Background: an optimization exercise with open tools, aiming at small area, a short achievable clock period and few clock cycles per item. Do not read the settings as production practice.
The RTL was checked by simulation tests, not by an equivalence proof against the original design.
Some runs may be left out. An edit can pass the tests and still lose a function that they never use.
Power figures rest on the tool's default switching activity, not on a simulated workload.

==> flow/design.v, too long to show whole: its modules and the start of the top module <==
// module pow5_pipelined_valid: 31 lines
// module pow5_logic: 2217 lines
module pow5_pipelined_valid
#(
  parameter DATA_WIDTH = 8
)
(
  input  logic                      clk_i,
  input  logic                      rst_i,
  input  logic [DATA_WIDTH-1:0]     pow_data_i,
  input  logic                      data_valid_i,
  output logic [(5*DATA_WIDTH)-1:0] pow_data_o,
  output logic                      data_valid_o
);
  // ...
==> flow/run.sh <==
#!/bin/bash
# synth_recipe.tcl (not shown) runs the flow's synth.tcl, then flattens the netlist and writes it again
# the make line also repeats each setting of config.mk as NAME=value (left out here)
make -C /OpenROAD-flow-scripts/flow DESIGN_CONFIG=/design/flow/config.mk WORK_HOME=/design/flow/orfs CLKGATE_MAP_FILE= SYNTH_SCRIPT=/design/flow/synth_recipe.tcl finish
==> flow/config.mk <==
export PLATFORM = sky130hd
export DESIGN_NAME = pow5_pipelined_valid
export DESIGN_NICKNAME = pow5_pipelined_valid
export VERILOG_FILES = /design/flow/design.v
export SDC_FILE = /design/flow/constraint.sdc
export NUM_CORES = 4
export LEC_CHECK = 0
export CAP_MARGIN = 20
export CORE_MARGIN = 2
export CORE_UTILIZATION = 30
export PLACE_DENSITY = 0.45
export SLEW_MARGIN = 20
==> flow/constraint.sdc <==
create_clock -name core_clock -period 5.5 [get_ports {clk_i}]
set_input_delay 1.1000 -clock core_clock [delete_from_list [all_inputs] [get_ports {clk_i}]]
set_output_delay 1.1000 -clock core_clock [all_outputs]
set_load 0.01 [all_outputs]
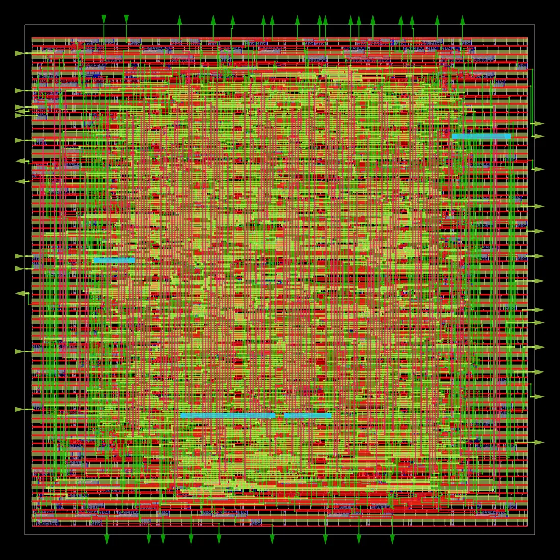
Fig. 1. Wires after detailed routing (run 1).
routed length on met3: 13910 µm
Met2 Routed Length: 26450 µm
uppermost metal layer occupied by signal nets: met5
detailed-route via count: 12720
Wirelength per Cell: 47.94 µm

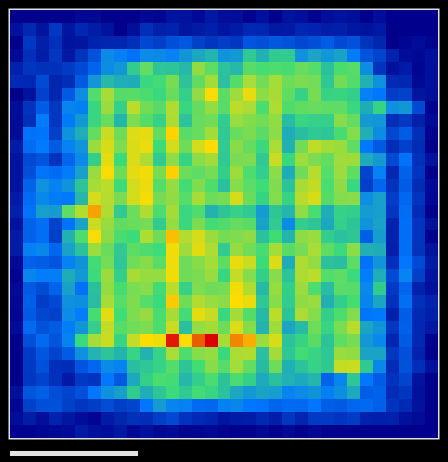
Fig. 2. Signal metal coverage by tile (run 1).
Bar = 50 µm. The die is cut into 33 by 33 equal tiles; dark blue is low, red is high, scaled to the fullest tile. Values are wire area over tile area, all layers added.
densest ninth of the die = center
nearly empty tiles = 7.5%
tiles over half the peak = 33%

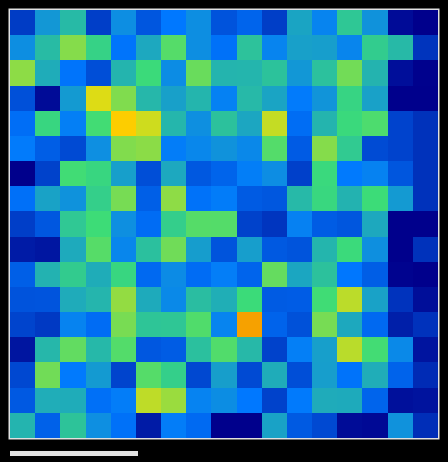
Fig. 3. Cell area per tile (run 1).
Bar = 50 µm. The die is cut into 17 by 17 equal tiles; dark blue is low, red is high, 0 to 100% covered.
nearly empty tiles = 4.5%
tiles over 75% full = 0.70%
fullest tile = 82%
mean over tiles = 31%

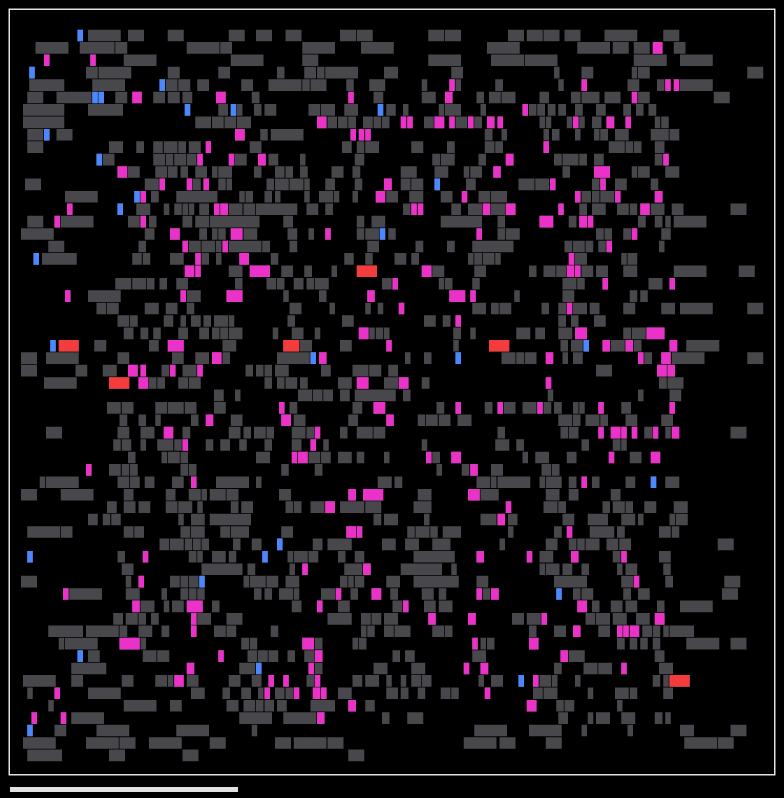
Fig. 4. Gate-type map (run 1).
Bar = 50 µm.
inverters -> blue  # cells 29, most used inv_1, where widely spread
NOR gates -> magenta  # cells 212, most used nor2_1, where widely spread
adder and majority cells -> red  # cells 6, most used ha_1

==> summary.md, run 1 <==
* 16.99% — fraction of post-synthesis cell area in the top cell type by area
* 2.256 ns — Place WS
* sky130_fd_sc_hd__dfxtp_1 17%, sky130_fd_sc_hd__o21ai_0 6.7%, sky130_fd_sc_hd__a21oi_1 6.1% — main area contributors after synthesis
* 0 — number of enable flip-flop cells after synthesis
* 259.1 nW/µm² — total power divided by cell area
* 261.6 MHz — fmax
* 2 — maximum count of clock buffers along a single path
* flip-flop to flip-flop — worst min-delay path category
* yes — clock tree from TritonCTS
* 3 — maximum level of the CTS H-tree
* 0 — cell count of the worst hold path
* 120 x sky130_fd_sc_hd__nor2_1, 120 x sky130_fd_sc_hd__nand2_1, 107 x sky130_fd_sc_hd__o21ai_0 — most used cells in the layout excluding fill and tap cells
* 50.96% — overall global routing resource usage
* 0 — final hold viol count
* 8740 µm² — total placed instance area
* 1516 — total instance count after detailed placement
* 57.83% — routing usage on met1
* 0.1541 mV — largest vdd supply drop
* sky130_fd_sc_hd__dfxtp_1 — most common flop cell mapped by yosys
* met2 — most utilized layer in the global route result
* 2.857% — proportion of register bits with asynchronous set or reset after synthesis
* 0 — post-CTS setup buffer count
* 0.08 ns — clock-pin transition on the worst setup and hold timing paths
* 52 — top-level port count
* 6.643 µm² — synthesized area per cell
* finished clean — run status
* 11810 — number of global-route vias before repair
* 32.78% — met3 Track Usage GR
* 97 — Synth cell types
* 0 — hold buffers post-CTS
* 0 — Max-Cap Viols
* 125 x sky130_fd_sc_hd__nor2_1, 120 x sky130_fd_sc_hd__nand2_1, 108 x sky130_fd_sc_hd__o21ai_0 — most instantiated cells after synthesis
* 59 — num rows
* 1.678 ns — final setup slack of the worst path
* sky130_fd_sc_hd__dfxtp_1 — cell type with the largest total area after synthesis
* 5 — number of cells on the worst reg-to-reg path
* 0.01660 ns — Worst Skew
* sky130_fd_sc_hd__clkbuf_16 — root cell of the clock tree
* 0 — antenna viol nets, final
* 10 — initial antenna violation count
* 99260 µm — first-pass GRT wire length
* 0 — count of cells resized by post-cts repair
* 0 — total count of max-transition violations in the final report
* flip-flop — element type at the critical path start
* 3.236 nW — leakage power
* 1206 — number of instances in the synthesized netlist
* 8011 µm² — combined area of all synthesized cells
* 0 — number of remaining DRC errors
* 51 — Buffers on Ports
* 28030 µm² — area enclosed by the die boundary
* 69.50% — final cycle utilization of the critical path
* 0 — final setup vio count
* 34 — Worst Path Max Fanout
* 1.187 — GP Congestion
* flip-flop to flip-flop — Setup CP Type
* sky130_fd_sc_hd__nor2_1 — most instantiated library cell after synthesis
* 0.3545 ns — Fin Hold WS
* 1.68 ns — r2r setup slk
* 40 — max reg flops
* 0 ns — summed negative setup slack over all endpoints
* 1539 — non-filler cells in the finished layout
* 11.44% — ratio of cells with drive above 1 in the final layout
* 34.74% — core occupancy in the finished layout
* 3176 — number of DRC markers in iteration 0
* 26130 µm² — Core Footprint
* 1209 — total number of nets in the final design
* 22 — drt pass-1 iters
* 49970 µm — placed wire-length estimate
* 0 — total congestion overflow after global routing
* 5.73 ns — data required time at the worst endpoint
* 167.4 µm — chip width
* 3.822 ns — final worst path period need
* 8.264 — post-DR vias/cell
Testbench counts for the RTL of run 1, summed over its fixed seeds: cycles 16,008, items 16,000.
==> run 1: power by group <==
group	switching, W	total (W)	internal [W]	leakage [nW]
clock network	0.000325	0.000685	0.000360	0.148
logic	0.000750	0.00104	0.000291	2.49
registers	0.0000688	0.000626	0.000557	0.595
==> run 1: final cells by class <==
class	count	area, µm²	area share (%)
multi-input cells	973	5844	64.38
flip-flops and latches	70	1421	15.66
repair buffers	110	963.4	10.61
well taps	335	419.2	4.618
clock buffers	9	225.2	2.481
inverters	29	108.9	1.199
clock inverters	7	80.08	0.8821
diodes	6	15.01	0.1654
==> run 1: critical path, stage by stage, from the launching register on <==
cell and delay [ns]:
sky130_fd_sc_hd__dfxtp_2 0.98, sky130_fd_sc_hd__nand2_1 0.66, sky130_fd_sc_hd__nor2_1 1.07, sky130_fd_sc_hd__o21ai_0 0.25, sky130_fd_sc_hd__a311oi_1 0.55, sky130_fd_sc_hd__o21ai_1 0.14
==> run 1: cells by family after synthesis <==
family	share of synthesized area [%]
multiplexers	0.3748
XOR/XNOR	0.3280
AND/OR/NAND/NOR	28.05
AO/OA/AOI/OAI	43.00
adder cells (fa/ha/maj)	0.9058
buffers and inverters	9.730
flip-flops	17.62
==> run 2: changes to the inputs <==
--- a/flow/config.mk
+++ b/flow/config.mk
@@ -7,6 +7,7 @@
 export LEC_CHECK = 0
 export CAP_MARGIN = 20
 export CORE_MARGIN = 2
-export CORE_UTILIZATION = 30
-export PLACE_DENSITY = 0.45
+export CORE_UTILIZATION = 20
+export PLACE_DENSITY = 0.3
+export SETUP_SLACK_MARGIN = 3.0
 export SLEW_MARGIN = 20
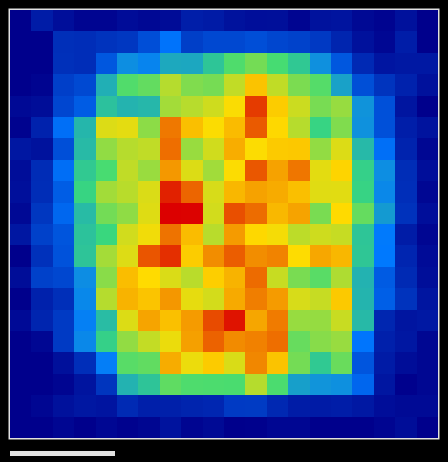
Fig. 5. Signal metal coverage by tile (run 2).
Bar = 50 µm. The die is cut into 20 by 20 equal tiles; dark blue is low, red is high, scaled to the fullest tile. Values are wire area over tile area, all layers added.
densest ninth of the die = center
mean over tiles = 0.37
tiles over half the peak = 42%
nearly empty tiles = 14%
fullest tile = 0.97

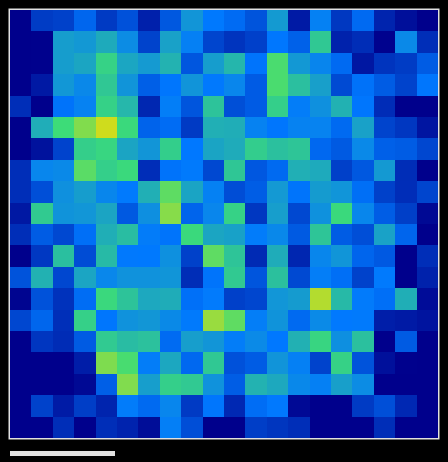
Fig. 6. Cell area per tile (run 2).
Bar = 50 µm. The die is cut into 20 by 20 equal tiles; dark blue is low, red is high, 0 to 100% covered.
nearly empty tiles = 13%
emptiest ninth of the die = lower right
fullest tile = 69%
mean over tiles = 23%

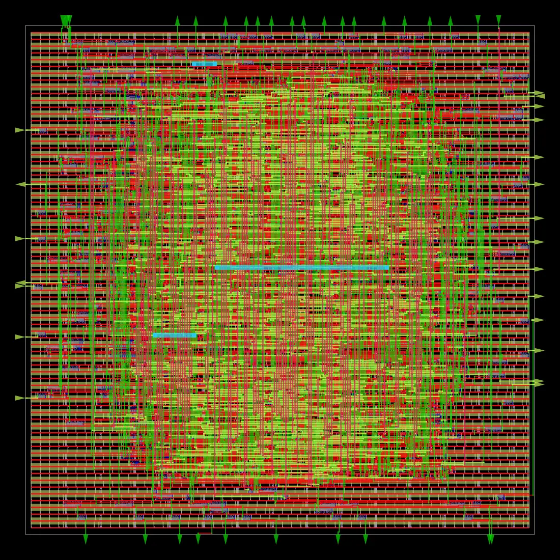
Fig. 7. Wires after detailed routing (run 2).
Met2 Routed Length: 31290 µm
routed length on met3: 12210 µm
overall global routing resource usage: 38.71%
wire length reported by the detailed router: 82160 µm
detailed-route via count: 12780

==> run 2 against run 1 <==
Final cell count grew 16%; non-clock buffer count grew 51; via count grew 0.44%; die area grew 49%; first-iteration DRC count shrank 27%; clock power shrank 3.8%; critical path depth is the same.
==> summary.md, run 2 <==
* 2.620 ns — final worst path period need, was 3.822 ns
* 97 — Synth cell types, unchanged
* met5 — uppermost metal layer occupied by signal nets, unchanged
* finished clean — run status, unchanged
* 1 — buffer and inverter count on the worst path, was 0
* flip-flop to flip-flop — Setup CP Type, unchanged
* 3 — maximum level of the CTS H-tree, unchanged
* 2.857% — proportion of register bits with asynchronous set or reset after synthesis, unchanged
* sky130_fd_sc_hd__dfxtp_1 — most common flop cell mapped by yosys, unchanged
* 10 — clkbuf count, was 9
* 0.08 ns — clock-pin transition on the worst setup and hold timing paths, about the same
* 56180 µm — placed wire-length estimate, was 49970 µm
* met2 — most utilized layer in the global route result, unchanged
* 0.9058% — adder and majority cell fraction of the synthesized area, unchanged
* 2.881% — proportion of cell area spent on the clock network, was 3.363%
* 48.39% — share of total power consumed by net switching, was 48.63%
* 0.3280% — area share of xor/xnor cells in the synthesized design, unchanged
* 70 — FF+latch count, unchanged
* 28.05% — post-synthesis simple-gate area fraction, unchanged
* 0.01196 ns — Worst Skew, was 0.01660 ns
* 22.42% — ratio of cells with drive above 1 in the final layout, was 11.44%
* compound AO/OA/AOI/OAI gates — family with the most delay on the worst path, was simple AND/OR/NAND/NOR gates
* 26.18% — core occupancy in the finished layout, was 34.74%
* 17.11% — met3 Track Usage GR, was 32.78%
* 204.1 µm — chip width, was 167.4 µm
* 54 — maximum number of pins on one net before global-route repair, was 84
* 0 — total congestion overflow after global routing, unchanged
* 0.3748% — proportion of synthesized area in mux cells, unchanged
* 5 — number of cells on the critical path, unchanged
* 73 — num rows, was 59
* 7.185 — post-DR vias/cell, was 8.264
* 43.00% — synthesized-area fraction occupied by ao, oa, aoi and oai cells, unchanged
* 1.961 ns — Place WS, was 2.256 ns
* 0 — Max-Cap Viols, unchanged
* 6.643 µm² — synthesized area per cell, unchanged
* 0 — antenna viol nets, final, unchanged
* 48.8% — power share of the combinational group, was 44.3%
* sky130_fd_sc_hd__clkbuf_16 — root cell of the clock tree, unchanged
* sky130_fd_sc_hd__nor2_1 — most instantiated library cell after synthesis, unchanged
* 6 — drt pass-1 iters, was 22
* 14.70% — Layout non-clock buf frac, was 10.61%
* 16.99% — fraction of post-synthesis cell area in the top cell type by area, unchanged
* 0 — final hold viol count, unchanged
* 13.97% — register share of the cell area, was 15.66%
* yes — clock tree from TritonCTS, unchanged
* 0 — cell count of the worst hold path, unchanged
* 0 — final setup vio count, unchanged
* 2322 — number of DRC markers in iteration 0, was 3176
* 47.00% — routing usage on met1, was 57.83%
* 11880 — number of global-route vias before repair, was 11810
* 4 — number of antenna repair diodes, was 6
* 6 — initial antenna violation count, was 10
* 5.78 ns — data required time at the worst endpoint, was 5.73 ns
* 0.3515 ns — Fin Hold WS, was 0.3545 ns
* flip-flop to flip-flop — worst min-delay path category, unchanged
* 26.8% — fraction of power consumed by the clock network, was 29.1%
* 1.101 — GP Congestion, was 1.187
* 39640 µm² — Core Footprint, was 26130 µm²
* 0 — number of remaining DRC errors, unchanged
* 60.86% — fraction of standard cell area in multi-input logic, was 64.38%
* 8011 µm² — combined area of all synthesized cells, unchanged
* 0.001190 W — net switching power figure, was 0.001144 W
* combinational cells — largest power group, unchanged
* 52 — top-level port count, unchanged
* 6316 µm² — area used by multi-input combinational logic, was 5844 µm²
* 236.8 nW/µm² — total power divided by cell area, was 259.1 nW/µm²
* 973 — count of multi-input gates, unchanged
* 0 — number of enable flip-flop cells after synthesis, unchanged
* 525 — tapcell count, was 335
* 381.7 MHz — fmax, was 261.6 MHz
* 46.21 µm — Wirelength per Cell, was 47.94 µm
* 24.4% — Flop pwr share, was 26.6%
* 2.88 ns — r2r setup slk, was 1.68 ns
* 125 x sky130_fd_sc_hd__nor2_1, 120 x sky130_fd_sc_hd__nand2_1, 108 x sky130_fd_sc_hd__o21ai_0 — most instantiated cells after synthesis, unchanged
* 0 — hold buffers post-CTS, unchanged
* 1206 — number of instances in the synthesized netlist, unchanged
* compound AO/OA/AOI/OAI gates — dominant combinational cell family by area after synthesis, unchanged
* 40 — max reg flops, unchanged
* 161 — number of signal-net buffers in the layout, was 110
* 115 x sky130_fd_sc_hd__nand2_1, 106 x sky130_fd_sc_hd__nor2_1, 97 x sky130_fd_sc_hd__o21ai_0 — most used cells in the layout excluding fill and tap cells, was 120 x sky130_fd_sc_hd__nor2_1, 120 x sky130_fd_sc_hd__nand2_1, 107 x sky130_fd_sc_hd__o21ai_0
* 47.63% — final cycle utilization of the critical path, was 69.50%
* 41670 µm² — area enclosed by the die boundary, was 28030 µm²
* 0.001269 W — internal power of the cells, was 0.001208 W
* sky130_fd_sc_hd__dfxtp_1 17%, sky130_fd_sc_hd__o21ai_0 6.7%, sky130_fd_sc_hd__a21oi_1 6.1% — main area contributors after synthesis, unchanged
* flip-flop — element type at the critical path start, unchanged
* 0.00120 W — power drawn by the combinational cells, was 0.00104 W
* 0 ns — summed negative setup slack over all endpoints, unchanged
* 1450 µm² — sequential standard cell area, was 1421 µm²
* 0 — total count of max-transition violations in the final report, unchanged
* 1260 — total number of nets in the final design, was 1209
[run 2: changes by cell type in the layout (fill, tap and decap cells not counted), moves of 6 or more]
cell / change
sky130_fd_sc_hd__buf_4: +28
sky130_fd_sc_hd__buf_6: +12
sky130_fd_sc_hd__buf_8: +6
sky130_fd_sc_hd__dfxtp_1: -7
sky130_fd_sc_hd__dfxtp_4: +8
sky130_fd_sc_hd__nor2_1: -14
sky130_fd_sc_hd__nor2_2: +9
sky130_fd_sc_hd__o21ai_0: -10
sky130_fd_sc_hd__o21ai_2: +9
[run 2: what timing repair did]
action	in CTS	in global routing
cloned	1	0
pin swaps	6	7
setup buffers	26	6
resized for setup	114	63
endpoints found under the hold margin	0	0
setup endpoints to repair	34	28
[run 2: metrics by stage]
stage / cells / instance area, µm² / power [W]
2_1_floorplan: 1206 / 8011 / 0.001086
3_3_place_gp: 1724 / 9101 / 0.001652
3_5_place_dp: 1724 / 9102 / 0.001613
4_1_cts: 1767 / 10040 / 0.002343
5_1_grt: 1774 / 10370 / 0.002472
6_report: 1778 / 10380 / 0.002458
==> run 3: changes to the inputs <==
--- a/flow/config.mk
+++ b/flow/config.mk
@@ -9,5 +9,5 @@
 export CORE_MARGIN = 2
 export CORE_UTILIZATION = 20
 export PLACE_DENSITY = 0.3
-export SETUP_SLACK_MARGIN = 3.0
+export SETUP_SLACK_MARGIN = 3.4
 export SLEW_MARGIN = 20
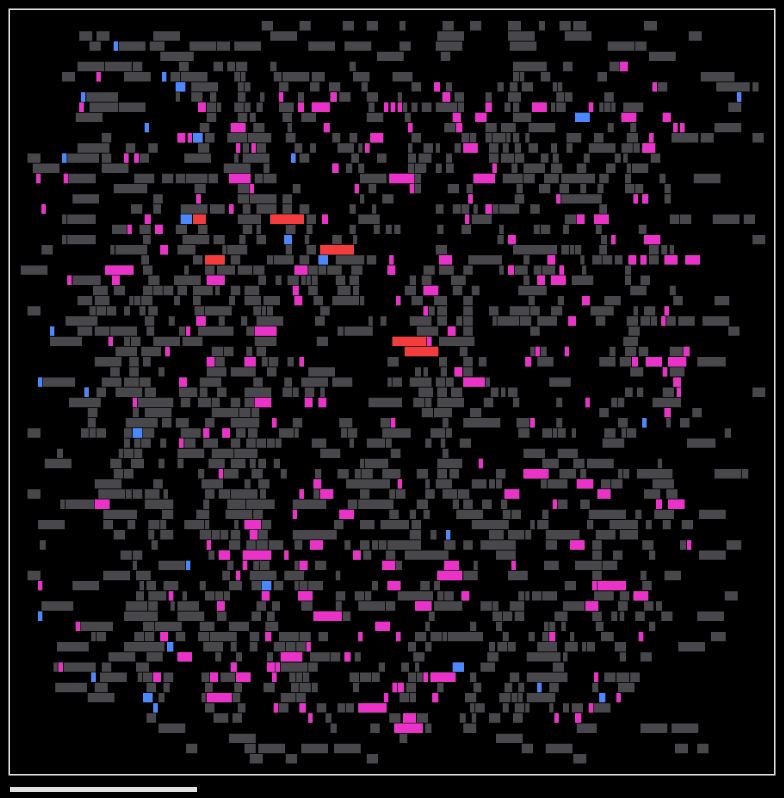
Fig. 8. Gate-type map (run 3).
Bar = 50 µm.
adder and majority cells -> red  # cells 6, most used ha_4
inverters -> blue  # cells 29, most used inv_1, where widely spread
NOR gates -> magenta  # cells 212, most used nor2_1, where widely spread

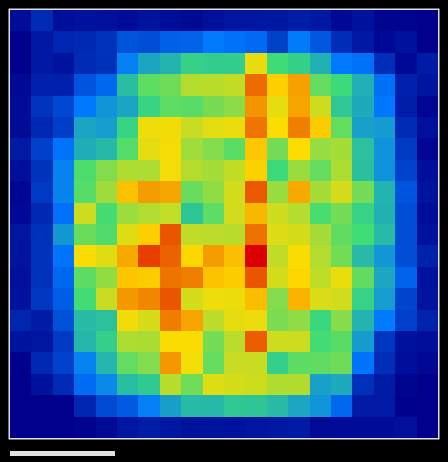
Fig. 9. Signal metal coverage by tile (run 3).
Bar = 50 µm. The die is cut into 20 by 20 equal tiles; dark blue is low, red is high, scaled to the fullest tile. Values are wire area over tile area, all layers added.
tiles over half the peak = 43%
emptiest ninth of the die = upper left
nearly empty tiles = 7.7%

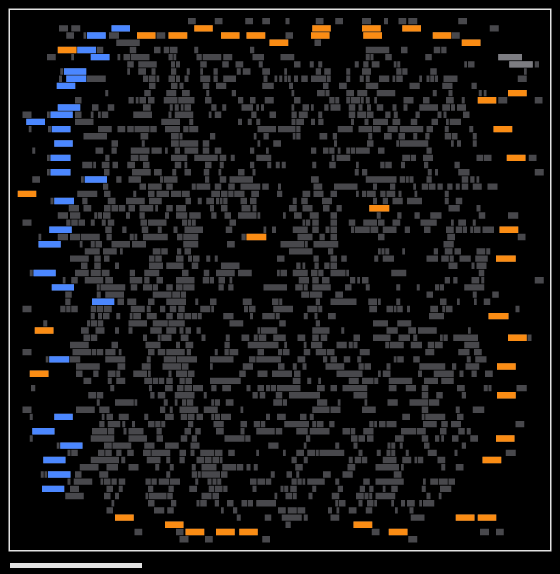
Fig. 10. Register map, names as in the netlist (run 3).
Bar = 50 µm.
pow_ff -> orange  # sequential cells 40, where widely spread
u_pow5.rq -> blue  # sequential cells 28
not colored = 2

==> run 3 against run 2 <==
Synthesized cell count stayed put; cell area is 29% higher; sequential share of layout area is 2.9 points lower; largest power group unchanged; register-to-register slack better by 0.17 ns.
==> summary.md, run 3 <==
* finished clean — run status, unchanged
* 0 — total count of max-transition violations in the final report, unchanged
* 26.5% — fraction of power consumed by the clock network, was 26.8%
* 2.586% — proportion of cell area spent on the clock network, was 2.881%
* 407.6 MHz — fmax, was 381.7 MHz
* 70 — FF+latch count, unchanged
* 4.908 nW — leakage power, was 3.644 nW
* sky130_fd_sc_hd__dfxtp_1 — cell type with the largest total area after synthesis, unchanged
* 525 — tapcell count, unchanged
* 125 x sky130_fd_sc_hd__nor2_1, 120 x sky130_fd_sc_hd__nand2_1, 108 x sky130_fd_sc_hd__o21ai_0 — most instantiated cells after synthesis, unchanged
* 0.002857 W — post-layout total power, was 0.002458 W
* 8011 µm² — combined area of all synthesized cells, unchanged
* 0.07 ns — clock-pin transition on the worst setup and hold timing paths, was 0.08 ns
* 3 — maximum level of the CTS H-tree, unchanged
* 3.046 ns — final setup slack of the worst path, was 2.880 ns
* 5.79 ns — data required time at the worst endpoint, was 5.78 ns
* 39640 µm² — Core Footprint, unchanged
* 47.14 µm — Wirelength per Cell, was 46.21 µm
* 52 — top-level port count, unchanged
* 2 — maximum count of clock buffers along a single path, unchanged
* multi-input combinational cells — largest cell class by area, unchanged
* 2393 — number of DRC markers in iteration 0, was 2322
* 0.1892 mV — largest vdd supply drop, was 0.1496 mV
* 214.0 nW/µm² — total power divided by cell area, was 236.8 nW/µm²
* 1911 — non-filler cells in the finished layout, was 1778
* 8 — drt pass-1 iters, was 6
* 56.68% — fraction of standard cell area in multi-input logic, was 60.86%
* 117600 µm — first-pass GRT wire length, was 108800 µm
* sky130_fd_sc_hd__a31oi_1 — critical path's slowest cell, was sky130_fd_sc_hd__nor4_1
* 13350 µm — routed length on met3, was 12210 µm
* 9 — number of cells on the worst reg-to-reg path, was 5
* sky130_fd_sc_hd__dfxtp_1 17%, sky130_fd_sc_hd__o21ai_0 6.7%, sky130_fd_sc_hd__a21oi_1 6.1% — main area contributors after synthesis, unchanged
* 50.41% — routing usage on met1, was 47.00%
* 7570 µm² — area used by multi-input combinational logic, was 6316 µm²
* 1475 µm² — sequential standard cell area, was 1450 µm²
* 0.3510 ns — Fin Hold WS, was 0.3515 ns
* 73 — num rows, unchanged
* compound AO/OA/AOI/OAI gates — family with the most delay on the worst path, unchanged
* 9 — number of cells on the critical path, was 5
* 11.05% — register share of the cell area, was 13.97%
* sky130_fd_sc_hd__clkbuf_16 — root cell of the clock tree, unchanged
* 10 — clkbuf count, unchanged
* 3.05 ns — r2r setup slk, was 2.88 ns
* 0 — antenna viol nets, final, unchanged
* 0 — cell count of the worst hold path, unchanged
* 2.857% — proportion of register bits with asynchronous set or reset after synthesis, unchanged
* 7.083 — post-DR vias/cell, was 7.185
* 9170 µm² — total placed instance area, was 9102 µm²
* 1397 — total number of nets in the final design, was 1260
* 1.085 — GP Congestion, was 1.101
* 90090 µm — wire length reported by the detailed router, was 82160 µm
* 0 — final hold viol count, unchanged
* 2.454 ns — final worst path period need, was 2.620 ns
* sky130_fd_sc_hd__nor2_1 — most instantiated library cell after synthesis, unchanged
* 18.81% — met3 Track Usage GR, was 17.11%
* 1 — number of antenna repair diodes, was 4
* 29 — Inverters excl. clock, unchanged
* 1733 — total instance count after detailed placement, was 1724
* 1206 — number of instances in the synthesized netlist, unchanged
* 0.001333 W — net switching power figure, was 0.001190 W
* 0 — number of remaining DRC errors, unchanged
* 7 — Worst Path Max Fanout, was 30
* 0 ns — summed negative setup slack over all endpoints, unchanged
* buf_8 -> buf_4 -> o22a_4 -> nor2_4 -> buf_6 -> a311oi_1 -> a31oi_1 -> o211ai_1 -> a2111oi_2 — ordered cell list for the critical path, was buf_6 -> a2bb2oi_2 -> nor4_1 -> o221ai_1 -> a311oi_2
* 33.69% — core occupancy in the finished layout, was 26.18%
* 97 — Synth cell types, unchanged
* met2 — most utilized layer in the global route result, unchanged
* 40 — max reg flops, unchanged
* 0 — total congestion overflow after global routing, unchanged
* 0 — initial antenna violation count, was 6
* 973 — count of multi-input gates, unchanged
* flip-flop to flip-flop — worst min-delay path category, unchanged
* 0 — Max-Cap Viols, unchanged
-- run 3: what timing repair did --
item / 4_1_cts / 5_1_grt
cloned: 4 / 3
pin swaps: 45 / 86
resized for setup: 433 / 191
hold endpoints to repair: 0 / 0
setup endpoints to repair: 77 / 38
buffers inserted: 88 / 67
-- run 3: cell families (layout without fill, tap and decap cells) --
kind of cell,count (synthesis),in the layout,synth area share [%]
compound gates,500,500,43.00
xor+xnor,3,3,0.3280
fa+ha+maj,6,6,0.9058
buf+inv,163,342,9.730
flops,70,70,17.62
mux,3,3,0.3748
other cells,0,1,0
simple gates,461,461,28.05
-- run 3: power by group through the flow --
| stage | Clock [W] | Sequential (W) | Combinational (W) |
|---|---|---|---|
| 6_report | 0.000759 | 0.000597 | 0.00150 |
| 3_3_place_gp | 0 | 0.000617 | 0.00108 |
| 4_1_cts | 0.000774 | 0.000596 | 0.00125 |
| 2_1_floorplan | 0 | 0.000606 | 0.000481 |
| 3_5_place_dp | 0 | 0.000615 | 0.00103 |
| 5_1_grt | 0.000791 | 0.000600 | 0.00148 |
==> run 4: changes to the inputs <==
==> flow/flow/run.sh (new file) <==
#!/bin/bash
# Own flow: the standard synthesis, then the combinational logic re-mapped by abc
# with an area-recovering script (flip-flops untouched), then the standard layout.
set -euo pipefail
R=orfs/results/${FLOW_PLATFORM}/pow5_pipelined_valid/base
bash standard.sh synth > log_synth_standard.log 2>&1
cp $R/1_2_yosys.v standard_1_2_yosys.v
ABC_SCRIPT=$(cat flow/abc_script.txt)
bash flow/remap.sh standard_1_2_yosys.v remapped.v "$ABC_SCRIPT" > log_remap_yosys.log 2>&1
cp remapped.v $R/1_2_yosys.v
rm -f $R/1_synth.odb $R/1_synth.sdc
bash standard.sh > log_layout.log 2>&1
==> flow/flow/abc_script.txt (new file) <==
strash;dch;map -a;mfs2;strash;dch;map -a
==> flow/flow/cellmodels.py (new file) <==
#!/usr/bin/env python3
"""Write Verilog models (one assign per output) of the combinational cells of a Liberty
file. usage: cellmodels.py LIB > models.v"""
import re, sys
txt = open(sys.argv[1]).read()
# split into cells
out = []
for m in re.finditer(r'\n\s*cell\s*\(\s*"?(\w+)"?\s*\)\s*\{', txt):
    name = m.group(1)
    start = m.end(); depth = 1; i = start
    while depth:
        c = txt[i]
        if c == '{': depth += 1
        elif c == '}': depth -= 1
        i += 1
    body = txt[start:i]
    if re.search(r'\b(ff|latch|statetable)\s*\(', body):
        continue
    pins = {}
    for pm in re.finditer(r'\bpin\s*\(\s*"?(\w+)"?\s*\)\s*\{', body):
        s = pm.end(); d = 1; j = s
        while d:
            if body[j] == '{': d += 1
            elif body[j] == '}': d -= 1
            j += 1
        pb = body[s:j]
        dm = re.search(r'direction\s*:\s*"?(\w+)"?', pb)
        fm = re.search(r'\bfunction\s*:\s*"([^"]*)"', pb)
        pins[pm.group(1)] = (dm.group(1) if dm else None, fm.group(1) if fm else None)
    outs = [p for p, (d, f) in pins.items() if d == 'output' and f]
    ins = [p for p, (d, f) in pins.items() if d == 'input']
    if not outs or any(d == 'output' and not f for p, (d, f) in pins.items()):
        continue
    def conv(f):
        f = f.replace('!', '~')
        toks = re.findall(r'\w+|[~&|^()*+]', f)
        r, prev = [], False
        for t in toks:
            if t == '*': t = '&'
            if t == '+': t = '|'
            opn = t in '(~' or re.match(r'\w', t)
            if prev and opn: r.append('&')
            r.append(t)
            prev = bool(re.match(r'\w', t)) or t == ')'
        return ' '.join(r)
    out.append(f"module {name} ({', '.join(ins + outs)});")
    for p in ins: out.append(f"  input {p};")
    for p in outs: out.append(f"  output {p};")
    for p in outs: out.append(f"  assign {p} = {conv(pins[p][1])};")
    out.append("endmodule")
print("\n".join(out))
==> flow/flow/remap.sh (new file) <==
#!/bin/bash
# remap.sh IN.v OUT.v ABC_SCRIPT : re-map the combinational logic of the standard synthesis
# netlist with another abc script; every flip-flop instance (name, cell, connections) is kept.
set -euo pipefail
IN=$1; OUT=$2; SCR=$3
D=$(cd "$(dirname "$0")" && pwd)
YOSYS=$(command -v yosys || echo /OpenROAD-flow-scripts/tools/install/yosys/bin/yosys)
PLAT=${FLOW_HOME:-/OpenROAD-flow-scripts/flow}/platforms/sky130hd
LIB=$PLAT/lib/sky130_fd_sc_hd__tt_025C_1v80.lib
echo "$SCR" | tr ';' '\n' > remap_abc.script
DU=""
for c in $(grep -o "sky130_fd_sc_hd__lpflow\w*\|sky130_fd_sc_hd__probe\w*" $PLAT/config.mk | sort -u); do DU="$DU -dont_use $c"; done
python3 $D/cellmodels.py $LIB > remap_models.v
$YOSYS -p "read_verilog remap_models.v; read_liberty -lib -ignore_redef $LIB; read_verilog $IN; hierarchy -top $FLOW_TOP; flatten; techmap; opt -fast; opt_clean -purge; stat; abc -script remap_abc.script -liberty $LIB $DU; opt_clean -purge; splitnets; opt_clean -purge; hilomap -singleton -hicell sky130_fd_sc_hd__conb_1 HI -locell sky130_fd_sc_hd__conb_1 LO; insbuf -buf sky130_fd_sc_hd__buf_4 A X; stat -liberty $LIB; write_verilog -noattr -nohex -nodec $OUT"
==> flow/standard.sh (new file) <==
#!/bin/bash
# synth_recipe.tcl (not shown) runs the flow's synth.tcl, then flattens the netlist and writes it again
# the make line also repeats each setting of config.mk as NAME=value (left out here)
make -C /OpenROAD-flow-scripts/flow DESIGN_CONFIG=/design/flow/config.mk WORK_HOME=/design/flow/orfs CLKGATE_MAP_FILE= SYNTH_SCRIPT=/design/flow/synth_recipe.tcl "${@:-finish}"
--- a/flow/config.mk
+++ b/flow/config.mk
@@ -9,5 +9,5 @@
 export CORE_MARGIN = 2
 export CORE_UTILIZATION = 20
 export PLACE_DENSITY = 0.3
-export SETUP_SLACK_MARGIN = 3.4
+export SETUP_SLACK_MARGIN = 3.0
 export SLEW_MARGIN = 20
removed: flow/run.sh
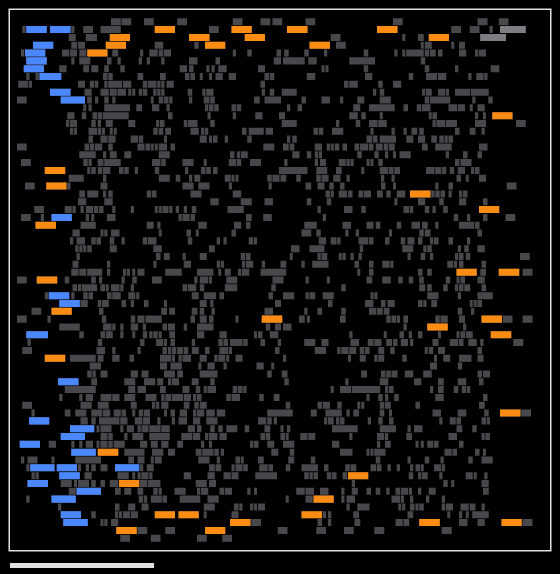
Fig. 11. Register map, names as in the netlist (run 4).
Bar = 50 µm.
pow_ff -> orange  # sequential cells 40, where widely spread
u_pow5.rq -> blue  # sequential cells 28

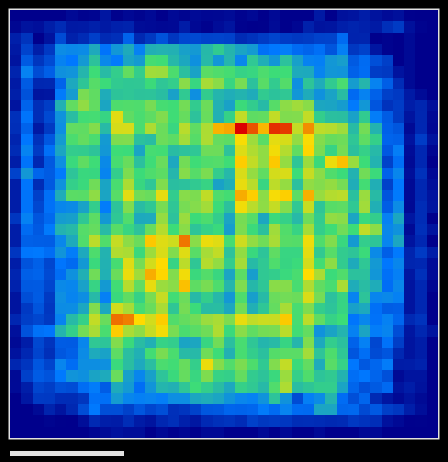
Fig. 12. Signal metal coverage by tile (run 4).
Bar = 50 µm. The die is cut into 38 by 38 equal tiles; dark blue is low, red is high, scaled to the fullest tile. Values are wire area over tile area, all layers added.
mean over tiles = 0.47
fullest tile = 1.4
nearly empty tiles = 8.5%
densest ninth of the die = center
tiles over half the peak = 28%

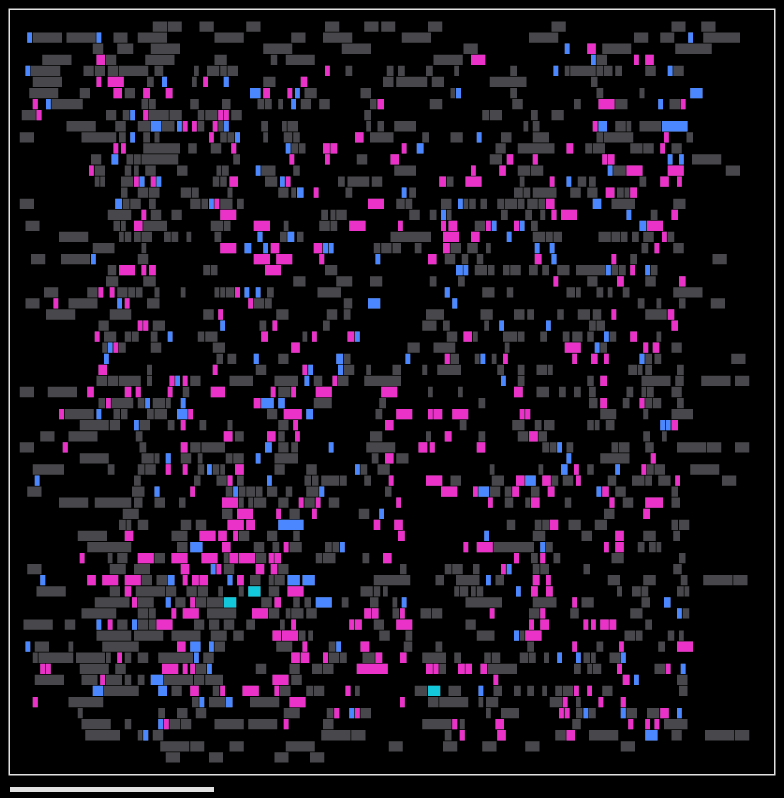
Fig. 13. Gate-type map (run 4).
Bar = 50 µm.
NOR gates -> magenta  # cells 336, most used nor2_1, where widely spread
XOR/XNOR gates -> cyan  # cells 3, most used xor2_1
inverters -> blue  # cells 164, most used clkinv_1, where widely spread

==> run 4 against run 3 <==
Non-clock buffer count shrank 90; die area shrank 15%; power shrank 11%; hold slack gained 0.023 ns.
==> summary.md, run 4 <==
* finished clean — run status, unchanged
* 0 — number of remaining DRC errors, unchanged
* 1389 — total number of nets in the final design, was 1397
* 40 — max reg flops, unchanged
* 12710 — detailed-route via count, was 13540
* 47.49 µm — Wirelength per Cell, was 47.14 µm
* nor2_2 -> clkinv_1 -> buf_4 -> nor2_2 -> nor2_1 -> a22oi_1 -> nor2_1 -> nor3_1 -> o221a_2 — ordered cell list for the critical path, was buf_8 -> buf_4 -> o22a_4 -> nor2_4 -> buf_6 -> a311oi_1 -> a31oi_1 -> o211ai_1 -> a2111oi_2
* 2 — maximum count of clock buffers along a single path, unchanged
* 0 — final setup vio count, unchanged
* 47.17% — final cycle utilization of the critical path, was 44.61%
* 64760 µm — placed wire-length estimate, was 60060 µm
* 0.41 ns — highest cell delay on the worst timing path, was 0.42 ns
* 11960 — number of global-route vias before repair, was 12510
* 0.01650 ns — Worst Skew, was 0.02049 ns
* flip-flop to flip-flop — Setup CP Type, unchanged
* 0.3735 ns — Fin Hold WS, was 0.3510 ns
* 2264 — number of DRC markers in iteration 0, was 2393
* 0.08 ns — clock-pin transition on the worst setup and hold timing paths, was 0.07 ns
* 2.594 ns — final worst path period need, was 2.454 ns
* 6.915 — post-DR vias/cell, was 7.083
* 240.6 nW/µm² — total power divided by cell area, was 214.0 nW/µm²
* 5.827 µm² — synthesized area per cell, was 6.643 µm²
* 8 — drt pass-1 iters, unchanged
* 0 — final hold viol count, unchanged
* 0.1736 mV — largest vdd supply drop, was 0.1892 mV
* 2.91 ns — r2r setup slk, was 3.05 ns
* 215 — count of cells resized by post-cts repair, was 433
* 5.83 ns — data required time at the worst endpoint, was 5.79 ns
* 1.342 ns — Place WS, was 2.035 ns
* yes — clock tree from TritonCTS, unchanged
* 0 — antenna viol nets, final, unchanged
* 87290 µm — wire length reported by the detailed router, was 90090 µm
* 27.84% — ratio of cells with drive above 1 in the final layout, was 43.03%
* 67 — num rows, was 73
* 35220 µm² — area enclosed by the die boundary, was 41670 µm²
* 31.53% — core occupancy in the finished layout, was 33.69%
* 1.183 — GP Congestion, was 1.085
* 36 — maximum number of pins on one net before global-route repair, was 51
* 166 x sky130_fd_sc_hd__nor2_1, 136 x sky130_fd_sc_hd__buf_4, 120 x sky130_fd_sc_hd__clkinv_1 — most used cells in the layout excluding fill and tap cells, was 163 x sky130_fd_sc_hd__buf_4, 97 x sky130_fd_sc_hd__nand2_1, 87 x sky130_fd_sc_hd__nor2_1
* 9 — number of cells on the worst reg-to-reg path, unchanged
* 3.720 nW — leakage power, was 4.908 nW
* 33360 µm² — Core Footprint, was 39640 µm²
* 10520 µm² — final standard cell area without fillers, was 13350 µm²
* 385.5 MHz — fmax, was 407.6 MHz
* sky130_fd_sc_hd__clkbuf_16 — root cell of the clock tree, unchanged
* 8668 µm² — total placed instance area, was 9170 µm²
* 48.97% — overall global routing resource usage, was 42.49%
* 25 — post-CTS setup buffer count, was 88
* 1158 — number of instances in the synthesized netlist, was 1206
* 6 — Worst Path Max Fanout, was 7
* 0 — cell count of the worst hold path, unchanged
run 4: worst max-delay path: cells and delay by family, from the launching register on:
kind	cells	cell delay [ns]
compound gates	2	0.56
buf+inv	2	0.33
flops	1	0.41
simple gates	5	1.21
run 4: per-layer routing:
| metal | vias up | part of all wire [%] | wire length (µm) | GRT usage (%) |
|---|---|---|---|---|
| met2 | 1452 | 37 | 32690 | 67.04 |
| met1 | 6060 | 36 | 31090 | 56.52 |
| li1 | 4675 | - | - | - |
| met3 | 516 | 16 | 13760 | 25.72 |
| met5 | - | 0.17 | 149 | 2.335 |
| met4 | 6 | 11 | 9600 | 38.34 |
run 4: report_power, final:
part           internal [W]  switching, W
registers          0.000555     0.0000374
logic              0.000355      0.000911
clock network      0.000367      0.000306
run 4: final cells by class:
type / count / area (µm²)
inverters: 164 / 744.5
repair buffers: 208 / 1833
well taps: 448 / 560.5
clock inverters: 6 / 70.07
clock buffers: 10 / 239.0
flip-flops and latches: 70 / 1448
fillers: 3881 / 22840
diodes: 7 / 17.52
multi-input cells: 925 / 5608
==> run 5: changes to the inputs <==
==> flow/flow/run.sh (replaced) <==
#!/bin/bash
# Own flow: the standard synthesis, then the combinational logic re-mapped by abc
# with an area-recovering script (flip-flops untouched), then the standard layout
# with plain buf_1 cells as the port buffers.
set -euo pipefail
R=orfs/results/${FLOW_PLATFORM}/pow5_pipelined_valid/base
bash standard.sh synth > log_synth_standard.log 2>&1
cp $R/1_2_yosys.v standard_1_2_yosys.v
ABC_SCRIPT=$(cat flow/abc_script.txt)
bash flow/remap.sh standard_1_2_yosys.v remapped.v "$ABC_SCRIPT" > log_remap_yosys.log 2>&1
cp remapped.v $R/1_2_yosys.v
rm -f $R/1_synth.odb $R/1_synth.sdc
bash standard.sh "BUFFER_PORTS_ARGS=-buffer_cell sky130_fd_sc_hd__buf_1" finish > log_layout.log 2>&1
==> flow/flow/abc_script.txt (replaced) <==
strash;dch;map -a;mfs2;strash;dch;map -a;topo;buffer -c;upsize -D 1500;dnsize -D 1500
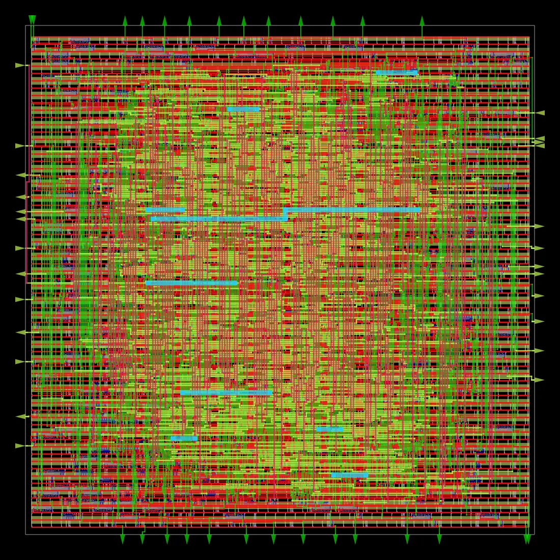
Fig. 14. Wires after detailed routing (run 5).
wire length reported by the detailed router: 86900 µm
overall global routing resource usage: 47.51%
routed metal-1 wire length: 30120 µm
routed length on met3: 14260 µm

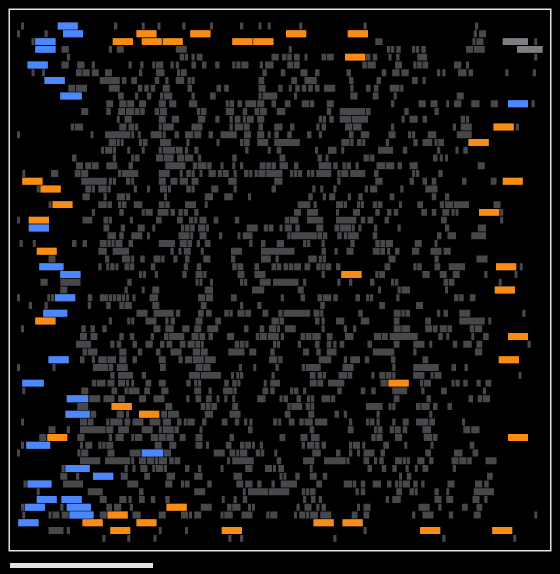
Fig. 15. Register map, names as in the netlist (run 5).
Bar = 50 µm.
u_pow5.rq -> blue  # sequential cells 28
pow_ff -> orange  # sequential cells 40, where widely spread

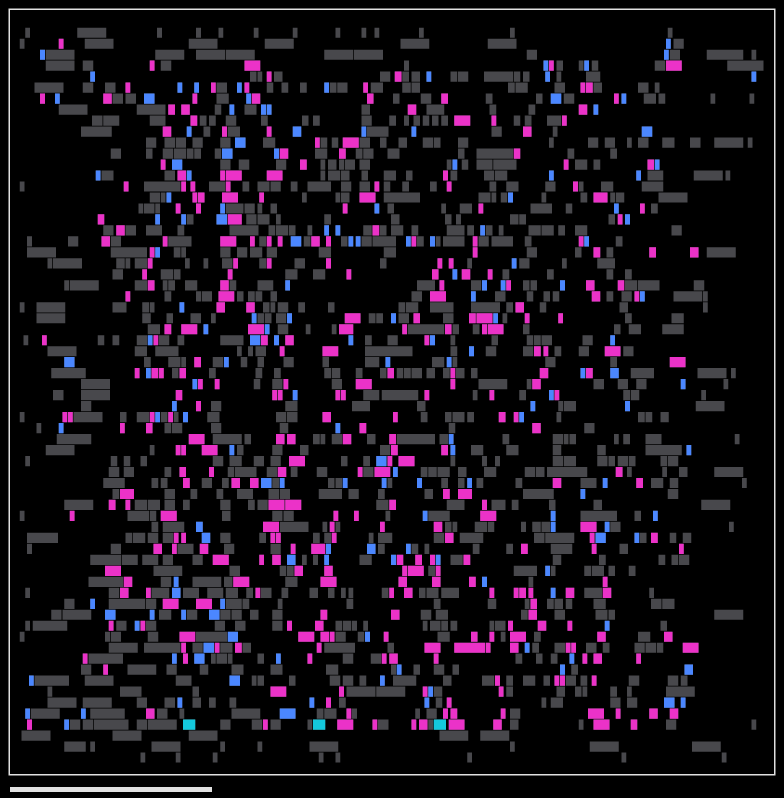
Fig. 16. Gate-type map (run 5).
Bar = 50 µm.
XOR/XNOR gates -> cyan  # cells 3, most used xor2_1
NOR gates -> magenta  # cells 335, most used nor2_1
inverters -> blue  # cells 164, most used inv_1, where widely spread

==> run 5 against run 4 <==
Still clean; power shrank 1.2%; cell area about the same; fmax fell by 3.2%; die area rose by 1.7%; register-to-register slack worse by 0.09 ns; final cell count grew 1.4%; area after synthesis grew 1.7%; critical path type unchanged; critical endpoint is now pow_ff[26].
==> summary.md, run 5 <==
* flip-flop — element type at the critical path start, unchanged
* 0 — total count of max-transition violations in the final report, unchanged
* 30.47% — ratio of cells with drive above 1 in the final layout, was 27.84%
* 27.15% — met3 Track Usage GR, was 25.72%
* 448 — tapcell count, unchanged
* 10 — initial antenna violation count, was 8
* 6863 µm² — combined area of all synthesized cells, was 6748 µm²
* 0 — cell count of the worst hold path, unchanged
* 35.94% — relative slew slack, was 32.82%
* 48.74% — final cycle utilization of the critical path, was 47.17%
* 64.17% — met2 track utilization from global routing, was 67.04%
* 17.52% — Layout non-clock buf frac, was 17.42%
* 5.76 ns — data required time at the worst endpoint, was 5.83 ns
* 0.08 ns — clock-pin transition on the worst setup and hold timing paths, about the same
* 6.959 — post-DR vias/cell, was 6.915
* 0.1796 mV — largest vdd supply drop, was 0.1736 mV
* 5 — number of antenna repair diodes, was 7
* 0 — antenna viol nets, final, unchanged
* 3 — maximum level of the CTS H-tree, unchanged
* 2420 — number of DRC markers in iteration 0, was 2264
* 163 x sky130_fd_sc_hd__nor2_1, 157 x sky130_fd_sc_hd__buf_4, 114 x sky130_fd_sc_hd__inv_1 — most used cells in the layout excluding fill and tap cells, was 166 x sky130_fd_sc_hd__nor2_1, 136 x sky130_fd_sc_hd__buf_4, 120 x sky130_fd_sc_hd__clkinv_1
* 2.807% — proportion of cell area spent on the clock network, was 2.938%
* 0 ns — summed negative setup slack over all endpoints, unchanged
* 0 — total congestion overflow after global routing, unchanged
* 5644 µm² — area used by multi-input combinational logic, was 5608 µm²
* flip-flop to flip-flop — worst min-delay path category, unchanged
* 53.15% — routing usage on met1, was 56.52%
* met2 — most utilized layer in the global route result, unchanged
* 31.21% — core occupancy in the finished layout, was 31.53%
* 0 — Max-Cap Viols, unchanged
* 189.2 µm — chip width, was 187.7 µm
* 46.62 µm — Wirelength per Cell, was 47.49 µm
* 46 — maximum number of pins on one net before global-route repair, was 36
* 2.819 ns — final setup slack of the worst path, was 2.906 ns
* 1446 µm² — sequential standard cell area, was 1448 µm²
* 2.681 ns — final worst path period need, was 2.594 ns
* 13.75% — register share of the cell area, was 13.76%
* 5.791 µm² — synthesized area per cell, was 5.827 µm²
* 0 — final setup vio count, unchanged
* 0 — number of remaining DRC errors, unchanged
* 237 — number of signal-net buffers in the layout, was 208
* flip-flop to flip-flop — Setup CP Type, unchanged
* 0.9002 ns — Place WS, was 1.342 ns
* 9 — clkbuf count, was 10
* 54 — post-CTS setup buffer count, was 25
* 20.36% — Initial Utilization, was 20.22%
* 3953 — number of fillers in the final layout, was 3881
* 0 — hold buffers post-CTS, unchanged
* 8 — number of cells on the worst reg-to-reg path, was 9
* 12060 — number of global-route vias before repair, was 11960
* 373.0 MHz — fmax, was 385.5 MHz
* sky130_fd_sc_hd__clkbuf_16 — root cell of the clock tree, unchanged
* 112400 µm — first-pass GRT wire length, was 114000 µm
* 237.7 nW/µm² — total power divided by cell area, was 240.6 nW/µm²
* 0.3524 ns — Fin Hold WS, was 0.3735 ns
* 1417 — total number of nets in the final design, was 1389
* 51 — Buffers on Ports, unchanged
* 62080 µm — placed wire-length estimate, was 64760 µm
* 164 — Inverters excl. clock, unchanged
* 1.181 — GP Congestion, was 1.183
* 2 — maximum count of clock buffers along a single path, unchanged
* 0.002501 W — post-layout total power, was 0.002531 W
* 67 — num rows, unchanged
* 35810 µm² — area enclosed by the die boundary, was 35220 µm²
* 52 — top-level port count, unchanged
* 12 — Worst Path Max Fanout, was 6
* 70 — FF+latch count, unchanged
* multi-input combinational cells — largest cell class by area, unchanged
* 204 — count of cells resized by post-cts repair, was 215
* yes — clock tree from TritonCTS, unchanged
* 0.01904 ns — Worst Skew, was 0.01650 ns
* 0 — final hold viol count, unchanged
* 53.66% — fraction of standard cell area in multi-input logic, was 53.31%
* 2.82 ns — r2r setup slk, was 2.91 ns
* 12970 — detailed-route via count, was 12710
* 3.972 nW — leakage power, was 3.720 nW
* 1185 — number of instances in the synthesized netlist, was 1158
* finished clean — run status, unchanged
* 40 — max reg flops, unchanged
* 924 — count of multi-input gates, was 925
* 8 — drt pass-1 iters, unchanged
* 33700 µm² — Core Footprint, was 33360 µm²
## run 5: metal layers
| layer | up-vias | part of all wire, % |
|---|---|---|
| li1 | 4721 | - |
| met1 | 6152 | 35 |
| met2 | 1491 | 37 |
| met3 | 589 | 16 |
| met4 | 18 | 11 |
| met5 | - | 0.27 |
## run 5: report_power, final
part           internal [W]  leakage (nW)  total, W  switching (W)
registers          0.000555         0.597  0.000593      0.0000378
logic              0.000327          3.23   0.00124       0.000916
clock network      0.000323         0.144  0.000664       0.000342
## run 5: per-stage QoR
stage,instances,area (µm²)
floorplan,1185,6863
global placement,1743,8179
detailed placement,1743,8182
CTS,1814,9607
global route,1859,10510
finish,1864,10520
## run 5: worst max-delay path, stage by stage (launching register included)
cell and delay (ns):
sky130_fd_sc_hd__dfxtp_1 0.47, sky130_fd_sc_hd__buf_4 0.41, sky130_fd_sc_hd__clkinvlp_4 0.34, sky130_fd_sc_hd__nand2_2 0.28, sky130_fd_sc_hd__nand2_1 0.16, sky130_fd_sc_hd__o21ai_0 0.27
sky130_fd_sc_hd__a31oi_1 0.11, sky130_fd_sc_hd__nor3_2 0.38, sky130_fd_sc_hd__o22ai_1 0.13
==> run 6: changes to the inputs <==
--- a/flow/config.mk
+++ b/flow/config.mk
@@ -9,5 +9,5 @@
 export CORE_MARGIN = 2
 export CORE_UTILIZATION = 20
 export PLACE_DENSITY = 0.3
-export SETUP_SLACK_MARGIN = 3.0
+export SETUP_SLACK_MARGIN = 2.8
 export SLEW_MARGIN = 20
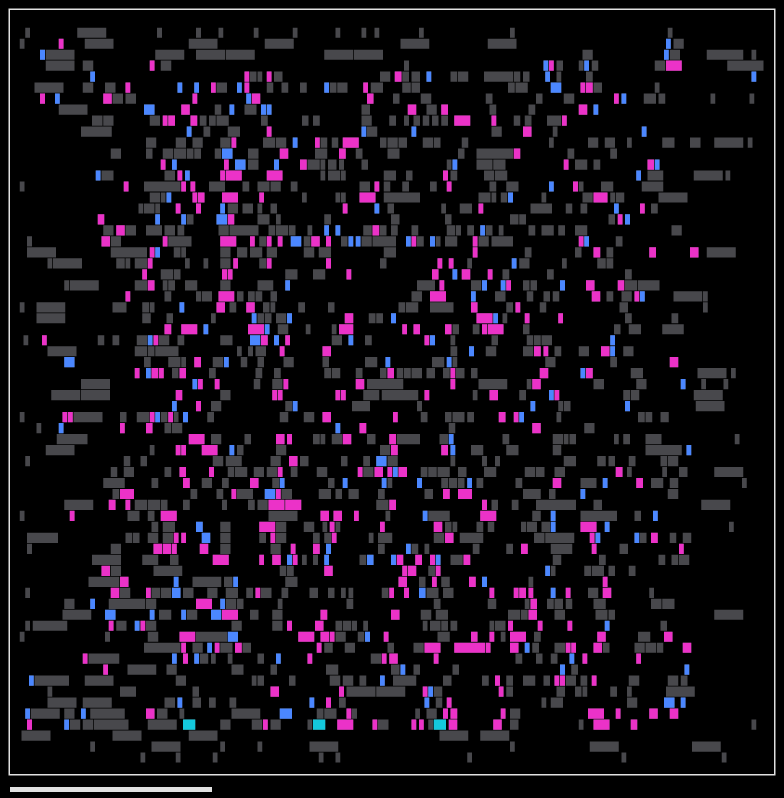
Fig. 17. Gate-type map (run 6).
Bar = 50 µm.
inverters -> blue  # cells 165, most used inv_1, where widely spread
XOR/XNOR gates -> cyan  # cells 3, most used xor2_1
NOR gates -> magenta  # cells 335, most used nor2_1

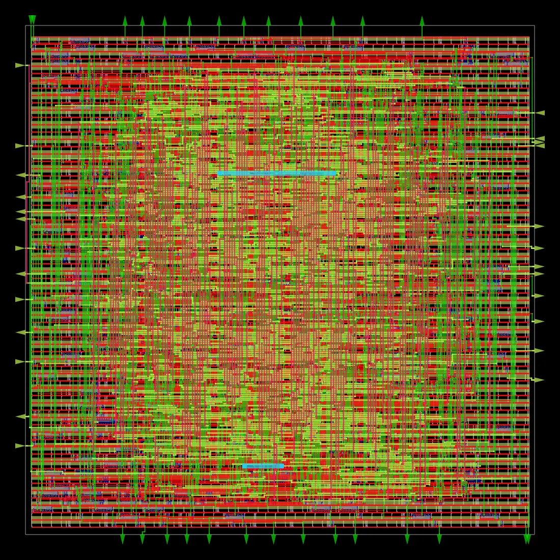
Fig. 18. Wires after detailed routing (run 6).
overall global routing resource usage: 46.86%
detailed-route via count: 12660
wire length reported by the detailed router: 85380 µm
routed length on met3: 13960 µm
Wirelength per Cell: 46.78 µm

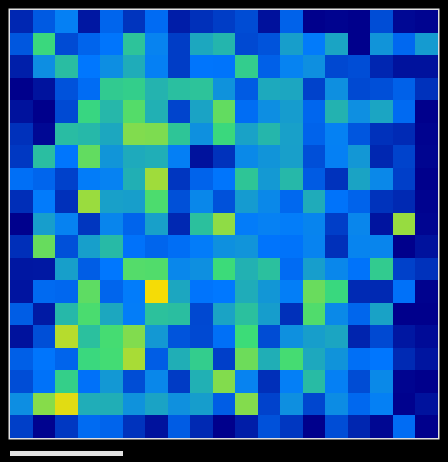
Fig. 19. Cell area per tile (run 6).
Bar = 50 µm. The die is cut into 19 by 19 equal tiles; dark blue is low, red is high, 0 to 100% covered.
mean over tiles = 26%
nearly empty tiles = 7.8%
fullest tile = 74%

==> run 6 against run 5 <==
Highest routed layer unchanged; power shrank 3.5%; still clean; sequential power up 1%; combinational power decreased by 7%; global-route usage decreased by 0.65 points; die area unchanged; largest power group unchanged.
==> summary.md, run 6 <==
* 0.001160 W — internal power of the cells, was 0.001205 W
* 35810 µm² — area enclosed by the die boundary, unchanged
* 165 — Inverters excl. clock, was 164
* 9713 µm² — final standard cell area without fillers, was 10520 µm²
* yes — clock tree from TritonCTS, unchanged
* 52 — top-level port count, unchanged
* 28.82% — core occupancy in the finished layout, was 31.21%
* 2.64 ns — r2r setup slk, was 2.82 ns
* 67 — num rows, unchanged
* 448 — tapcell count, unchanged
* 0.09 ns — clock-pin transition on the worst setup and hold timing paths, was 0.08 ns
* 176 x sky130_fd_sc_hd__nor2_1, 129 x sky130_fd_sc_hd__inv_1, 127 x sky130_fd_sc_hd__buf_4 — most used cells in the layout excluding fill and tap cells, was 163 x sky130_fd_sc_hd__nor2_1, 157 x sky130_fd_sc_hd__buf_4, 114 x sky130_fd_sc_hd__inv_1
* 1375 — total number of nets in the final design, was 1417
* 41.53% — Area Overhead vs Synth, was 53.27%
* 1434 µm² — sequential standard cell area, was 1446 µm²
* 0 — antenna viol nets, final, unchanged
* 0 ns — summed negative setup slack over all endpoints, unchanged
* 33700 µm² — Core Footprint, unchanged
* 0 — hold buffers post-CTS, unchanged
* 3.689 nW — leakage power, was 3.972 nW
* 12 — number of cells on the worst reg-to-reg path, was 8
* 70 — FF+latch count, unchanged
* sky130_fd_sc_hd__nor2_1 — leading cell type in the layout, fill and taps excluded, unchanged
* flip-flop to flip-flop — worst min-delay path category, unchanged
* 0.9002 ns — Place WS, unchanged
* 2 — maximum count of clock buffers along a single path, unchanged
* 14.50% — Layout non-clock buf frac, was 17.52%
* 2.643 ns — final setup slack of the worst path, was 2.819 ns
* 47.6% — power share of the combinational group, was 49.7%
* 3.040% — proportion of cell area spent on the clock network, was 2.807%
* 248.5 nW/µm² — total power divided by cell area, was 237.7 nW/µm²
* 0.01593 ns — Worst Skew, was 0.01904 ns
* 0.002414 W — post-layout total power, was 0.002501 W
* finished clean — run status, unchanged
* 14.76% — register share of the cell area, was 13.75%
* 22.39% — relative slew slack, was 35.94%
* 924 — count of multi-input gates, unchanged
* 51.93% — share of total power consumed by net switching, was 51.81%
* 0.000665 W — clock distribution power, was 0.000664 W
* 11830 — number of global-route vias before repair, was 12060
* 0.3549 ns — Fin Hold WS, was 0.3524 ns
* flip-flop — element type at the critical path start, unchanged
* 6.939 — post-DR vias/cell, was 6.959
* 194 — number of signal-net buffers in the layout, was 237
* 20.36% — Initial Utilization, unchanged
* multi-input combinational cells — largest cell class by area, unchanged
* 10 — initial antenna violation count, unchanged
* 1.181 — GP Congestion, unchanged
* 54.66% — fraction of standard cell area in multi-input logic, was 53.66%
* 0 — total congestion overflow after global routing, unchanged
* 0.00115 W — power drawn by the combinational cells, was 0.00124 W
* 46 — maximum number of pins on one net before global-route repair, unchanged
* 2452 — number of DRC markers in iteration 0, was 2420
* 51 — Buffers on Ports, unchanged
* 1743 — total instance count after detailed placement, unchanged
* 27.6% — fraction of power consumed by the clock network, was 26.6%
* 0 — final hold viol count, unchanged
* 32030 µm — Met2 Routed Length, was 32560 µm
* 5.791 µm² — synthesized area per cell, unchanged
* 4018 — number of fillers in the final layout, was 3953
* 1185 — number of instances in the synthesized netlist, unchanged
* 0 — cell count of the worst hold path, unchanged
* 24.8% — Flop pwr share, was 23.7%
* flip-flop to flip-flop — Setup CP Type, unchanged
* 1825 — non-filler cells in the finished layout, was 1864
* 5309 µm² — area used by multi-input combinational logic, was 5644 µm²
* met5 — uppermost metal layer occupied by signal nets, unchanged
* sky130_fd_sc_hd__clkbuf_16 — root cell of the clock tree, unchanged
* 350.0 MHz — fmax, was 373.0 MHz
* 0 — number of remaining DRC errors, unchanged
* 9 — clkbuf count, unchanged
* 1.160 ns — Worst Tran Pin Value, was 0.9567 ns
* 2.857 ns — final worst path period need, was 2.681 ns
* 14 — drt pass-1 iters, was 8
* 0.000599 W — seq pwr, was 0.000593 W
* 0.1740 mV — largest vdd supply drop, was 0.1796 mV
* 0 — Max-Cap Viols, unchanged
* 23.52% — ratio of cells with drive above 1 in the final layout, was 30.47%
* 1196 — total nets after synthesis, unchanged
* 29710 µm — routed metal-1 wire length, was 30120 µm
* 3 — maximum level of the CTS H-tree, unchanged
* true — setup repair after global routing missed its margin, unchanged
* 40 — max reg flops, unchanged
* 0.40 ns — Worst-Skew Late Latency, about the same
* 0 — final setup vio count, unchanged
* 110800 µm — first-pass GRT wire length, was 112400 µm
* combinational cells — largest power group, unchanged
* 189.2 µm — chip width, unchanged
* 10 — Worst Path Max Fanout, was 12
* 51.95% — final cycle utilization of the critical path, was 48.74%
* 6863 µm² — combined area of all synthesized cells, unchanged
* 2 — Warnings, synthesis, unchanged
* 0 — total count of max-transition violations in the final report, unchanged
* 5.78 ns — data required time at the worst endpoint, was 5.76 ns
* 62080 µm — placed wire-length estimate, unchanged
* 8182 µm² — total placed instance area, unchanged
* 8 — number of antenna repair diodes, was 5
* 0.001253 W — net switching power figure, was 0.001296 W
==> run 6: routing by layer <==
metal	vias up	global-route usage [%]
met5	-	2.335
met4	4	36.79
met3	594	25.58
met2	1469	64.75
met1	5959	52.94
li1	4638	-
==> run 6: worst max-delay path: stages (launching register included) <==
cell and delay, ns:
sky130_fd_sc_hd__dfxtp_4 0.39, sky130_fd_sc_hd__buf_12 0.18, sky130_fd_sc_hd__nor2_2 0.26, sky130_fd_sc_hd__buf_4 0.30, sky130_fd_sc_hd__nor2_1 0.10, sky130_fd_sc_hd__inv_2 0.24
sky130_fd_sc_hd__nor2_4 0.15, sky130_fd_sc_hd__nand2_1 0.09, sky130_fd_sc_hd__buf_4 0.10, sky130_fd_sc_hd__o311ai_0 0.27, sky130_fd_sc_hd__o2111ai_1 0.21, sky130_fd_sc_hd__nand2_1 0.12
sky130_fd_sc_hd__a31oi_1 0.31
==> run 6: timing repair <==
item | 4_1_cts | 5_1_grt
pin swaps | 10 | 22
setup endpoints to repair | 33 | 27
gates resized for setup | 112 | 110
buffers inserted | 22 | 34
gates cloned | 0 | 2
==> run 7: changes to the inputs <==
--- a/flow/config.mk
+++ b/flow/config.mk
@@ -9,5 +9,5 @@
 export CORE_MARGIN = 2
 export CORE_UTILIZATION = 20
 export PLACE_DENSITY = 0.3
-export SETUP_SLACK_MARGIN = 2.8
+export SETUP_SLACK_MARGIN = 2.5
 export SLEW_MARGIN = 20
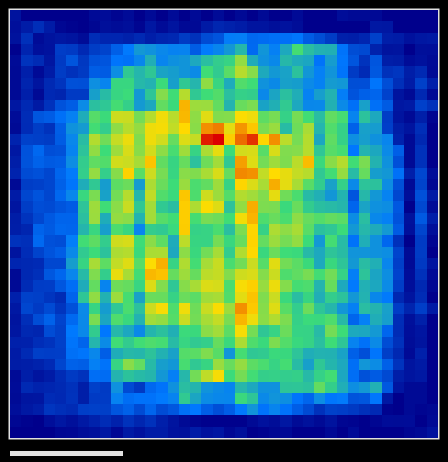
Fig. 20. Signal metal coverage by tile (run 7).
Bar = 50 µm. The die is cut into 38 by 38 equal tiles; dark blue is low, red is high, scaled to the fullest tile. Values are wire area over tile area, all layers added.
fullest tile = 1.4
mean over tiles = 0.44
tiles over half the peak = 27%
nearly empty tiles = 7.3%
densest ninth of the die = center

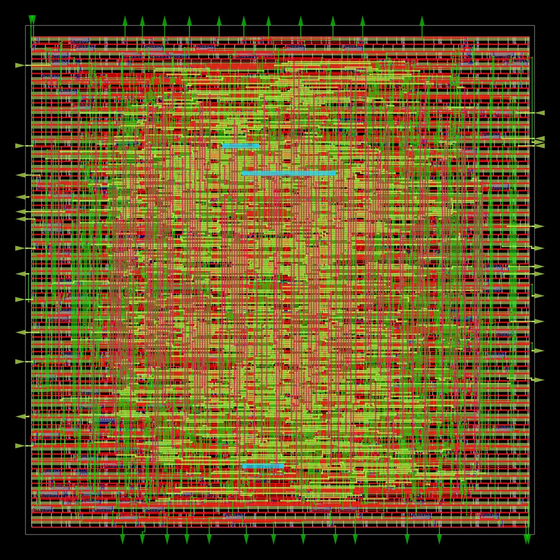
Fig. 21. Wires after detailed routing (run 7).
routed length on met3: 12700 µm
Wirelength per Cell: 46.79 µm
detailed-route via count: 12280
routed metal-1 wire length: 29740 µm

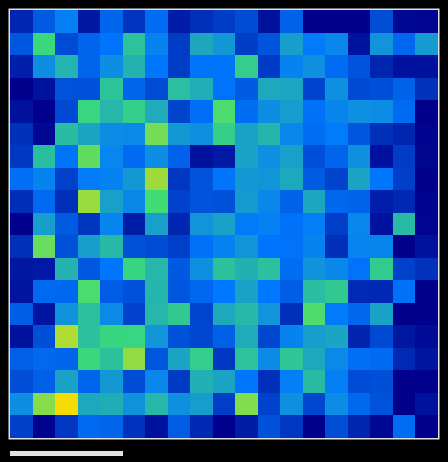
Fig. 22. Cell area per tile (run 7).
Bar = 50 µm. The die is cut into 19 by 19 equal tiles; dark blue is low, red is high, 0 to 100% covered.
fullest tile = 74%
nearly empty tiles = 7.5%
densest ninth of the die = lower left
mean over tiles = 23%

==> run 7 against run 6 <==
Still clean; fmax shrank 12%; via count down 3.0%; count of clock-buffer cells in the layout is the same; first-iteration DRC count shrank 8.2%; non-clock buffer count shrank 33; die area stayed put; cell area down 7.6%; sequential share of layout area increased by 1.1 points; synthesized cell count stayed put; register-to-register slack got worse by 0.39 ns.
==> summary.md, run 7 <==
* 0.07 ns — clock-pin transition on the worst setup and hold timing paths, was 0.09 ns
* 218 x sky130_fd_sc_hd__nor2_1, 148 x sky130_fd_sc_hd__inv_1, 109 x sky130_fd_sc_hd__nand2_1 — most used cells in the layout excluding fill and tap cells, was 176 x sky130_fd_sc_hd__nor2_1, 129 x sky130_fd_sc_hd__inv_1, 127 x sky130_fd_sc_hd__buf_4
* 2.250 ns — final setup slack of the worst path, was 2.643 ns
* 15.28% — ratio of cells with drive above 1 in the final layout, was 23.52%
* 46.29% — overall global routing resource usage, was 46.86%
* 52 — top-level port count, unchanged
* 20.36% — Initial Utilization, unchanged
* 11720 — number of global-route vias before repair, was 11830
* 40 — max reg flops, unchanged
* 10 — Worst Path Max Fanout, unchanged
* 0 ns — summed negative setup slack over all endpoints, unchanged
* 1.181 — GP Congestion, unchanged
* 0 — total congestion overflow after global routing, unchanged
* 2.25 ns — r2r setup slk, was 2.64 ns
* 6 — initial antenna violation count, was 10
* 35810 µm² — area enclosed by the die boundary, unchanged
* 109600 µm — first-pass GRT wire length, was 110800 µm
* 6.859 — post-DR vias/cell, was 6.939
* 1.110 ns — Worst Tran Pin Value, was 1.160 ns
* flip-flop to flip-flop — worst min-delay path category, unchanged
* 0.76 ns — highest cell delay on the worst timing path, was 0.39 ns
* true — setup repair after global routing missed its margin, unchanged
* 62080 µm — placed wire-length estimate, unchanged
* 9 — number of cells on the critical path, was 12
* flip-flop — element type at the critical path start, unchanged
* 46 — maximum number of pins on one net before global-route repair, unchanged
* sky130_fd_sc_hd__o21ai_0 — critical path's slowest cell, was sky130_fd_sc_hd__dfxtp_4
* 3 — maximum level of the CTS H-tree, unchanged
* 307.7 MHz — fmax, was 350.0 MHz
* 9 — number of cells on the worst reg-to-reg path, was 12
* 0 — total count of max-transition violations in the final report, unchanged
* 67 — num rows, unchanged
* nor2_2 -> nor2_1 -> inv_1 -> nor2_2 -> o21ai_0 -> nand3_1 -> nand3_1 -> o21ai_0 -> a21oi_1 — ordered cell list for the critical path, was buf_12 -> nor2_2 -> buf_4 -> nor2_1 -> inv_2 -> nor2_4 -> nand2_1 -> buf_4 -> o311ai_0 -> o2111ai_1 -> nand2_1 -> a31oi_1
* finished clean — run status, unchanged
* 0 — final hold viol count, unchanged
* 0 — number of remaining DRC errors, unchanged
* 30.77% — Area Overhead vs Synth, was 41.53%
* 1790 — non-filler cells in the finished layout, was 1825
* 59.09% — final cycle utilization of the critical path, was 51.95%
* simple AND/OR/NAND/NOR gates — family with the most delay on the worst path, was buffers and inverters
* 8975 µm² — final standard cell area without fillers, was 9713 µm²
* 4068 — number of fillers in the final layout, was 4018
* 25.70% — relative slew slack, was 22.39%
* 0.3529 ns — Fin Hold WS, was 0.3549 ns
* 1743 — total instance count after detailed placement, unchanged
* 26.63% — core occupancy in the finished layout, was 28.82%
* 3.485 nW — leakage power, was 3.689 nW
* 1421 µm² — sequential standard cell area, was 1434 µm²
* 0 — hold buffers post-CTS, unchanged
* 189.2 µm — chip width, unchanged
* sky130_fd_sc_hd__clkbuf_16 — root cell of the clock tree, unchanged
* flip-flop to flip-flop — Setup CP Type, unchanged
* 6863 µm² — combined area of all synthesized cells, unchanged
* 0.41 ns — Worst-Skew Late Latency, was 0.40 ns
* 32020 µm — Met2 Routed Length, was 32030 µm
* 10 — drt pass-1 iters, was 14
* sky130_fd_sc_hd__nor2_1 — leading cell type in the layout, fill and taps excluded, unchanged
* 51 — Buffers on Ports, unchanged
* 2 — maximum count of clock buffers along a single path, unchanged
* 0.01778 ns — Worst Skew, was 0.01593 ns
* 0.1786 mV — largest vdd supply drop, was 0.1740 mV
* 0 — final setup vio count, unchanged
* 259.4 nW/µm² — total power divided by cell area, was 248.5 nW/µm²
* 1185 — number of instances in the synthesized netlist, unchanged
* 2 — Warnings, synthesis, unchanged
* 0 — Max-Cap Viols, unchanged
* 1 — buffer and inverter count on the worst path, was 4
* 1341 — total number of nets in the final design, was 1375
* 5.83 ns — data required time at the worst endpoint, was 5.78 ns
* yes — clock tree from TritonCTS, unchanged
* 189.2 µm — die extent in y, unchanged
* 3.250 ns — final worst path period need, was 2.857 ns
* met5 — uppermost metal layer occupied by signal nets, unchanged
* 0 — antenna viol nets, final, unchanged
* 0 — cell count of the worst hold path, unchanged
* 8182 µm² — total placed instance area, unchanged
* 4991 µm² — area used by multi-input combinational logic, was 5309 µm²
[run 7: layout make-up]
type / count / share of cell area, %
well taps: 448 / 6.246
repair buffers: 161 / 11.60
diodes: 7 / 0.1952
flip-flops and latches: 70 / 15.84
multi-input cells: 924 / 55.61
inverters: 164 / 7.222
clock buffers: 9 / 2.509
clock inverters: 7 / 0.7807
[run 7: repair_timing]
action / 4_1_cts / 5_1_grt
buffers inserted: 12 / 11
endpoints found under the setup margin: 28 / 26
resized for setup: 48 / 43
cloned: 0 / 0
pin swaps: 4 / 6
[run 7: power breakdown]
| group | total (W) | internal [W] | switching, W |
|---|---|---|---|
| combinational | 0.00107 | 0.000240 | 0.000829 |
| clock | 0.000664 | 0.000322 | 0.000342 |
| sequential | 0.000596 | 0.000557 | 0.0000390 |
| total | 0.00233 | 0.00112 | 0.00121 |
[run 7: per-layer routing]
layer,up-vias,GRT usage (%)
met5,-,0.6868
met4,6,36.08
met3,506,23.93
met2,1299,64.30
met1,5901,53.08
li1,4566,-
--- run 8: outline of the changes from run 7 ---
flow/design.v: 2248 -> 2263 lines; modules unchanged: 1
  pow5_logic: edited, 2217 -> 2232 lines
==> flow/run.sh (new file) <==
#!/bin/bash
# synth_recipe.tcl (not shown) runs the flow's synth.tcl, then flattens the netlist and writes it again
# the make line also repeats each setting of config.mk as NAME=value (left out here)
make -C /OpenROAD-flow-scripts/flow DESIGN_CONFIG=/design/flow/config.mk WORK_HOME=/design/flow/orfs CLKGATE_MAP_FILE= SYNTH_SCRIPT=/design/flow/synth_recipe.tcl finish
--- a/flow/config.mk
+++ b/flow/config.mk
@@ -10,4 +10,4 @@
 export CORE_UTILIZATION = 20
 export PLACE_DENSITY = 0.3
-export SETUP_SLACK_MARGIN = 2.5
+export SETUP_SLACK_MARGIN = 3.2
 export SLEW_MARGIN = 20
removed: flow/flow/run.sh
removed: flow/flow/abc_script.txt
removed: flow/flow/cellmodels.py
removed: flow/flow/remap.sh
removed: flow/standard.sh
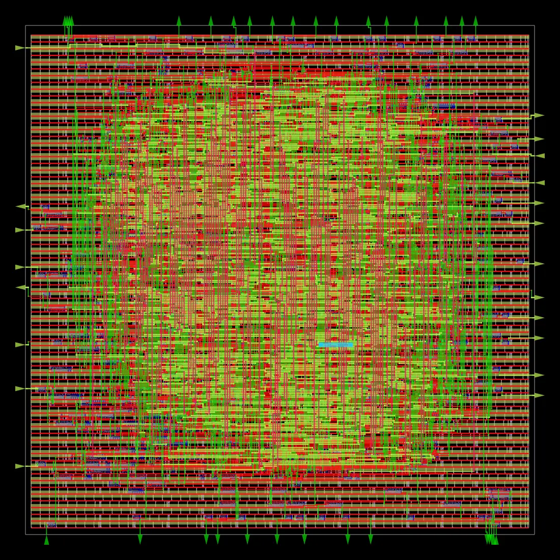
Fig. 23. Wires after detailed routing (run 8).
Met2 Routed Length: 31440 µm
Wirelength per Cell: 45.98 µm

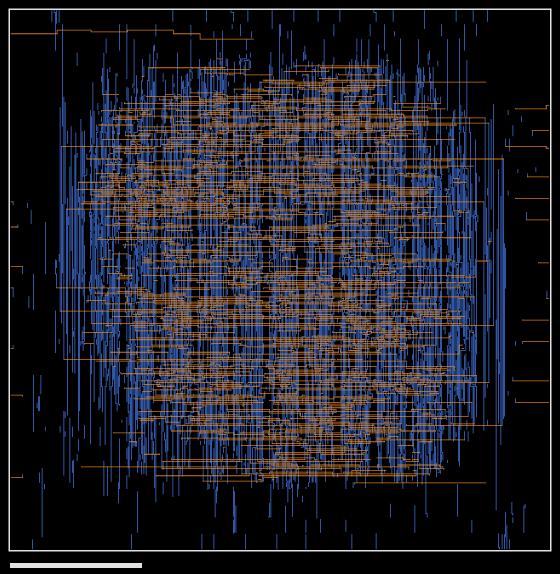
Fig. 24. Wiring by layer (run 8).
Bar = 50 µm. Two of the layers only.
met3 -> orange  # wire length 13600 µm
met2 -> blue  # wire length 31.4 mm

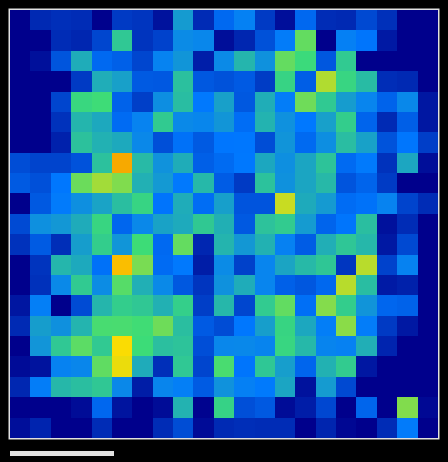
Fig. 25. Cell area per tile (run 8).
Bar = 50 µm. The die is cut into 21 by 21 equal tiles; dark blue is low, red is high, 0 to 100% covered.
tiles over 75% full = 0.50%
fullest tile = 81%
mean over tiles = 24%

==> run 8 against run 7 <==
Still clean on timing, DRC and antenna; cell area grew 21%; setup slack gained 0.80 ns; sequential share of layout area shrank 3.8 points; clock skew shrank 0.0043 ns; largest power group unchanged.
==> summary.md, run 8 <==
* finished clean — run status, unchanged
* 1 — buffer and inverter count on the worst path, unchanged
* 217.6 nW/µm² — total power divided by cell area, was 259.4 nW/µm²
* sky130_fd_sc_hd__a21oi_1 — cell occurring most often along the worst timing path
* 5.75 ns — data required time at the worst endpoint, was 5.83 ns
* 0.8146 ns — Worst Tran Pin Value, was 1.110 ns
* or2_1 -> buf_4 -> a21oi_1 -> a2bb2oi_1 -> o31ai_1 -> o32ai_1 -> a21oi_1 — ordered cell list for the critical path, was nor2_2 -> nor2_1 -> inv_1 -> nor2_2 -> o21ai_0 -> nand3_1 -> nand3_1 -> o21ai_0 -> a21oi_1
* 0 — cell count of the worst hold path, unchanged
* 45.28% — relative slew slack, was 25.70%
* 1244 — number of instances in the synthesized netlist, was 1185
* flip-flop to flip-flop — worst min-delay path category, unchanged
* 20.33% — Initial Utilization, was 20.36%
* 12050 — number of global-route vias before repair, was 11720
* 0.39 ns — Worst-Skew Late Latency, was 0.41 ns
* 0.3555 ns — Fin Hold WS, was 0.3529 ns
* 1817 — non-filler cells in the finished layout, was 1790
* 73 — num rows, was 67
* 1257 — total nets after synthesis, was 1196
* 3.046 ns — final setup slack of the worst path, was 2.250 ns
* 83550 µm — wire length reported by the detailed router, was 83760 µm
* 3.05 ns — r2r setup slk, was 2.25 ns
* 6.508 µm² — synthesized area per cell, was 5.791 µm²
* 44.62% — final cycle utilization of the critical path, was 59.09%
* 0 — final hold viol count, unchanged
* sky130_fd_sc_hd__a2bb2oi_1 — critical path's slowest cell, was sky130_fd_sc_hd__o21ai_0
* 0 — total count of max-transition violations in the final report, unchanged
* 205.2 µm — chip width, was 189.2 µm
* 13 — Worst Path Max Fanout, was 10
* 3.226% — proportion of register bits with asynchronous set or reset after synthesis
* 0.01349 ns — Worst Skew, was 0.01778 ns
* 8097 µm² — combined area of all synthesized cells, was 6863 µm²
* 52 — top-level port count, unchanged
* 51 — Buffers on Ports, unchanged
* sky130_fd_sc_hd__dfxtp_1 — cell type with the largest total area after synthesis
* 2.454 ns — final worst path period need, was 3.250 ns
* 55380 µm — placed wire-length estimate, was 62080 µm
* 0.002355 W — post-layout total power, was 0.002328 W
* 10820 µm² — final standard cell area without fillers, was 8975 µm²
* 2842 — number of DRC markers in iteration 0, was 2252
* 26 — post-CTS setup buffer count, was 12
* 0 — total congestion overflow after global routing, unchanged
* sky130_fd_sc_hd__clkbuf_16 — root cell of the clock tree, unchanged
* 109700 µm — first-pass GRT wire length, was 109600 µm
* 0 ns — summed negative setup slack over all endpoints, unchanged
* compound AO/OA/AOI/OAI gates — family with the most delay on the worst path, was simple AND/OR/NAND/NOR gates
* 42110 µm² — area enclosed by the die boundary, was 35810 µm²
* 7 — number of cells on the critical path, was 9
* sky130_fd_sc_hd__dfxtp_1 15%, sky130_fd_sc_hd__a21oi_1 6.9%, sky130_fd_sc_hd__o21ai_0 6.6% — main area contributors after synthesis
* 6711 µm² — area used by multi-input combinational logic, was 4991 µm²
* 2 — Warnings, synthesis, unchanged
* 0.06 ns — clock-pin transition on the worst setup and hold timing paths, was 0.07 ns
* 38.61% — overall global routing resource usage, was 46.29%
* 7 — number of cells on the worst reg-to-reg path, was 9
* 0 — hold buffers post-CTS, unchanged
Testbench counts for the RTL of run 8, summed over its fixed seeds: cycles 16,008, items 16,000.
-- run 8: layout make-up --
type | count | area share (%)
Timing Repair Buffer | 175 | 16.22
Inverter | 23 | 0.9597
Multi-Input combinational cell | 1012 | 62.02
Antenna cell | 4 | 0.09250
Clock inverter | 7 | 0.5319
Sequential cell | 62 | 12.02
Tap cell | 525 | 6.070
Clock buffer | 9 | 2.081
-- run 8: per-layer routing --
layer,vias to the layer above,share of wire (%),global-route usage [%]
li1,4866,-,-
met3,531,16,18.85
met2,1582,38,53.68
met5,-,0.013,0
met4,2,9.9,25.92
met1,6361,36,46.46
-- run 8: logic make-up (layout without fill, tap and decap cells) --
logic type | after synthesis | in the layout | synth area share, %
xor+xnor | 5 | 5 | 0.6337
mux | 3 | 3 | 0.4018
other cells | 0 | 4 | 0
compound gates | 526 | 526 | 44.29
fa+ha+maj | 3 | 3 | 0.4327
buf+inv | 170 | 214 | 9.720
simple gates | 475 | 475 | 29.07
flops | 62 | 62 | 15.45
-- run 8: power by group --
group | switching, W | total [W] | internal [W] | leakage, nW
Clock | 0.000282 | 0.000591 | 0.000309 | 0.129
Combinational | 0.000870 | 0.00122 | 0.000353 | 3.13
Sequential | 0.0000457 | 0.000540 | 0.000495 | 0.532
==> run 9: changes to the inputs <==
--- a/flow/config.mk
+++ b/flow/config.mk
@@ -5,6 +5,7 @@
 export SDC_FILE = /design/flow/constraint.sdc
 export NUM_CORES = 4
 export LEC_CHECK = 0
+export ABC_AREA = 1
 export CAP_MARGIN = 20
 export CORE_MARGIN = 2
 export CORE_UTILIZATION = 20
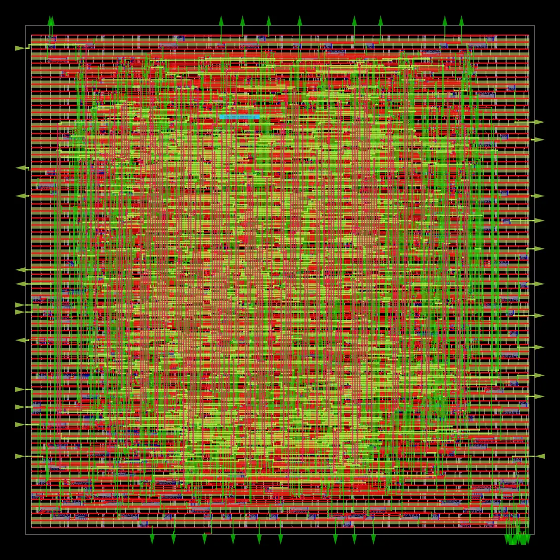
Fig. 26. Wires after detailed routing (run 9).
overall global routing resource usage: 43.91%
Wirelength per Cell: 43.53 µm
routed metal-1 wire length: 31380 µm
wire length reported by the detailed router: 85620 µm
routed length on met3: 12460 µm

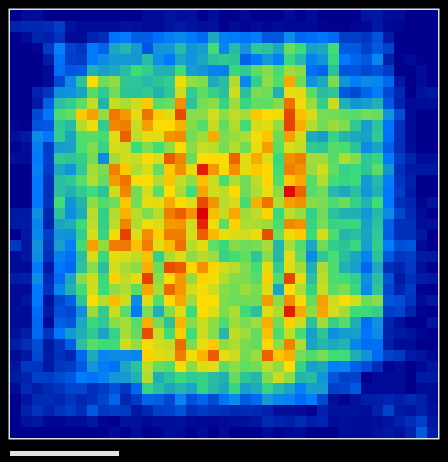
Fig. 27. Signal metal coverage by tile (run 9).
Bar = 50 µm. The die is cut into 39 by 39 equal tiles; dark blue is low, red is high, scaled to the fullest tile. Values are wire area over tile area, all layers added.
mean over tiles = 0.41
fullest tile = 1.1
densest ninth of the die = center

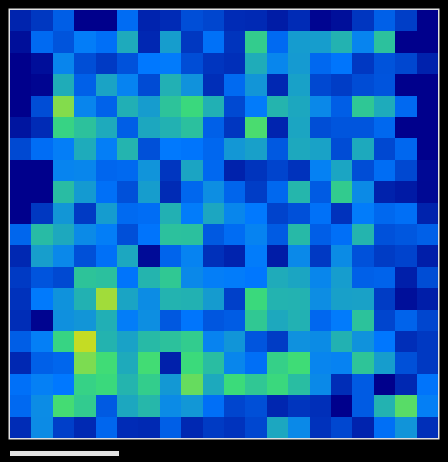
Fig. 28. Cell area per tile (run 9).
Bar = 50 µm. The die is cut into 20 by 20 equal tiles; dark blue is low, red is high, 0 to 100% covered.
emptiest ninth of the die = upper right
fullest tile = 68%
mean over tiles = 24%
nearly empty tiles = 6.5%

==> run 9 against run 8 <==
Critical endpoint is now pow_ff[20]; final cell count increased by 8.3%; utilization decreased by 0.22 points; clock skew decreased by 0.0014 ns; combinational power decreased by 3%; sequential cell count unchanged; critical path depth increased by 2; synthesized cell count increased by 15%; first-iteration DRC count decreased by 21%.
==> summary.md, run 9 <==
* 1.917 ns — Place WS, was 2.039 ns
* 1427 — number of instances in the synthesized netlist, was 1244
* 19 — Worst Path Max Fanout, was 13
* 39 — Synth cell types, was 90
* 5937 µm² — area used by multi-input combinational logic, was 6711 µm²
* 0 — total congestion overflow after global routing, unchanged
* 199 — count of cells resized by post-cts repair, was 194
* 4308 — number of fillers in the final layout, was 4549
* sky130_fd_sc_hd__nand2_2 — critical path's slowest cell, was sky130_fd_sc_hd__a2bb2oi_1
* 0 — number of remaining DRC errors, unchanged
* 441 x sky130_fd_sc_hd__nand2_1, 272 x sky130_fd_sc_hd__nand3_1, 165 x sky130_fd_sc_hd__nor2_1 — most instantiated cells after synthesis, was 116 x sky130_fd_sc_hd__nand2_1, 115 x sky130_fd_sc_hd__nor2_1, 111 x sky130_fd_sc_hd__a21oi_1
* 0.00118 W — power drawn by the combinational cells, was 0.00122 W
* 3.073 ns — final setup slack of the worst path, was 3.046 ns
* combinational cells — largest power group, unchanged
* 2 — maximum count of clock buffers along a single path, unchanged
* sky130_fd_sc_hd__nand2_1 — most instantiated library cell after synthesis, unchanged
* 4 — buffer and inverter count on the worst path, was 1
* 6.561 — post-DR vias/cell, was 7.343
* 70 — num rows, was 73
* buf_12 -> inv_8 -> nand2_2 -> clkinvlp_4 -> buf_4 -> o211ai_1 -> nand4_1 -> nand2_1 -> nand2_1 — ordered cell list for the critical path, was or2_1 -> buf_4 -> a21oi_1 -> a2bb2oi_1 -> o31ai_1 -> o32ai_1 -> a21oi_1
* finished clean — run status, unchanged
* sky130_fd_sc_hd__dfxtp_1 — most common flop cell mapped by yosys, unchanged
* 3.07 ns — r2r setup slk, was 3.05 ns
* 1.175 — GP Congestion, was 1.135
* 196.8 µm — die extent in y, was 205.2 µm
* 22.26% — fraction of post-synthesis cell area in the top cell type by area, was 14.84%
* sky130_fd_sc_hd__nand2_1 22%, sky130_fd_sc_hd__nand3_1 18%, sky130_fd_sc_hd__dfxtp_1 16% — main area contributors after synthesis, was sky130_fd_sc_hd__dfxtp_1 15%, sky130_fd_sc_hd__a21oi_1 6.9%, sky130_fd_sc_hd__o21ai_0 6.6%
* 196.8 µm — chip width, was 205.2 µm
* 0.3365% — adder and majority cell fraction of the synthesized area, was 0.4327%
* 3 — maximum level of the CTS H-tree, unchanged
* 6 — drt pass-1 iters, was 9
* sky130_fd_sc_hd__clkbuf_16 — root cell of the clock tree, unchanged
* 0 — final hold viol count, unchanged
* 0.39 ns — Worst-Skew Late Latency, about the same
* flip-flop — element type at the critical path start, unchanged
* 12130 — number of global-route vias before repair, was 12050
* 3.226% — proportion of register bits with asynchronous set or reset after synthesis, unchanged
* flip-flop to flip-flop — Setup CP Type, unchanged
* 0.3534% — area share of xor/xnor cells in the synthesized design, was 0.6336%
* 3 — initial antenna violation count, was 5
* 23.0% — Flop pwr share, was 22.9%
* 0.07 ns — clock-pin transition on the worst setup and hold timing paths, was 0.06 ns
* 55.11% — post-synthesis simple-gate area fraction, was 29.07%
* 0% — proportion of synthesized area in mux cells, was 0.4018%
* 399 x sky130_fd_sc_hd__nand2_1, 263 x sky130_fd_sc_hd__nand3_1, 130 x sky130_fd_sc_hd__nor2_1 — most used cells in the layout excluding fill and tap cells, was 108 x sky130_fd_sc_hd__nand2_1, 103 x sky130_fd_sc_hd__a21oi_1, 94 x sky130_fd_sc_hd__o21ai_0
* 0 — Max-Cap Viols, unchanged
* 36610 µm² — Core Footprint, was 39820 µm²
* 44.12% — final cycle utilization of the critical path, was 44.62%
* 0 — final setup vio count, unchanged
* 12910 — detailed-route via count, was 13340
* 25 — post-CTS setup buffer count, was 26
* yes — clock tree from TritonCTS, unchanged
* 0 — cell count of the worst hold path, unchanged
* 4.535 nW — leakage power, was 3.786 nW
* 0 ns — summed negative setup slack over all endpoints, unchanged
* 237.7 nW/µm² — total power divided by cell area, was 217.6 nW/µm²
* 53.36% — share of total power consumed by net switching, was 50.84%
* 1440 — total nets after synthesis, was 1257
* 0.1709 mV — largest vdd supply drop, was 0.1296 mV
* 50.3% — power share of the combinational group, was 51.9%
* 2.427 ns — final worst path period need, was 2.454 ns
* 38740 µm² — area enclosed by the die boundary, was 42110 µm²
* 0.002345 W — post-layout total power, was 0.002355 W
* 17.89% — ratio of cells with drive above 1 in the final layout, was 24.15%
* flip-flop to flip-flop — worst min-delay path category, unchanged
-- run 9: cell types whose count changed in the layout (fill, tap and decap cells not counted), sizes merged, moves of 43 or more --
cell and change:
nand2 +334, nand3 +225, inv +80, nor2 +58
nor3 -48, buf -43
-- run 9: metrics by stage --
step	hold WS, ns	cell area, µm²	std cells	utilization, %
4_1_cts	0.3614	9487	1955	25.91
6_report	0.3584	9868	1967	26.95
2_1_floorplan	0.3312	7436	1427	-
3_3_place_gp	0.3418	8452	1911	23.09
5_1_grt	0.3667	9866	1966	26.95
3_5_place_dp	0.3460	8468	1913	23.13
-- run 9: area by class of cell --
cell class                 count  area share [%]
multi-input combinational   1176           60.16
sequential                    62           13.02
timing repair buffer         128           12.55
tap                          468           5.934
inverter                     116           5.401
clock buffer                   9           2.282
clock inverter                 7          0.6213
antenna                        1         0.02536
-- run 9: layer usage --
layer,vias up,track usage (%),share of wire (%)
met5,-,0,0.015
met4,2,35.64,11
met1,6165,51.91,37
li1,4901,-,-
met2,1371,59.90,38
met3,466,20.81,15
-- run 9: kinds of logic after synthesis --
family	after synthesis
AO/OA/AOI/OAI	224
XOR/XNOR	3
adder cells (fa/ha/maj)	2
buffers and inverters	189
flip-flops	62
AND/OR/NAND/NOR	947
==> run 10: changes to the inputs <==
--- a/flow/config.mk
+++ b/flow/config.mk
@@ -12,3 +12,4 @@
 export PLACE_DENSITY = 0.3
 export SETUP_SLACK_MARGIN = 3.2
 export SLEW_MARGIN = 20
+export TNS_END_PERCENT = 5
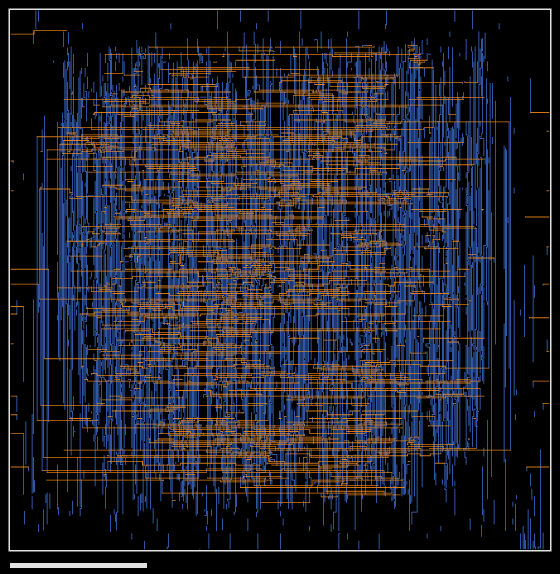
Fig. 29. Wiring by layer (run 10).
Bar = 50 µm. Two of the layers only.
met3 -> orange  # wire length 12600 µm
met2 -> blue  # wire length 32.9 mm

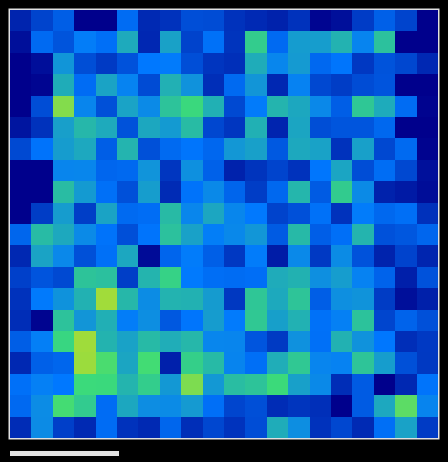
Fig. 30. Cell area per tile (run 10).
Bar = 50 µm. The die is cut into 20 by 20 equal tiles; dark blue is low, red is high, 0 to 100% covered.
emptiest ninth of the die = upper right
nearly empty tiles = 6.0%
mean over tiles = 24%

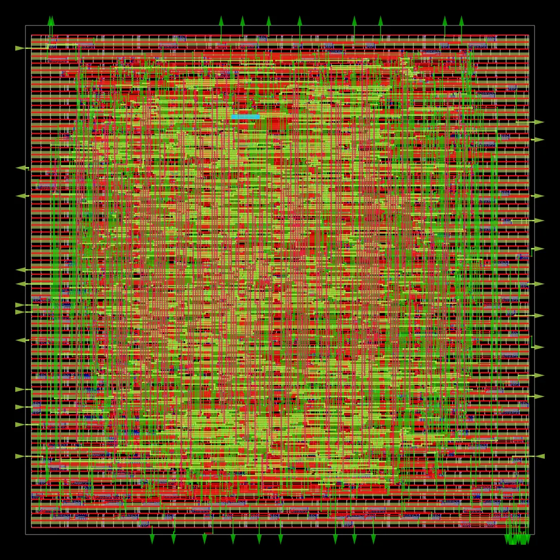
Fig. 31. Wires after detailed routing (run 10).
Met2 Routed Length: 32880 µm
routed metal-1 wire length: 31810 µm
routed length on met3: 12620 µm
wire length reported by the detailed router: 86470 µm
Wirelength per Cell: 43.91 µm

==> run 10 against run 9 <==
Die area stayed put; synthesized cell count unchanged; final cell count up 0.10%; power is 1.2% higher; cell area decreased by 0.37%; combinational power hardly changed; sequential power about the same; wire length grew 0.99%; clock skew is 0.0010 ns lower; critical path type unchanged; highest routed layer unchanged.
==> summary.md, run 10 <==
* 22.8% — Flop pwr share, was 23.0%
* 26.5% — fraction of power consumed by the clock network, was 26.7%
* simple AND/OR/NAND/NOR gates — dominant combinational cell family by area after synthesis, unchanged
* 0 — final setup vio count, unchanged
* 11 — drt pass-1 iters, was 6
* 36610 µm² — Core Footprint, unchanged
* 39 — Synth cell types, unchanged
* 6.545 — post-DR vias/cell, was 6.561
* 0 — antenna viol nets, final, unchanged
* sky130_fd_sc_hd__nand2_1 — cell type with the largest total area after synthesis, unchanged
* sky130_fd_sc_hd__nand2_1 — most instantiated library cell after synthesis, unchanged
* 2.99 ns — r2r setup slk, was 3.07 ns
* buf_4 -> clkinvlp_4 -> buf_4 -> nand2_1 -> nand2_1 -> inv_1 -> o21ai_0 -> nand3_1 -> nand4_1 -> nand3_1 -> nand2_1 — ordered cell list for the critical path, was buf_12 -> inv_8 -> nand2_2 -> clkinvlp_4 -> buf_4 -> o211ai_1 -> nand4_1 -> nand2_1 -> nand2_1
* combinational cells — largest power group, unchanged
* 1440 — total nets after synthesis, unchanged
* 2.513 ns — final worst path period need, was 2.427 ns
* 3 — initial antenna violation count, unchanged
* 0.000630 W — clock distribution power, was 0.000625 W
* 4.465 nW — leakage power, was 4.535 nW
* 22.26% — fraction of post-synthesis cell area in the top cell type by area, unchanged
* 0.9806 ns — Worst Tran Pin Value, was 1.005 ns
* 38740 µm² — area enclosed by the die boundary, unchanged
* 45.69% — final cycle utilization of the critical path, was 44.12%
* 3.226% — proportion of register bits with asynchronous set or reset after synthesis, unchanged
* 0.40 ns — Worst-Skew Late Latency, was 0.39 ns
* 0 — number of enable flip-flop cells after synthesis, unchanged
* 0 — total count of max-transition violations in the final report, unchanged
* 52.94% — share of total power consumed by net switching, was 53.36%
* 12030 — number of global-route vias before repair, was 12130
* 20.53% — met3 Track Usage GR, was 20.81%
* 34.19% — relative slew slack, was 32.54%
* 0 — final hold viol count, unchanged
* 12890 — detailed-route via count, was 12910
* 20.31% — Initial Utilization, unchanged
* finished clean — run status, unchanged
* 0 — Max-Cap Viols, unchanged
* 405 x sky130_fd_sc_hd__nand2_1, 266 x sky130_fd_sc_hd__nand3_1, 132 x sky130_fd_sc_hd__nor2_1 — most used cells in the layout excluding fill and tap cells, was 399 x sky130_fd_sc_hd__nand2_1, 263 x sky130_fd_sc_hd__nand3_1, 130 x sky130_fd_sc_hd__nor2_1
* 1969 — non-filler cells in the finished layout, was 1967
* 196.8 µm — die extent in y, unchanged
* 441 x sky130_fd_sc_hd__nand2_1, 272 x sky130_fd_sc_hd__nand3_1, 165 x sky130_fd_sc_hd__nor2_1 — most instantiated cells after synthesis, unchanged
* 0.08 ns — clock-pin transition on the worst setup and hold timing paths, was 0.07 ns
* true — setup repair after global routing missed its margin, unchanged
* yes — clock tree from TritonCTS, unchanged
* buffers and inverters — family with the most delay on the worst path, was simple AND/OR/NAND/NOR gates
* 2312 — number of DRC markers in iteration 0, was 2257
* 2 — maximum count of clock buffers along a single path, unchanged
* 0.001117 W — internal power of the cells, was 0.001094 W
* 51 — Buffers on Ports, unchanged
* 7436 µm² — combined area of all synthesized cells, unchanged
* 50.6% — power share of the combinational group, was 50.3%
* 5.211 µm² — synthesized area per cell, unchanged
* 11 — number of cells on the critical path, was 9
* met2 — most utilized layer in the global route result, unchanged
* 241.4 nW/µm² — total power divided by cell area, was 237.7 nW/µm²
* 4 — buffer and inverter count on the worst path, unchanged
* 62230 µm — placed wire-length estimate, unchanged
* 3 — maximum level of the CTS H-tree, unchanged
* 2 — Warnings, synthesis, unchanged
* 40 — max reg flops, unchanged
* 70 — num rows, unchanged
* 112000 µm — first-pass GRT wire length, was 112600 µm
* flip-flop — element type at the critical path start, unchanged
==> run 10: cell counts after synthesis <==
No cell type changed its count.
==> run 10: metrics by stage <==
stage | total power [W] | utilization, % | setup slack (ns) | area [µm²]
final | 0.002374 | 26.86 | 2.987 | 9832
after global routing | 0.002388 | 26.84 | 3.051 | 9827
after CTS | 0.002239 | 25.65 | 3.089 | 9390
after detailed placement | 0.001548 | 23.13 | 1.917 | 8468
after global placement | 0.001588 | 23.09 | 1.840 | 8452
after floorplan | 0.0009992 | - | 3.956 | 7436
==> run 10: cell type report <==
type,instances,share of cell area [%]
Clock inverter,7,0.6236
Clock buffer,9,2.291
Antenna cell,2,0.05090
Tap cell,468,5.956
Timing Repair Buffer,129,13.32
Sequential cell,62,13.07
Inverter,116,5.383
Multi-Input combinational cell,1176,59.30
==> run 10: what timing repair did <==
action                                  in CTS  in global routing
pin swaps                                    3                  8
buffers inserted                            25                 11
cloned                                       0                  2
gates resized for setup                    127                 87
endpoints found under the setup margin      77                 73
==> run 10: cell families after synthesis <==
| family | after synthesis |
|---|---|
| compound gates | 224 |
| xor+xnor | 3 |
| fa+ha+maj | 2 |
| buf+inv | 189 |
| flops | 62 |
| simple gates | 947 |
==> run 11: changes to the inputs <==
--- a/flow/config.mk
+++ b/flow/config.mk
@@ -10,6 +10,5 @@
 export CORE_MARGIN = 2
 export CORE_UTILIZATION = 20
 export PLACE_DENSITY = 0.3
-export SETUP_SLACK_MARGIN = 3.2
+export SETUP_SLACK_MARGIN = 3.4
 export SLEW_MARGIN = 20
-export TNS_END_PERCENT = 5
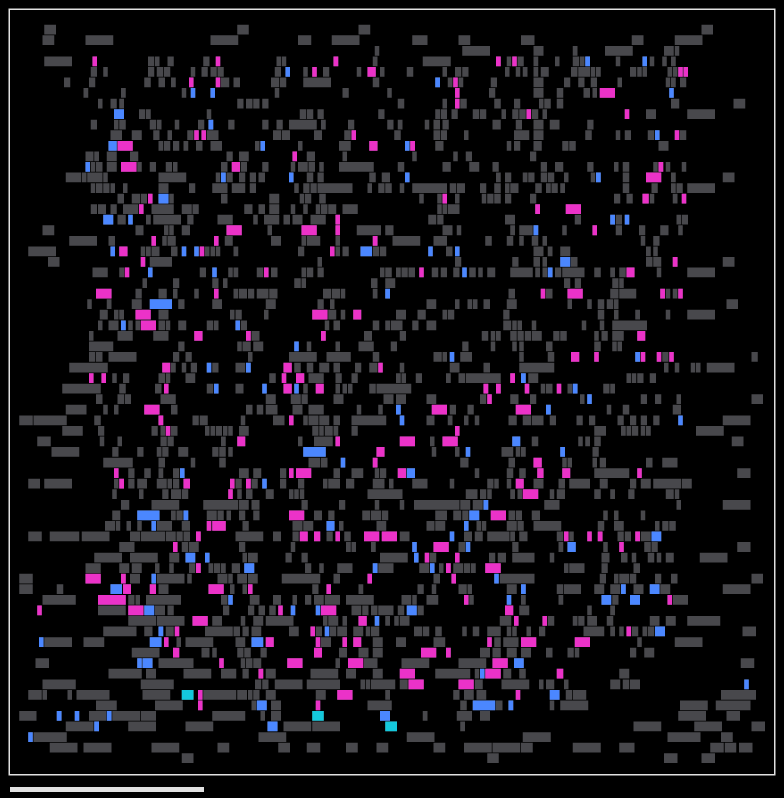
Fig. 32. Gate-type map (run 11).
Bar = 50 µm.
NOR gates -> magenta  # cells 189, most used nor2_1, where widely spread
XOR/XNOR gates -> cyan  # cells 3, most used xnor2_1
inverters -> blue  # cells 117, most used inv_1, where widely spread

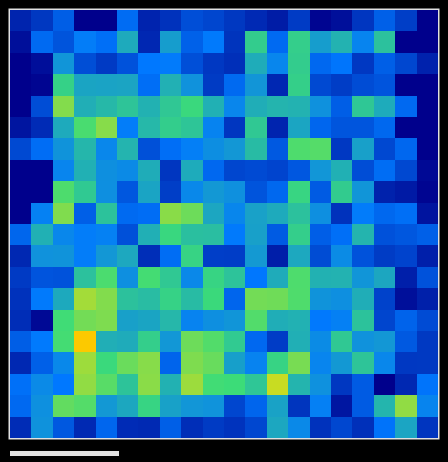
Fig. 33. Cell area per tile (run 11).
Bar = 50 µm. The die is cut into 20 by 20 equal tiles; dark blue is low, red is high, 0 to 100% covered.
tiles over 75% full = 0.30%
emptiest ninth of the die = upper right
mean over tiles = 28%
fullest tile = 77%
nearly empty tiles = 6.2%

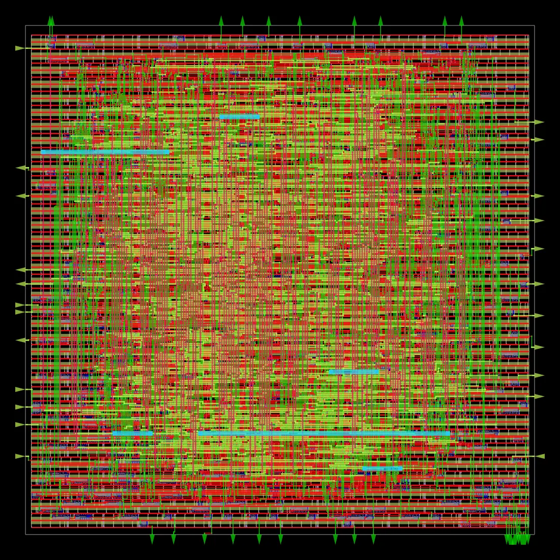
Fig. 34. Wires after detailed routing (run 11).
overall global routing resource usage: 44.15%
routed length on met3: 13570 µm
Met2 Routed Length: 33120 µm
routed metal-1 wire length: 32120 µm

==> run 11 against run 10 <==
Cell area grew 15%; non-clock buffer count grew 80; power grew 5.2%; critical path type unchanged; fmax grew 11%; sequential share of layout area fell by 1.6 points; via count rose by 4.2%; utilization up 4.0 points; area after synthesis is the same; highest routed layer unchanged; synthesized cell count stayed put; register-to-register slack gained 0.25 ns; critical endpoint is now pow_ff[12]; count of clock-buffer cells in the layout unchanged; sequential power about the same.
==> summary.md, run 11 <==
* 42.83% — relative slew slack, was 34.19%
* 2049 — non-filler cells in the finished layout, was 1969
* 0.001321 W — net switching power figure, was 0.001257 W
* 373 x sky130_fd_sc_hd__nand2_1, 260 x sky130_fd_sc_hd__nand3_1, 112 x sky130_fd_sc_hd__nor2_1, 112 x sky130_fd_sc_hd__buf_4, 79 x sky130_fd_sc_hd__a21oi_1 — most used cells in the layout excluding fill and tap cells, was 405 x sky130_fd_sc_hd__nand2_1, 266 x sky130_fd_sc_hd__nand3_1, 132 x sky130_fd_sc_hd__nor2_1
* 12390 — number of global-route vias before repair, was 12030
* 56.08% — fraction of standard cell area in multi-input logic, was 59.30%
* 0.001177 W — internal power of the cells, was 0.001117 W
* sky130_fd_sc_hd__clkbuf_16 — root cell of the clock tree, unchanged
* 0 — number of enable flip-flop cells after synthesis, unchanged
* 5.125 nW — leakage power, was 4.465 nW
* 3.226% — proportion of register bits with asynchronous set or reset after synthesis, unchanged
* 5.79 ns — data required time at the worst endpoint, was 5.76 ns
* 21.6% — Flop pwr share, was 22.8%
* 468 — tapcell count, unchanged
* 62230 µm — placed wire-length estimate, unchanged
* 52 — top-level port count, unchanged
* sky130_fd_sc_hd__nand2_1 — leading cell type in the layout, fill and taps excluded, unchanged
* 3.234 ns — final setup slack of the worst path, was 2.987 ns
* 0 — antenna viol nets, final, unchanged
* 0.000539 W — seq pwr, was 0.000542 W
* 3 — maximum level of the CTS H-tree, unchanged
* 11310 µm² — final standard cell area without fillers, was 9832 µm²
* 3.23 ns — r2r setup slk, was 2.99 ns
* 57 — maximum number of pins on one net before global-route repair, unchanged
* 1427 — number of instances in the synthesized netlist, unchanged
* 70 — num rows, unchanged
* 2.266 ns — final worst path period need, was 2.513 ns
* 1301 µm² — sequential standard cell area, was 1285 µm²
* 0 — cell count of the worst hold path, unchanged
* 0.39 ns — Worst-Skew Late Latency, was 0.40 ns
* 7436 µm² — combined area of all synthesized cells, unchanged
* 0 — final setup vio count, unchanged
* 2543 — number of DRC markers in iteration 0, was 2312
* 4246 — number of fillers in the final layout, was 4285
* finished clean — run status, unchanged
* 11.50% — register share of the cell area, was 13.07%
* 0 — total congestion overflow after global routing, unchanged
* 209 — number of signal-net buffers in the layout, was 129
* 1.175 — GP Congestion, unchanged
* 39 — Synth cell types, unchanged
* 40 — max reg flops, unchanged
* 12 — drt pass-1 iters, was 11
* 0.002498 W — post-layout total power, was 0.002374 W
* 30.91% — core occupancy in the finished layout, was 26.86%
* 0.8566 ns — Worst Tran Pin Value, was 0.9806 ns
* 62 — FF+latch count, unchanged
* 88990 µm — wire length reported by the detailed router, was 86470 µm
* 1.917 ns — Place WS, unchanged
* 0.000628 W — clock distribution power, was 0.000630 W
* 0.1749 mV — largest vdd supply drop, was 0.1766 mV
* 0.01320 ns — Worst Skew, was 0.01104 ns
* clkbuf_16 -> nand2_8 -> nor2_1 -> nor3_2 -> buf_2 -> nand3b_1 -> nand4_1 -> nand2_1 -> nand2_1 — ordered cell list for the critical path, was buf_4 -> clkinvlp_4 -> buf_4 -> nand2_1 -> nand2_1 -> inv_1 -> o21ai_0 -> nand3_1 -> nand4_1 -> nand3_1 -> nand2_1
* flip-flop to flip-flop — worst min-delay path category, unchanged
* 2 — Warnings, synthesis, unchanged
* 8468 µm² — total placed instance area, unchanged
* 196.8 µm — chip width, unchanged
* 1913 — total instance count after detailed placement, unchanged
* 0 — number of remaining DRC errors, unchanged
* 43.43 µm — Wirelength per Cell, was 43.91 µm
* 0.00133 W — power drawn by the combinational cells, was 0.00120 W
* sky130_fd_sc_hd__nand2_1 — cell type with the largest total area after synthesis, unchanged
* 9 — clkbuf count, unchanged
* 41.20% — final cycle utilization of the critical path, was 45.69%
* 22.26% — fraction of post-synthesis cell area in the top cell type by area, unchanged
* 1176 — count of multi-input gates, unchanged
* 19.42% — Layout non-clock buf frac, was 13.32%
* 441 x sky130_fd_sc_hd__nand2_1, 272 x sky130_fd_sc_hd__nand3_1, 165 x sky130_fd_sc_hd__nor2_1 — most instantiated cells after synthesis, unchanged
* 52.16% — Area Overhead vs Synth, was 32.22%
* sky130_fd_sc_hd__nand2_1 — cell occurring most often along the worst timing path, unchanged
* 6345 µm² — area used by multi-input combinational logic, was 5831 µm²
* 0 ns — summed negative setup slack over all endpoints, unchanged
* 13420 — detailed-route via count, was 12890
* 1440 — total nets after synthesis, unchanged
* 25.2% — fraction of power consumed by the clock network, was 26.5%
* 38740 µm² — area enclosed by the die boundary, unchanged
* 0 — Max-Cap Viols, unchanged
* 196.8 µm — die extent in y, unchanged
* combinational cells — largest power group, unchanged
* yes — clock tree from TritonCTS, unchanged
* 7 — initial antenna violation count, was 3
* sky130_fd_sc_hd__nand2_1 22%, sky130_fd_sc_hd__nand3_1 18%, sky130_fd_sc_hd__dfxtp_1 16% — main area contributors after synthesis, unchanged
* 7 — Worst Path Max Fanout, was 13
-- run 11: cell counts after synthesis --
No cell type changed its count.
-- run 11: routing by layer --
layer,GRT usage (%),up-vias,share of wire [%]
li1,-,5090,-
met1,51.85,6277,36
met2,59.91,1470,37
met3,20.79,574,15
met4,37.43,12,11
met5,0.8940,-,0.23
-- run 11: repair_timing --
item                                    CTS  global route
buffers inserted                         55            56
gates resized for setup                 306           160
cloned                                    1             7
pin swaps                                 9            30
endpoints found under the setup margin   77            42
hold buffers                              0             0
-- run 11: logic make-up after synthesis --
logic type / after synthesis / share of synthesized area, %
AO/OA/AOI/OAI: 224 / 16.47
AND/OR/NAND/NOR: 947 / 55.11
adder cells (fa/ha/maj): 2 / 0.3365
flip-flops: 62 / 16.83
XOR/XNOR: 3 / 0.3534
buffers and inverters: 189 / 10.90
-- run 11: worst max-delay path: cells and delay by family (launching register included) --
family	cells	cell delay, ns
buffers and inverters	2	0.50
flip-flops	1	0.40
AND/OR/NAND/NOR	7	1.26
==> run 12: changes to the inputs <==
--- a/flow/config.mk
+++ b/flow/config.mk
@@ -9,6 +9,7 @@
 export CAP_MARGIN = 20
 export CORE_MARGIN = 2
 export CORE_UTILIZATION = 20
+export GPL_TIMING_DRIVEN = 0
 export PLACE_DENSITY = 0.3
-export SETUP_SLACK_MARGIN = 3.4
+export SETUP_SLACK_MARGIN = 3.2
 export SLEW_MARGIN = 20
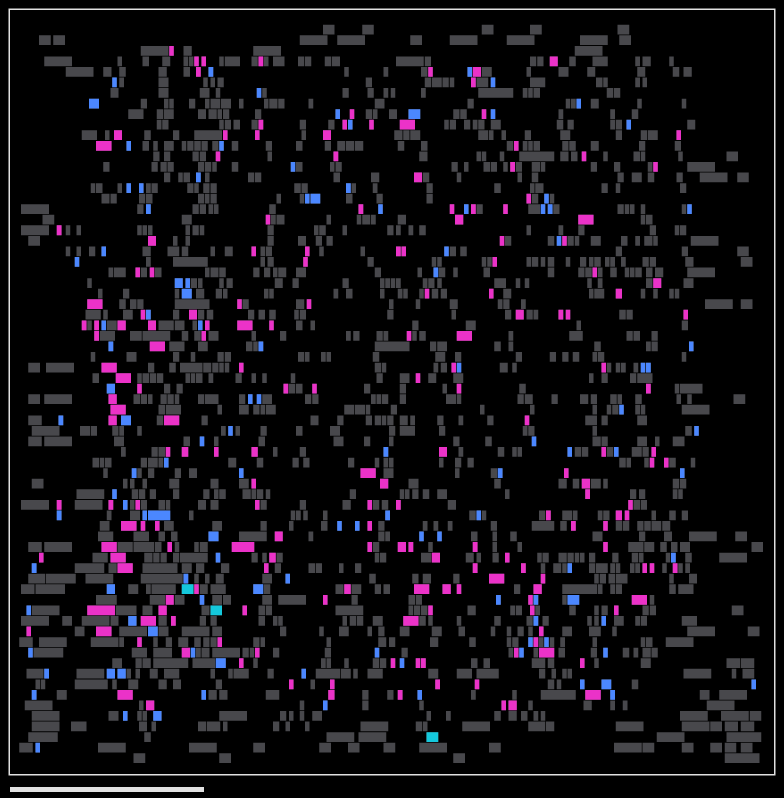
Fig. 35. Gate-type map (run 12).
Bar = 50 µm.
inverters -> blue  # cells 116, most used inv_1, where widely spread
XOR/XNOR gates -> cyan  # cells 3, most used xnor2_1
NOR gates -> magenta  # cells 189, most used nor2_1, where widely spread

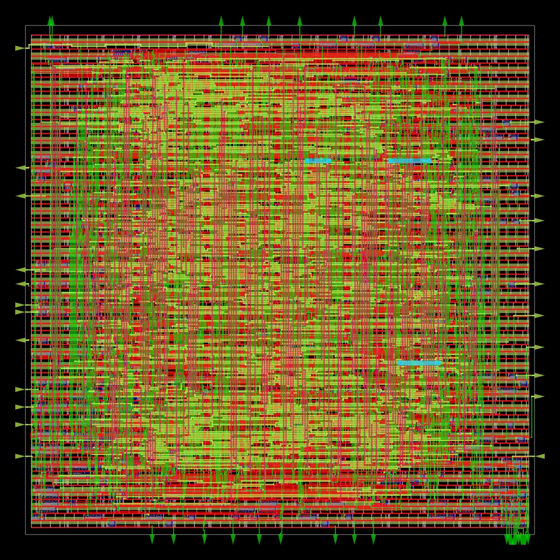
Fig. 36. Wires after detailed routing (run 12).
wire length reported by the detailed router: 95100 µm
Met2 Routed Length: 35210 µm

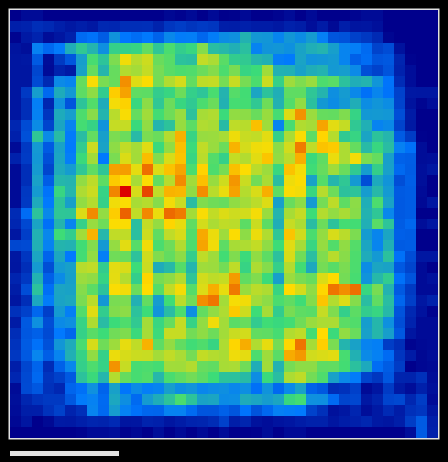
Fig. 37. Signal metal coverage by tile (run 12).
Bar = 50 µm. The die is cut into 39 by 39 equal tiles; dark blue is low, red is high, scaled to the fullest tile. Values are wire area over tile area, all layers added.
fullest tile = 1.2
nearly empty tiles = 6.9%
tiles over half the peak = 40%
mean over tiles = 0.46
densest ninth of the die = center

==> run 12 against run 11 <==
Register-to-register slack worse by 0.20 ns; via count down 0.12%; non-clock buffer count down 46; critical path type unchanged; combinational power down 4%; sequential power down 3%; still clean; sequential share of layout area up 1.0 points; highest routed layer unchanged; utilization down 3.4 points; sequential cell count unchanged; area after synthesis unchanged; clock skew up 0.0099 ns; largest cell class unchanged; count of clock-buffer cells in the layout up 1.
==> summary.md, run 12 <==
* 2.042 ns — Place WS, was 1.917 ns
* 196.8 µm — die extent in y, unchanged
* 0.1816 mV — largest vdd supply drop, was 0.1749 mV
* 0.001151 W — internal power of the cells, was 0.001177 W
* sky130_fd_sc_hd__nand2_1 22%, sky130_fd_sc_hd__nand3_1 18%, sky130_fd_sc_hd__dfxtp_1 16% — main area contributors after synthesis, unchanged
* 44.90% — final cycle utilization of the critical path, was 41.20%
* flip-flop to flip-flop — worst min-delay path category, unchanged
* 22.26% — fraction of post-synthesis cell area in the top cell type by area, unchanged
* 2.469 ns — final worst path period need, was 2.266 ns
* 385 x sky130_fd_sc_hd__nand2_1, 266 x sky130_fd_sc_hd__nand3_1, 128 x sky130_fd_sc_hd__nor2_1 — most used cells in the layout excluding fill and tap cells, was 373 x sky130_fd_sc_hd__nand2_1, 260 x sky130_fd_sc_hd__nand3_1, 112 x sky130_fd_sc_hd__nor2_1, 112 x sky130_fd_sc_hd__buf_4, 79 x sky130_fd_sc_hd__a21oi_1
* combinational cells — largest power group, unchanged
* 196.8 µm — chip width, unchanged
* 121600 µm — first-pass GRT wire length, was 113200 µm
* 441 x sky130_fd_sc_hd__nand2_1, 272 x sky130_fd_sc_hd__nand3_1, 165 x sky130_fd_sc_hd__nor2_1 — most instantiated cells after synthesis, unchanged
* 27.22% — met3 Track Usage GR, was 20.79%
* 7436 µm² — combined area of all synthesized cells, unchanged
* sky130_fd_sc_hd__dfxtp_1 — most common flop cell mapped by yosys, unchanged
* met2 — most utilized layer in the global route result, unchanged
* 35.22% — Area Overhead vs Synth, was 52.16%
* 53.29% — share of total power consumed by net switching, was 52.87%
* 5.211 µm² — synthesized area per cell, unchanged
* 0.3365% — adder and majority cell fraction of the synthesized area, unchanged
* 38740 µm² — area enclosed by the die boundary, unchanged
* 0.02309 ns — Worst Skew, was 0.01320 ns
* met5 — uppermost metal layer occupied by signal nets, unchanged
* 0.00128 W — power drawn by the combinational cells, was 0.00133 W
* 7 — Worst Path Max Fanout, unchanged
* 0 — Max-Cap Viols, unchanged
* 20.31% — Initial Utilization, unchanged
* clkbuf_4 -> inv_1 -> nand2_2 -> a21oi_1 -> nand2_1 -> nand4_1 -> nand2_1 -> nand2_1 -> nor2_1 — ordered cell list for the critical path, was clkbuf_16 -> nand2_8 -> nor2_1 -> nor3_2 -> buf_2 -> nand3b_1 -> nand4_1 -> nand2_1 -> nand2_1
* 0 — final hold viol count, unchanged
* 10050 µm² — final standard cell area without fillers, was 11310 µm²
* flip-flop to flip-flop — Setup CP Type, unchanged
* simple AND/OR/NAND/NOR gates — dominant combinational cell family by area after synthesis, unchanged
* 0 — number of enable flip-flop cells after synthesis, unchanged
* sky130_fd_sc_hd__nand2_1 — most instantiated library cell after synthesis, unchanged
* finished clean — run status, unchanged
* sky130_fd_sc_hd__nand2_1 — cell occurring most often along the worst timing path, unchanged
* 2 — Warnings, synthesis, unchanged
* 1440 — total nets after synthesis, unchanged
* 0 — final setup vio count, unchanged
* 0.000664 W — clock distribution power, was 0.000628 W
* 1427 — number of instances in the synthesized netlist, unchanged
* 1.196 ns — Worst Tran Pin Value, was 0.8566 ns
* 3 — maximum level of the CTS H-tree, unchanged
* 39 — Synth cell types, unchanged
[run 12: cell types whose count changed in the layout (fill, tap and decap cells not counted), sizes merged]
| cell | previous run | this run |
|---|---|---|
| clkdlybuf4s15 | 12 | 1 |
| bufinv | 0 | 1 |
| clkinv | 5 | 2 |
| buf | 151 | 84 |
| inv | 99 | 107 |
| diode | 1 | 5 |
| clkinvlp | 20 | 12 |
| clkbuf | 17 | 37 |
| bufbuf | 1 | 0 |
| dlygate4sd2 | 27 | 41 |
[run 12: area by class of cell]
cell class / count / area (µm²) / share of cell area, %
tap: 468 / 585.6 / 5.824
clock buffer: 10 / 239.0 / 2.377
buffer: 73 / 543.0 / 5.401
timing repair buffer: 90 / 825.8 / 8.213
inverter: 116 / 509.2 / 5.065
clock inverter: 6 / 70.07 / 0.6969
multi-input combinational: 1176 / 6008 / 59.76
sequential: 62 / 1261 / 12.54
antenna: 5 / 12.51 / 0.1244
[run 12: timing repair]
action,CTS,global route
pin swaps,6,7
setup buffers,24,12
endpoints found under the setup margin,75,28
resized for setup,209,119

==> notes/layouts.md <==
Pictures saved along the way, in no particular order.

Register map, names as in the netlist.
Bar = 50 µm.
picture 1
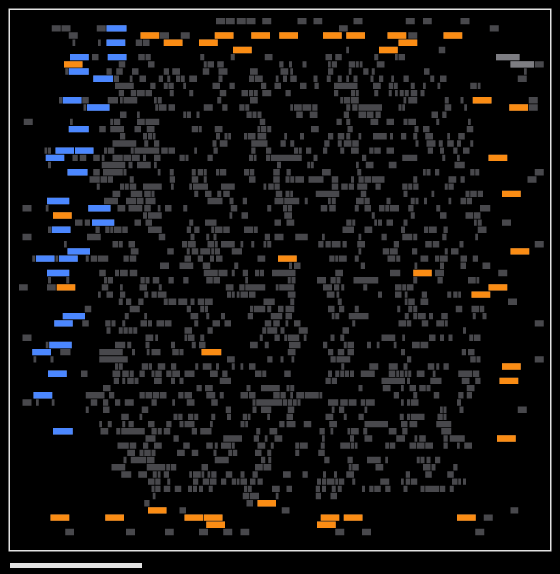
picture 2
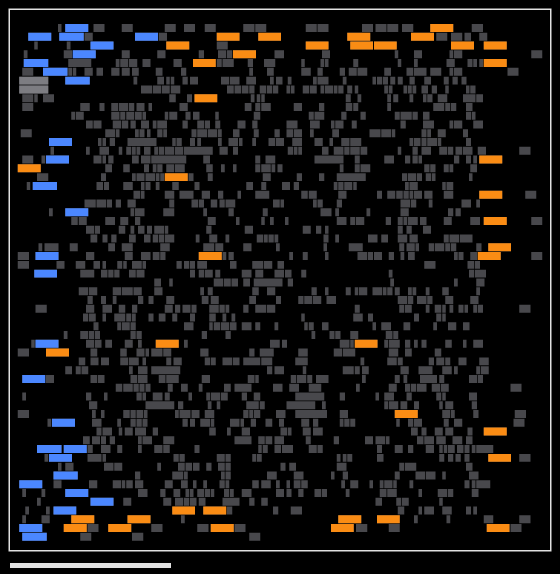
picture 3
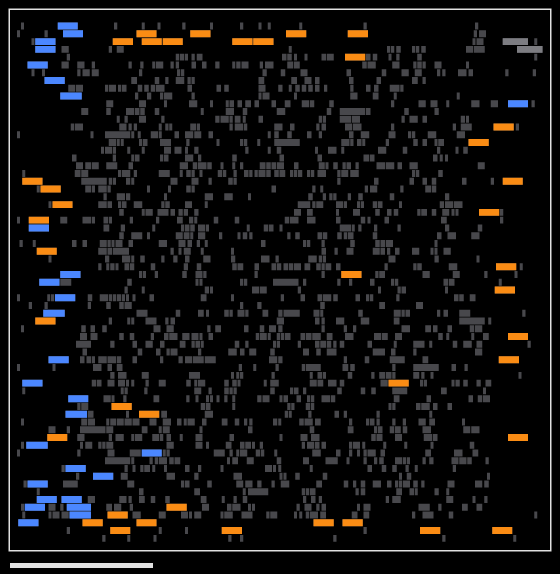
The one with the fewest cells is picture 2.
- run 2 = picture 1
- run 7 = picture 3
- run 1 = picture 2

Key to picture 2:
pow_ff -> orange  # sequential cells 40, where widely spread
u_pow5.rq -> blue  # sequential cells 28
not colored = 2


==> gallery <==
Cell area per tile.
Plate I
Bar = 50 µm. The die is cut into 20 by 20 equal tiles; dark blue is low, red is high, 0 to 100% covered.
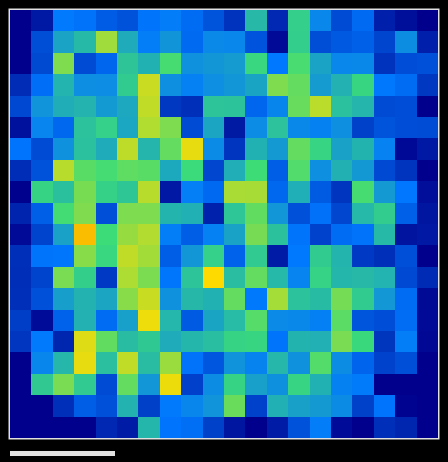
Plate II
Bar = 50 µm. The die is cut into 19 by 19 equal tiles; dark blue is low, red is high, 0 to 100% covered.
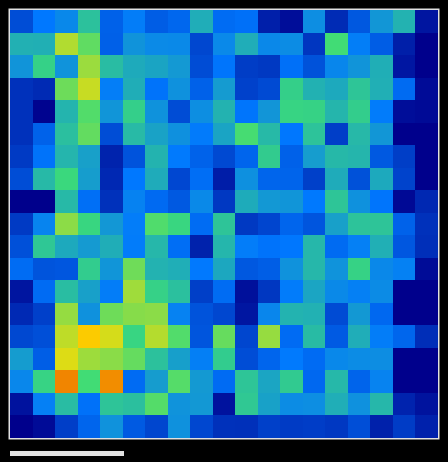
Plate III
Bar = 50 µm. The die is cut into 20 by 20 equal tiles; dark blue is low, red is high, 0 to 100% covered.
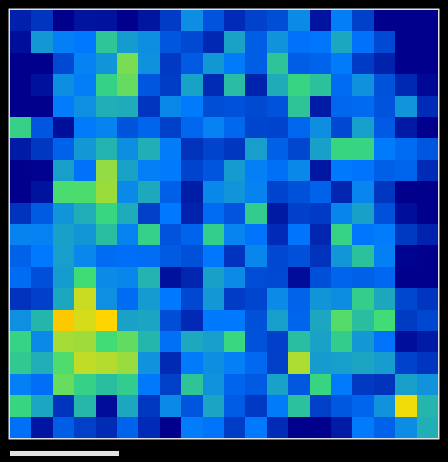
Plate IV
Bar = 50 µm. The die is cut into 19 by 19 equal tiles; dark blue is low, red is high, 0 to 100% covered.
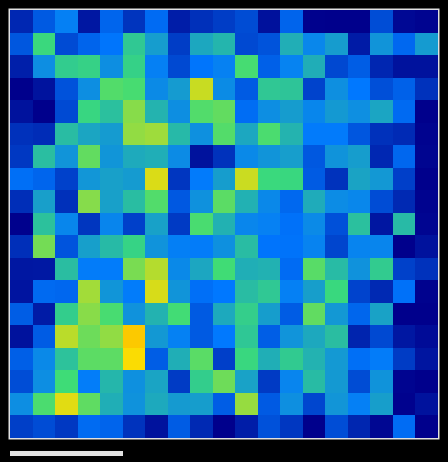
- Plate I = run 3
- Plate II = run 4
- Plate III = run 12
- Plate IV = run 5

## re-timing with driven ports
Ports are ideal in the flow. The routed layouts listed here were re-timed in OpenROAD.
Step 1, drivers: a clkbuf_16 drives clk_i and a buf_2 each remaining input, both assumed.
Step 2, shift: input delay + t, output delay - t, t = (earliest + latest rising clock arrival at the registers) / 2. This alone moves slack from input paths to output paths.
a / b / c = no drivers / after step 1 / after step 2; a / b = the first two.
run | t, ns | setup WS [ns] | worst slew at a driven data input, ns
run 1 | 0.421 | 1.678 / 1.678 / 1.678 | 0.03
run 2 | 0.442 | 2.880 / 2.880 / 2.880 | 0.04
run 3 | 0.462 | 3.046 / 3.046 / 3.046 | 0.03
run 4 | 0.442 | 2.906 / 2.906 / 2.906 | 0.04
run 5 | 0.447 | 2.819 / 2.819 / 2.819 | 0.04
run 6 | 0.448 | 2.643 / 2.643 / 2.643 | 0.04
run 7 | 0.459 | 2.250 / 2.250 / 2.250 | 0.04
run 8 | 0.435 | 3.046 / 3.046 / 3.046 | 0.03
run 9 | 0.444 | 3.073 / 3.073 / 3.073 | 0.04
run 10 | 0.451 | 2.987 / 2.987 / 2.987 | 0.04
run 11 | 0.443 | 3.234 / 3.234 / 3.234 | 0.04
run 12 | 0.459 | 3.031 / 3.031 / 3.031 | 0.04
After both steps setup and hold are still met in every run listed.
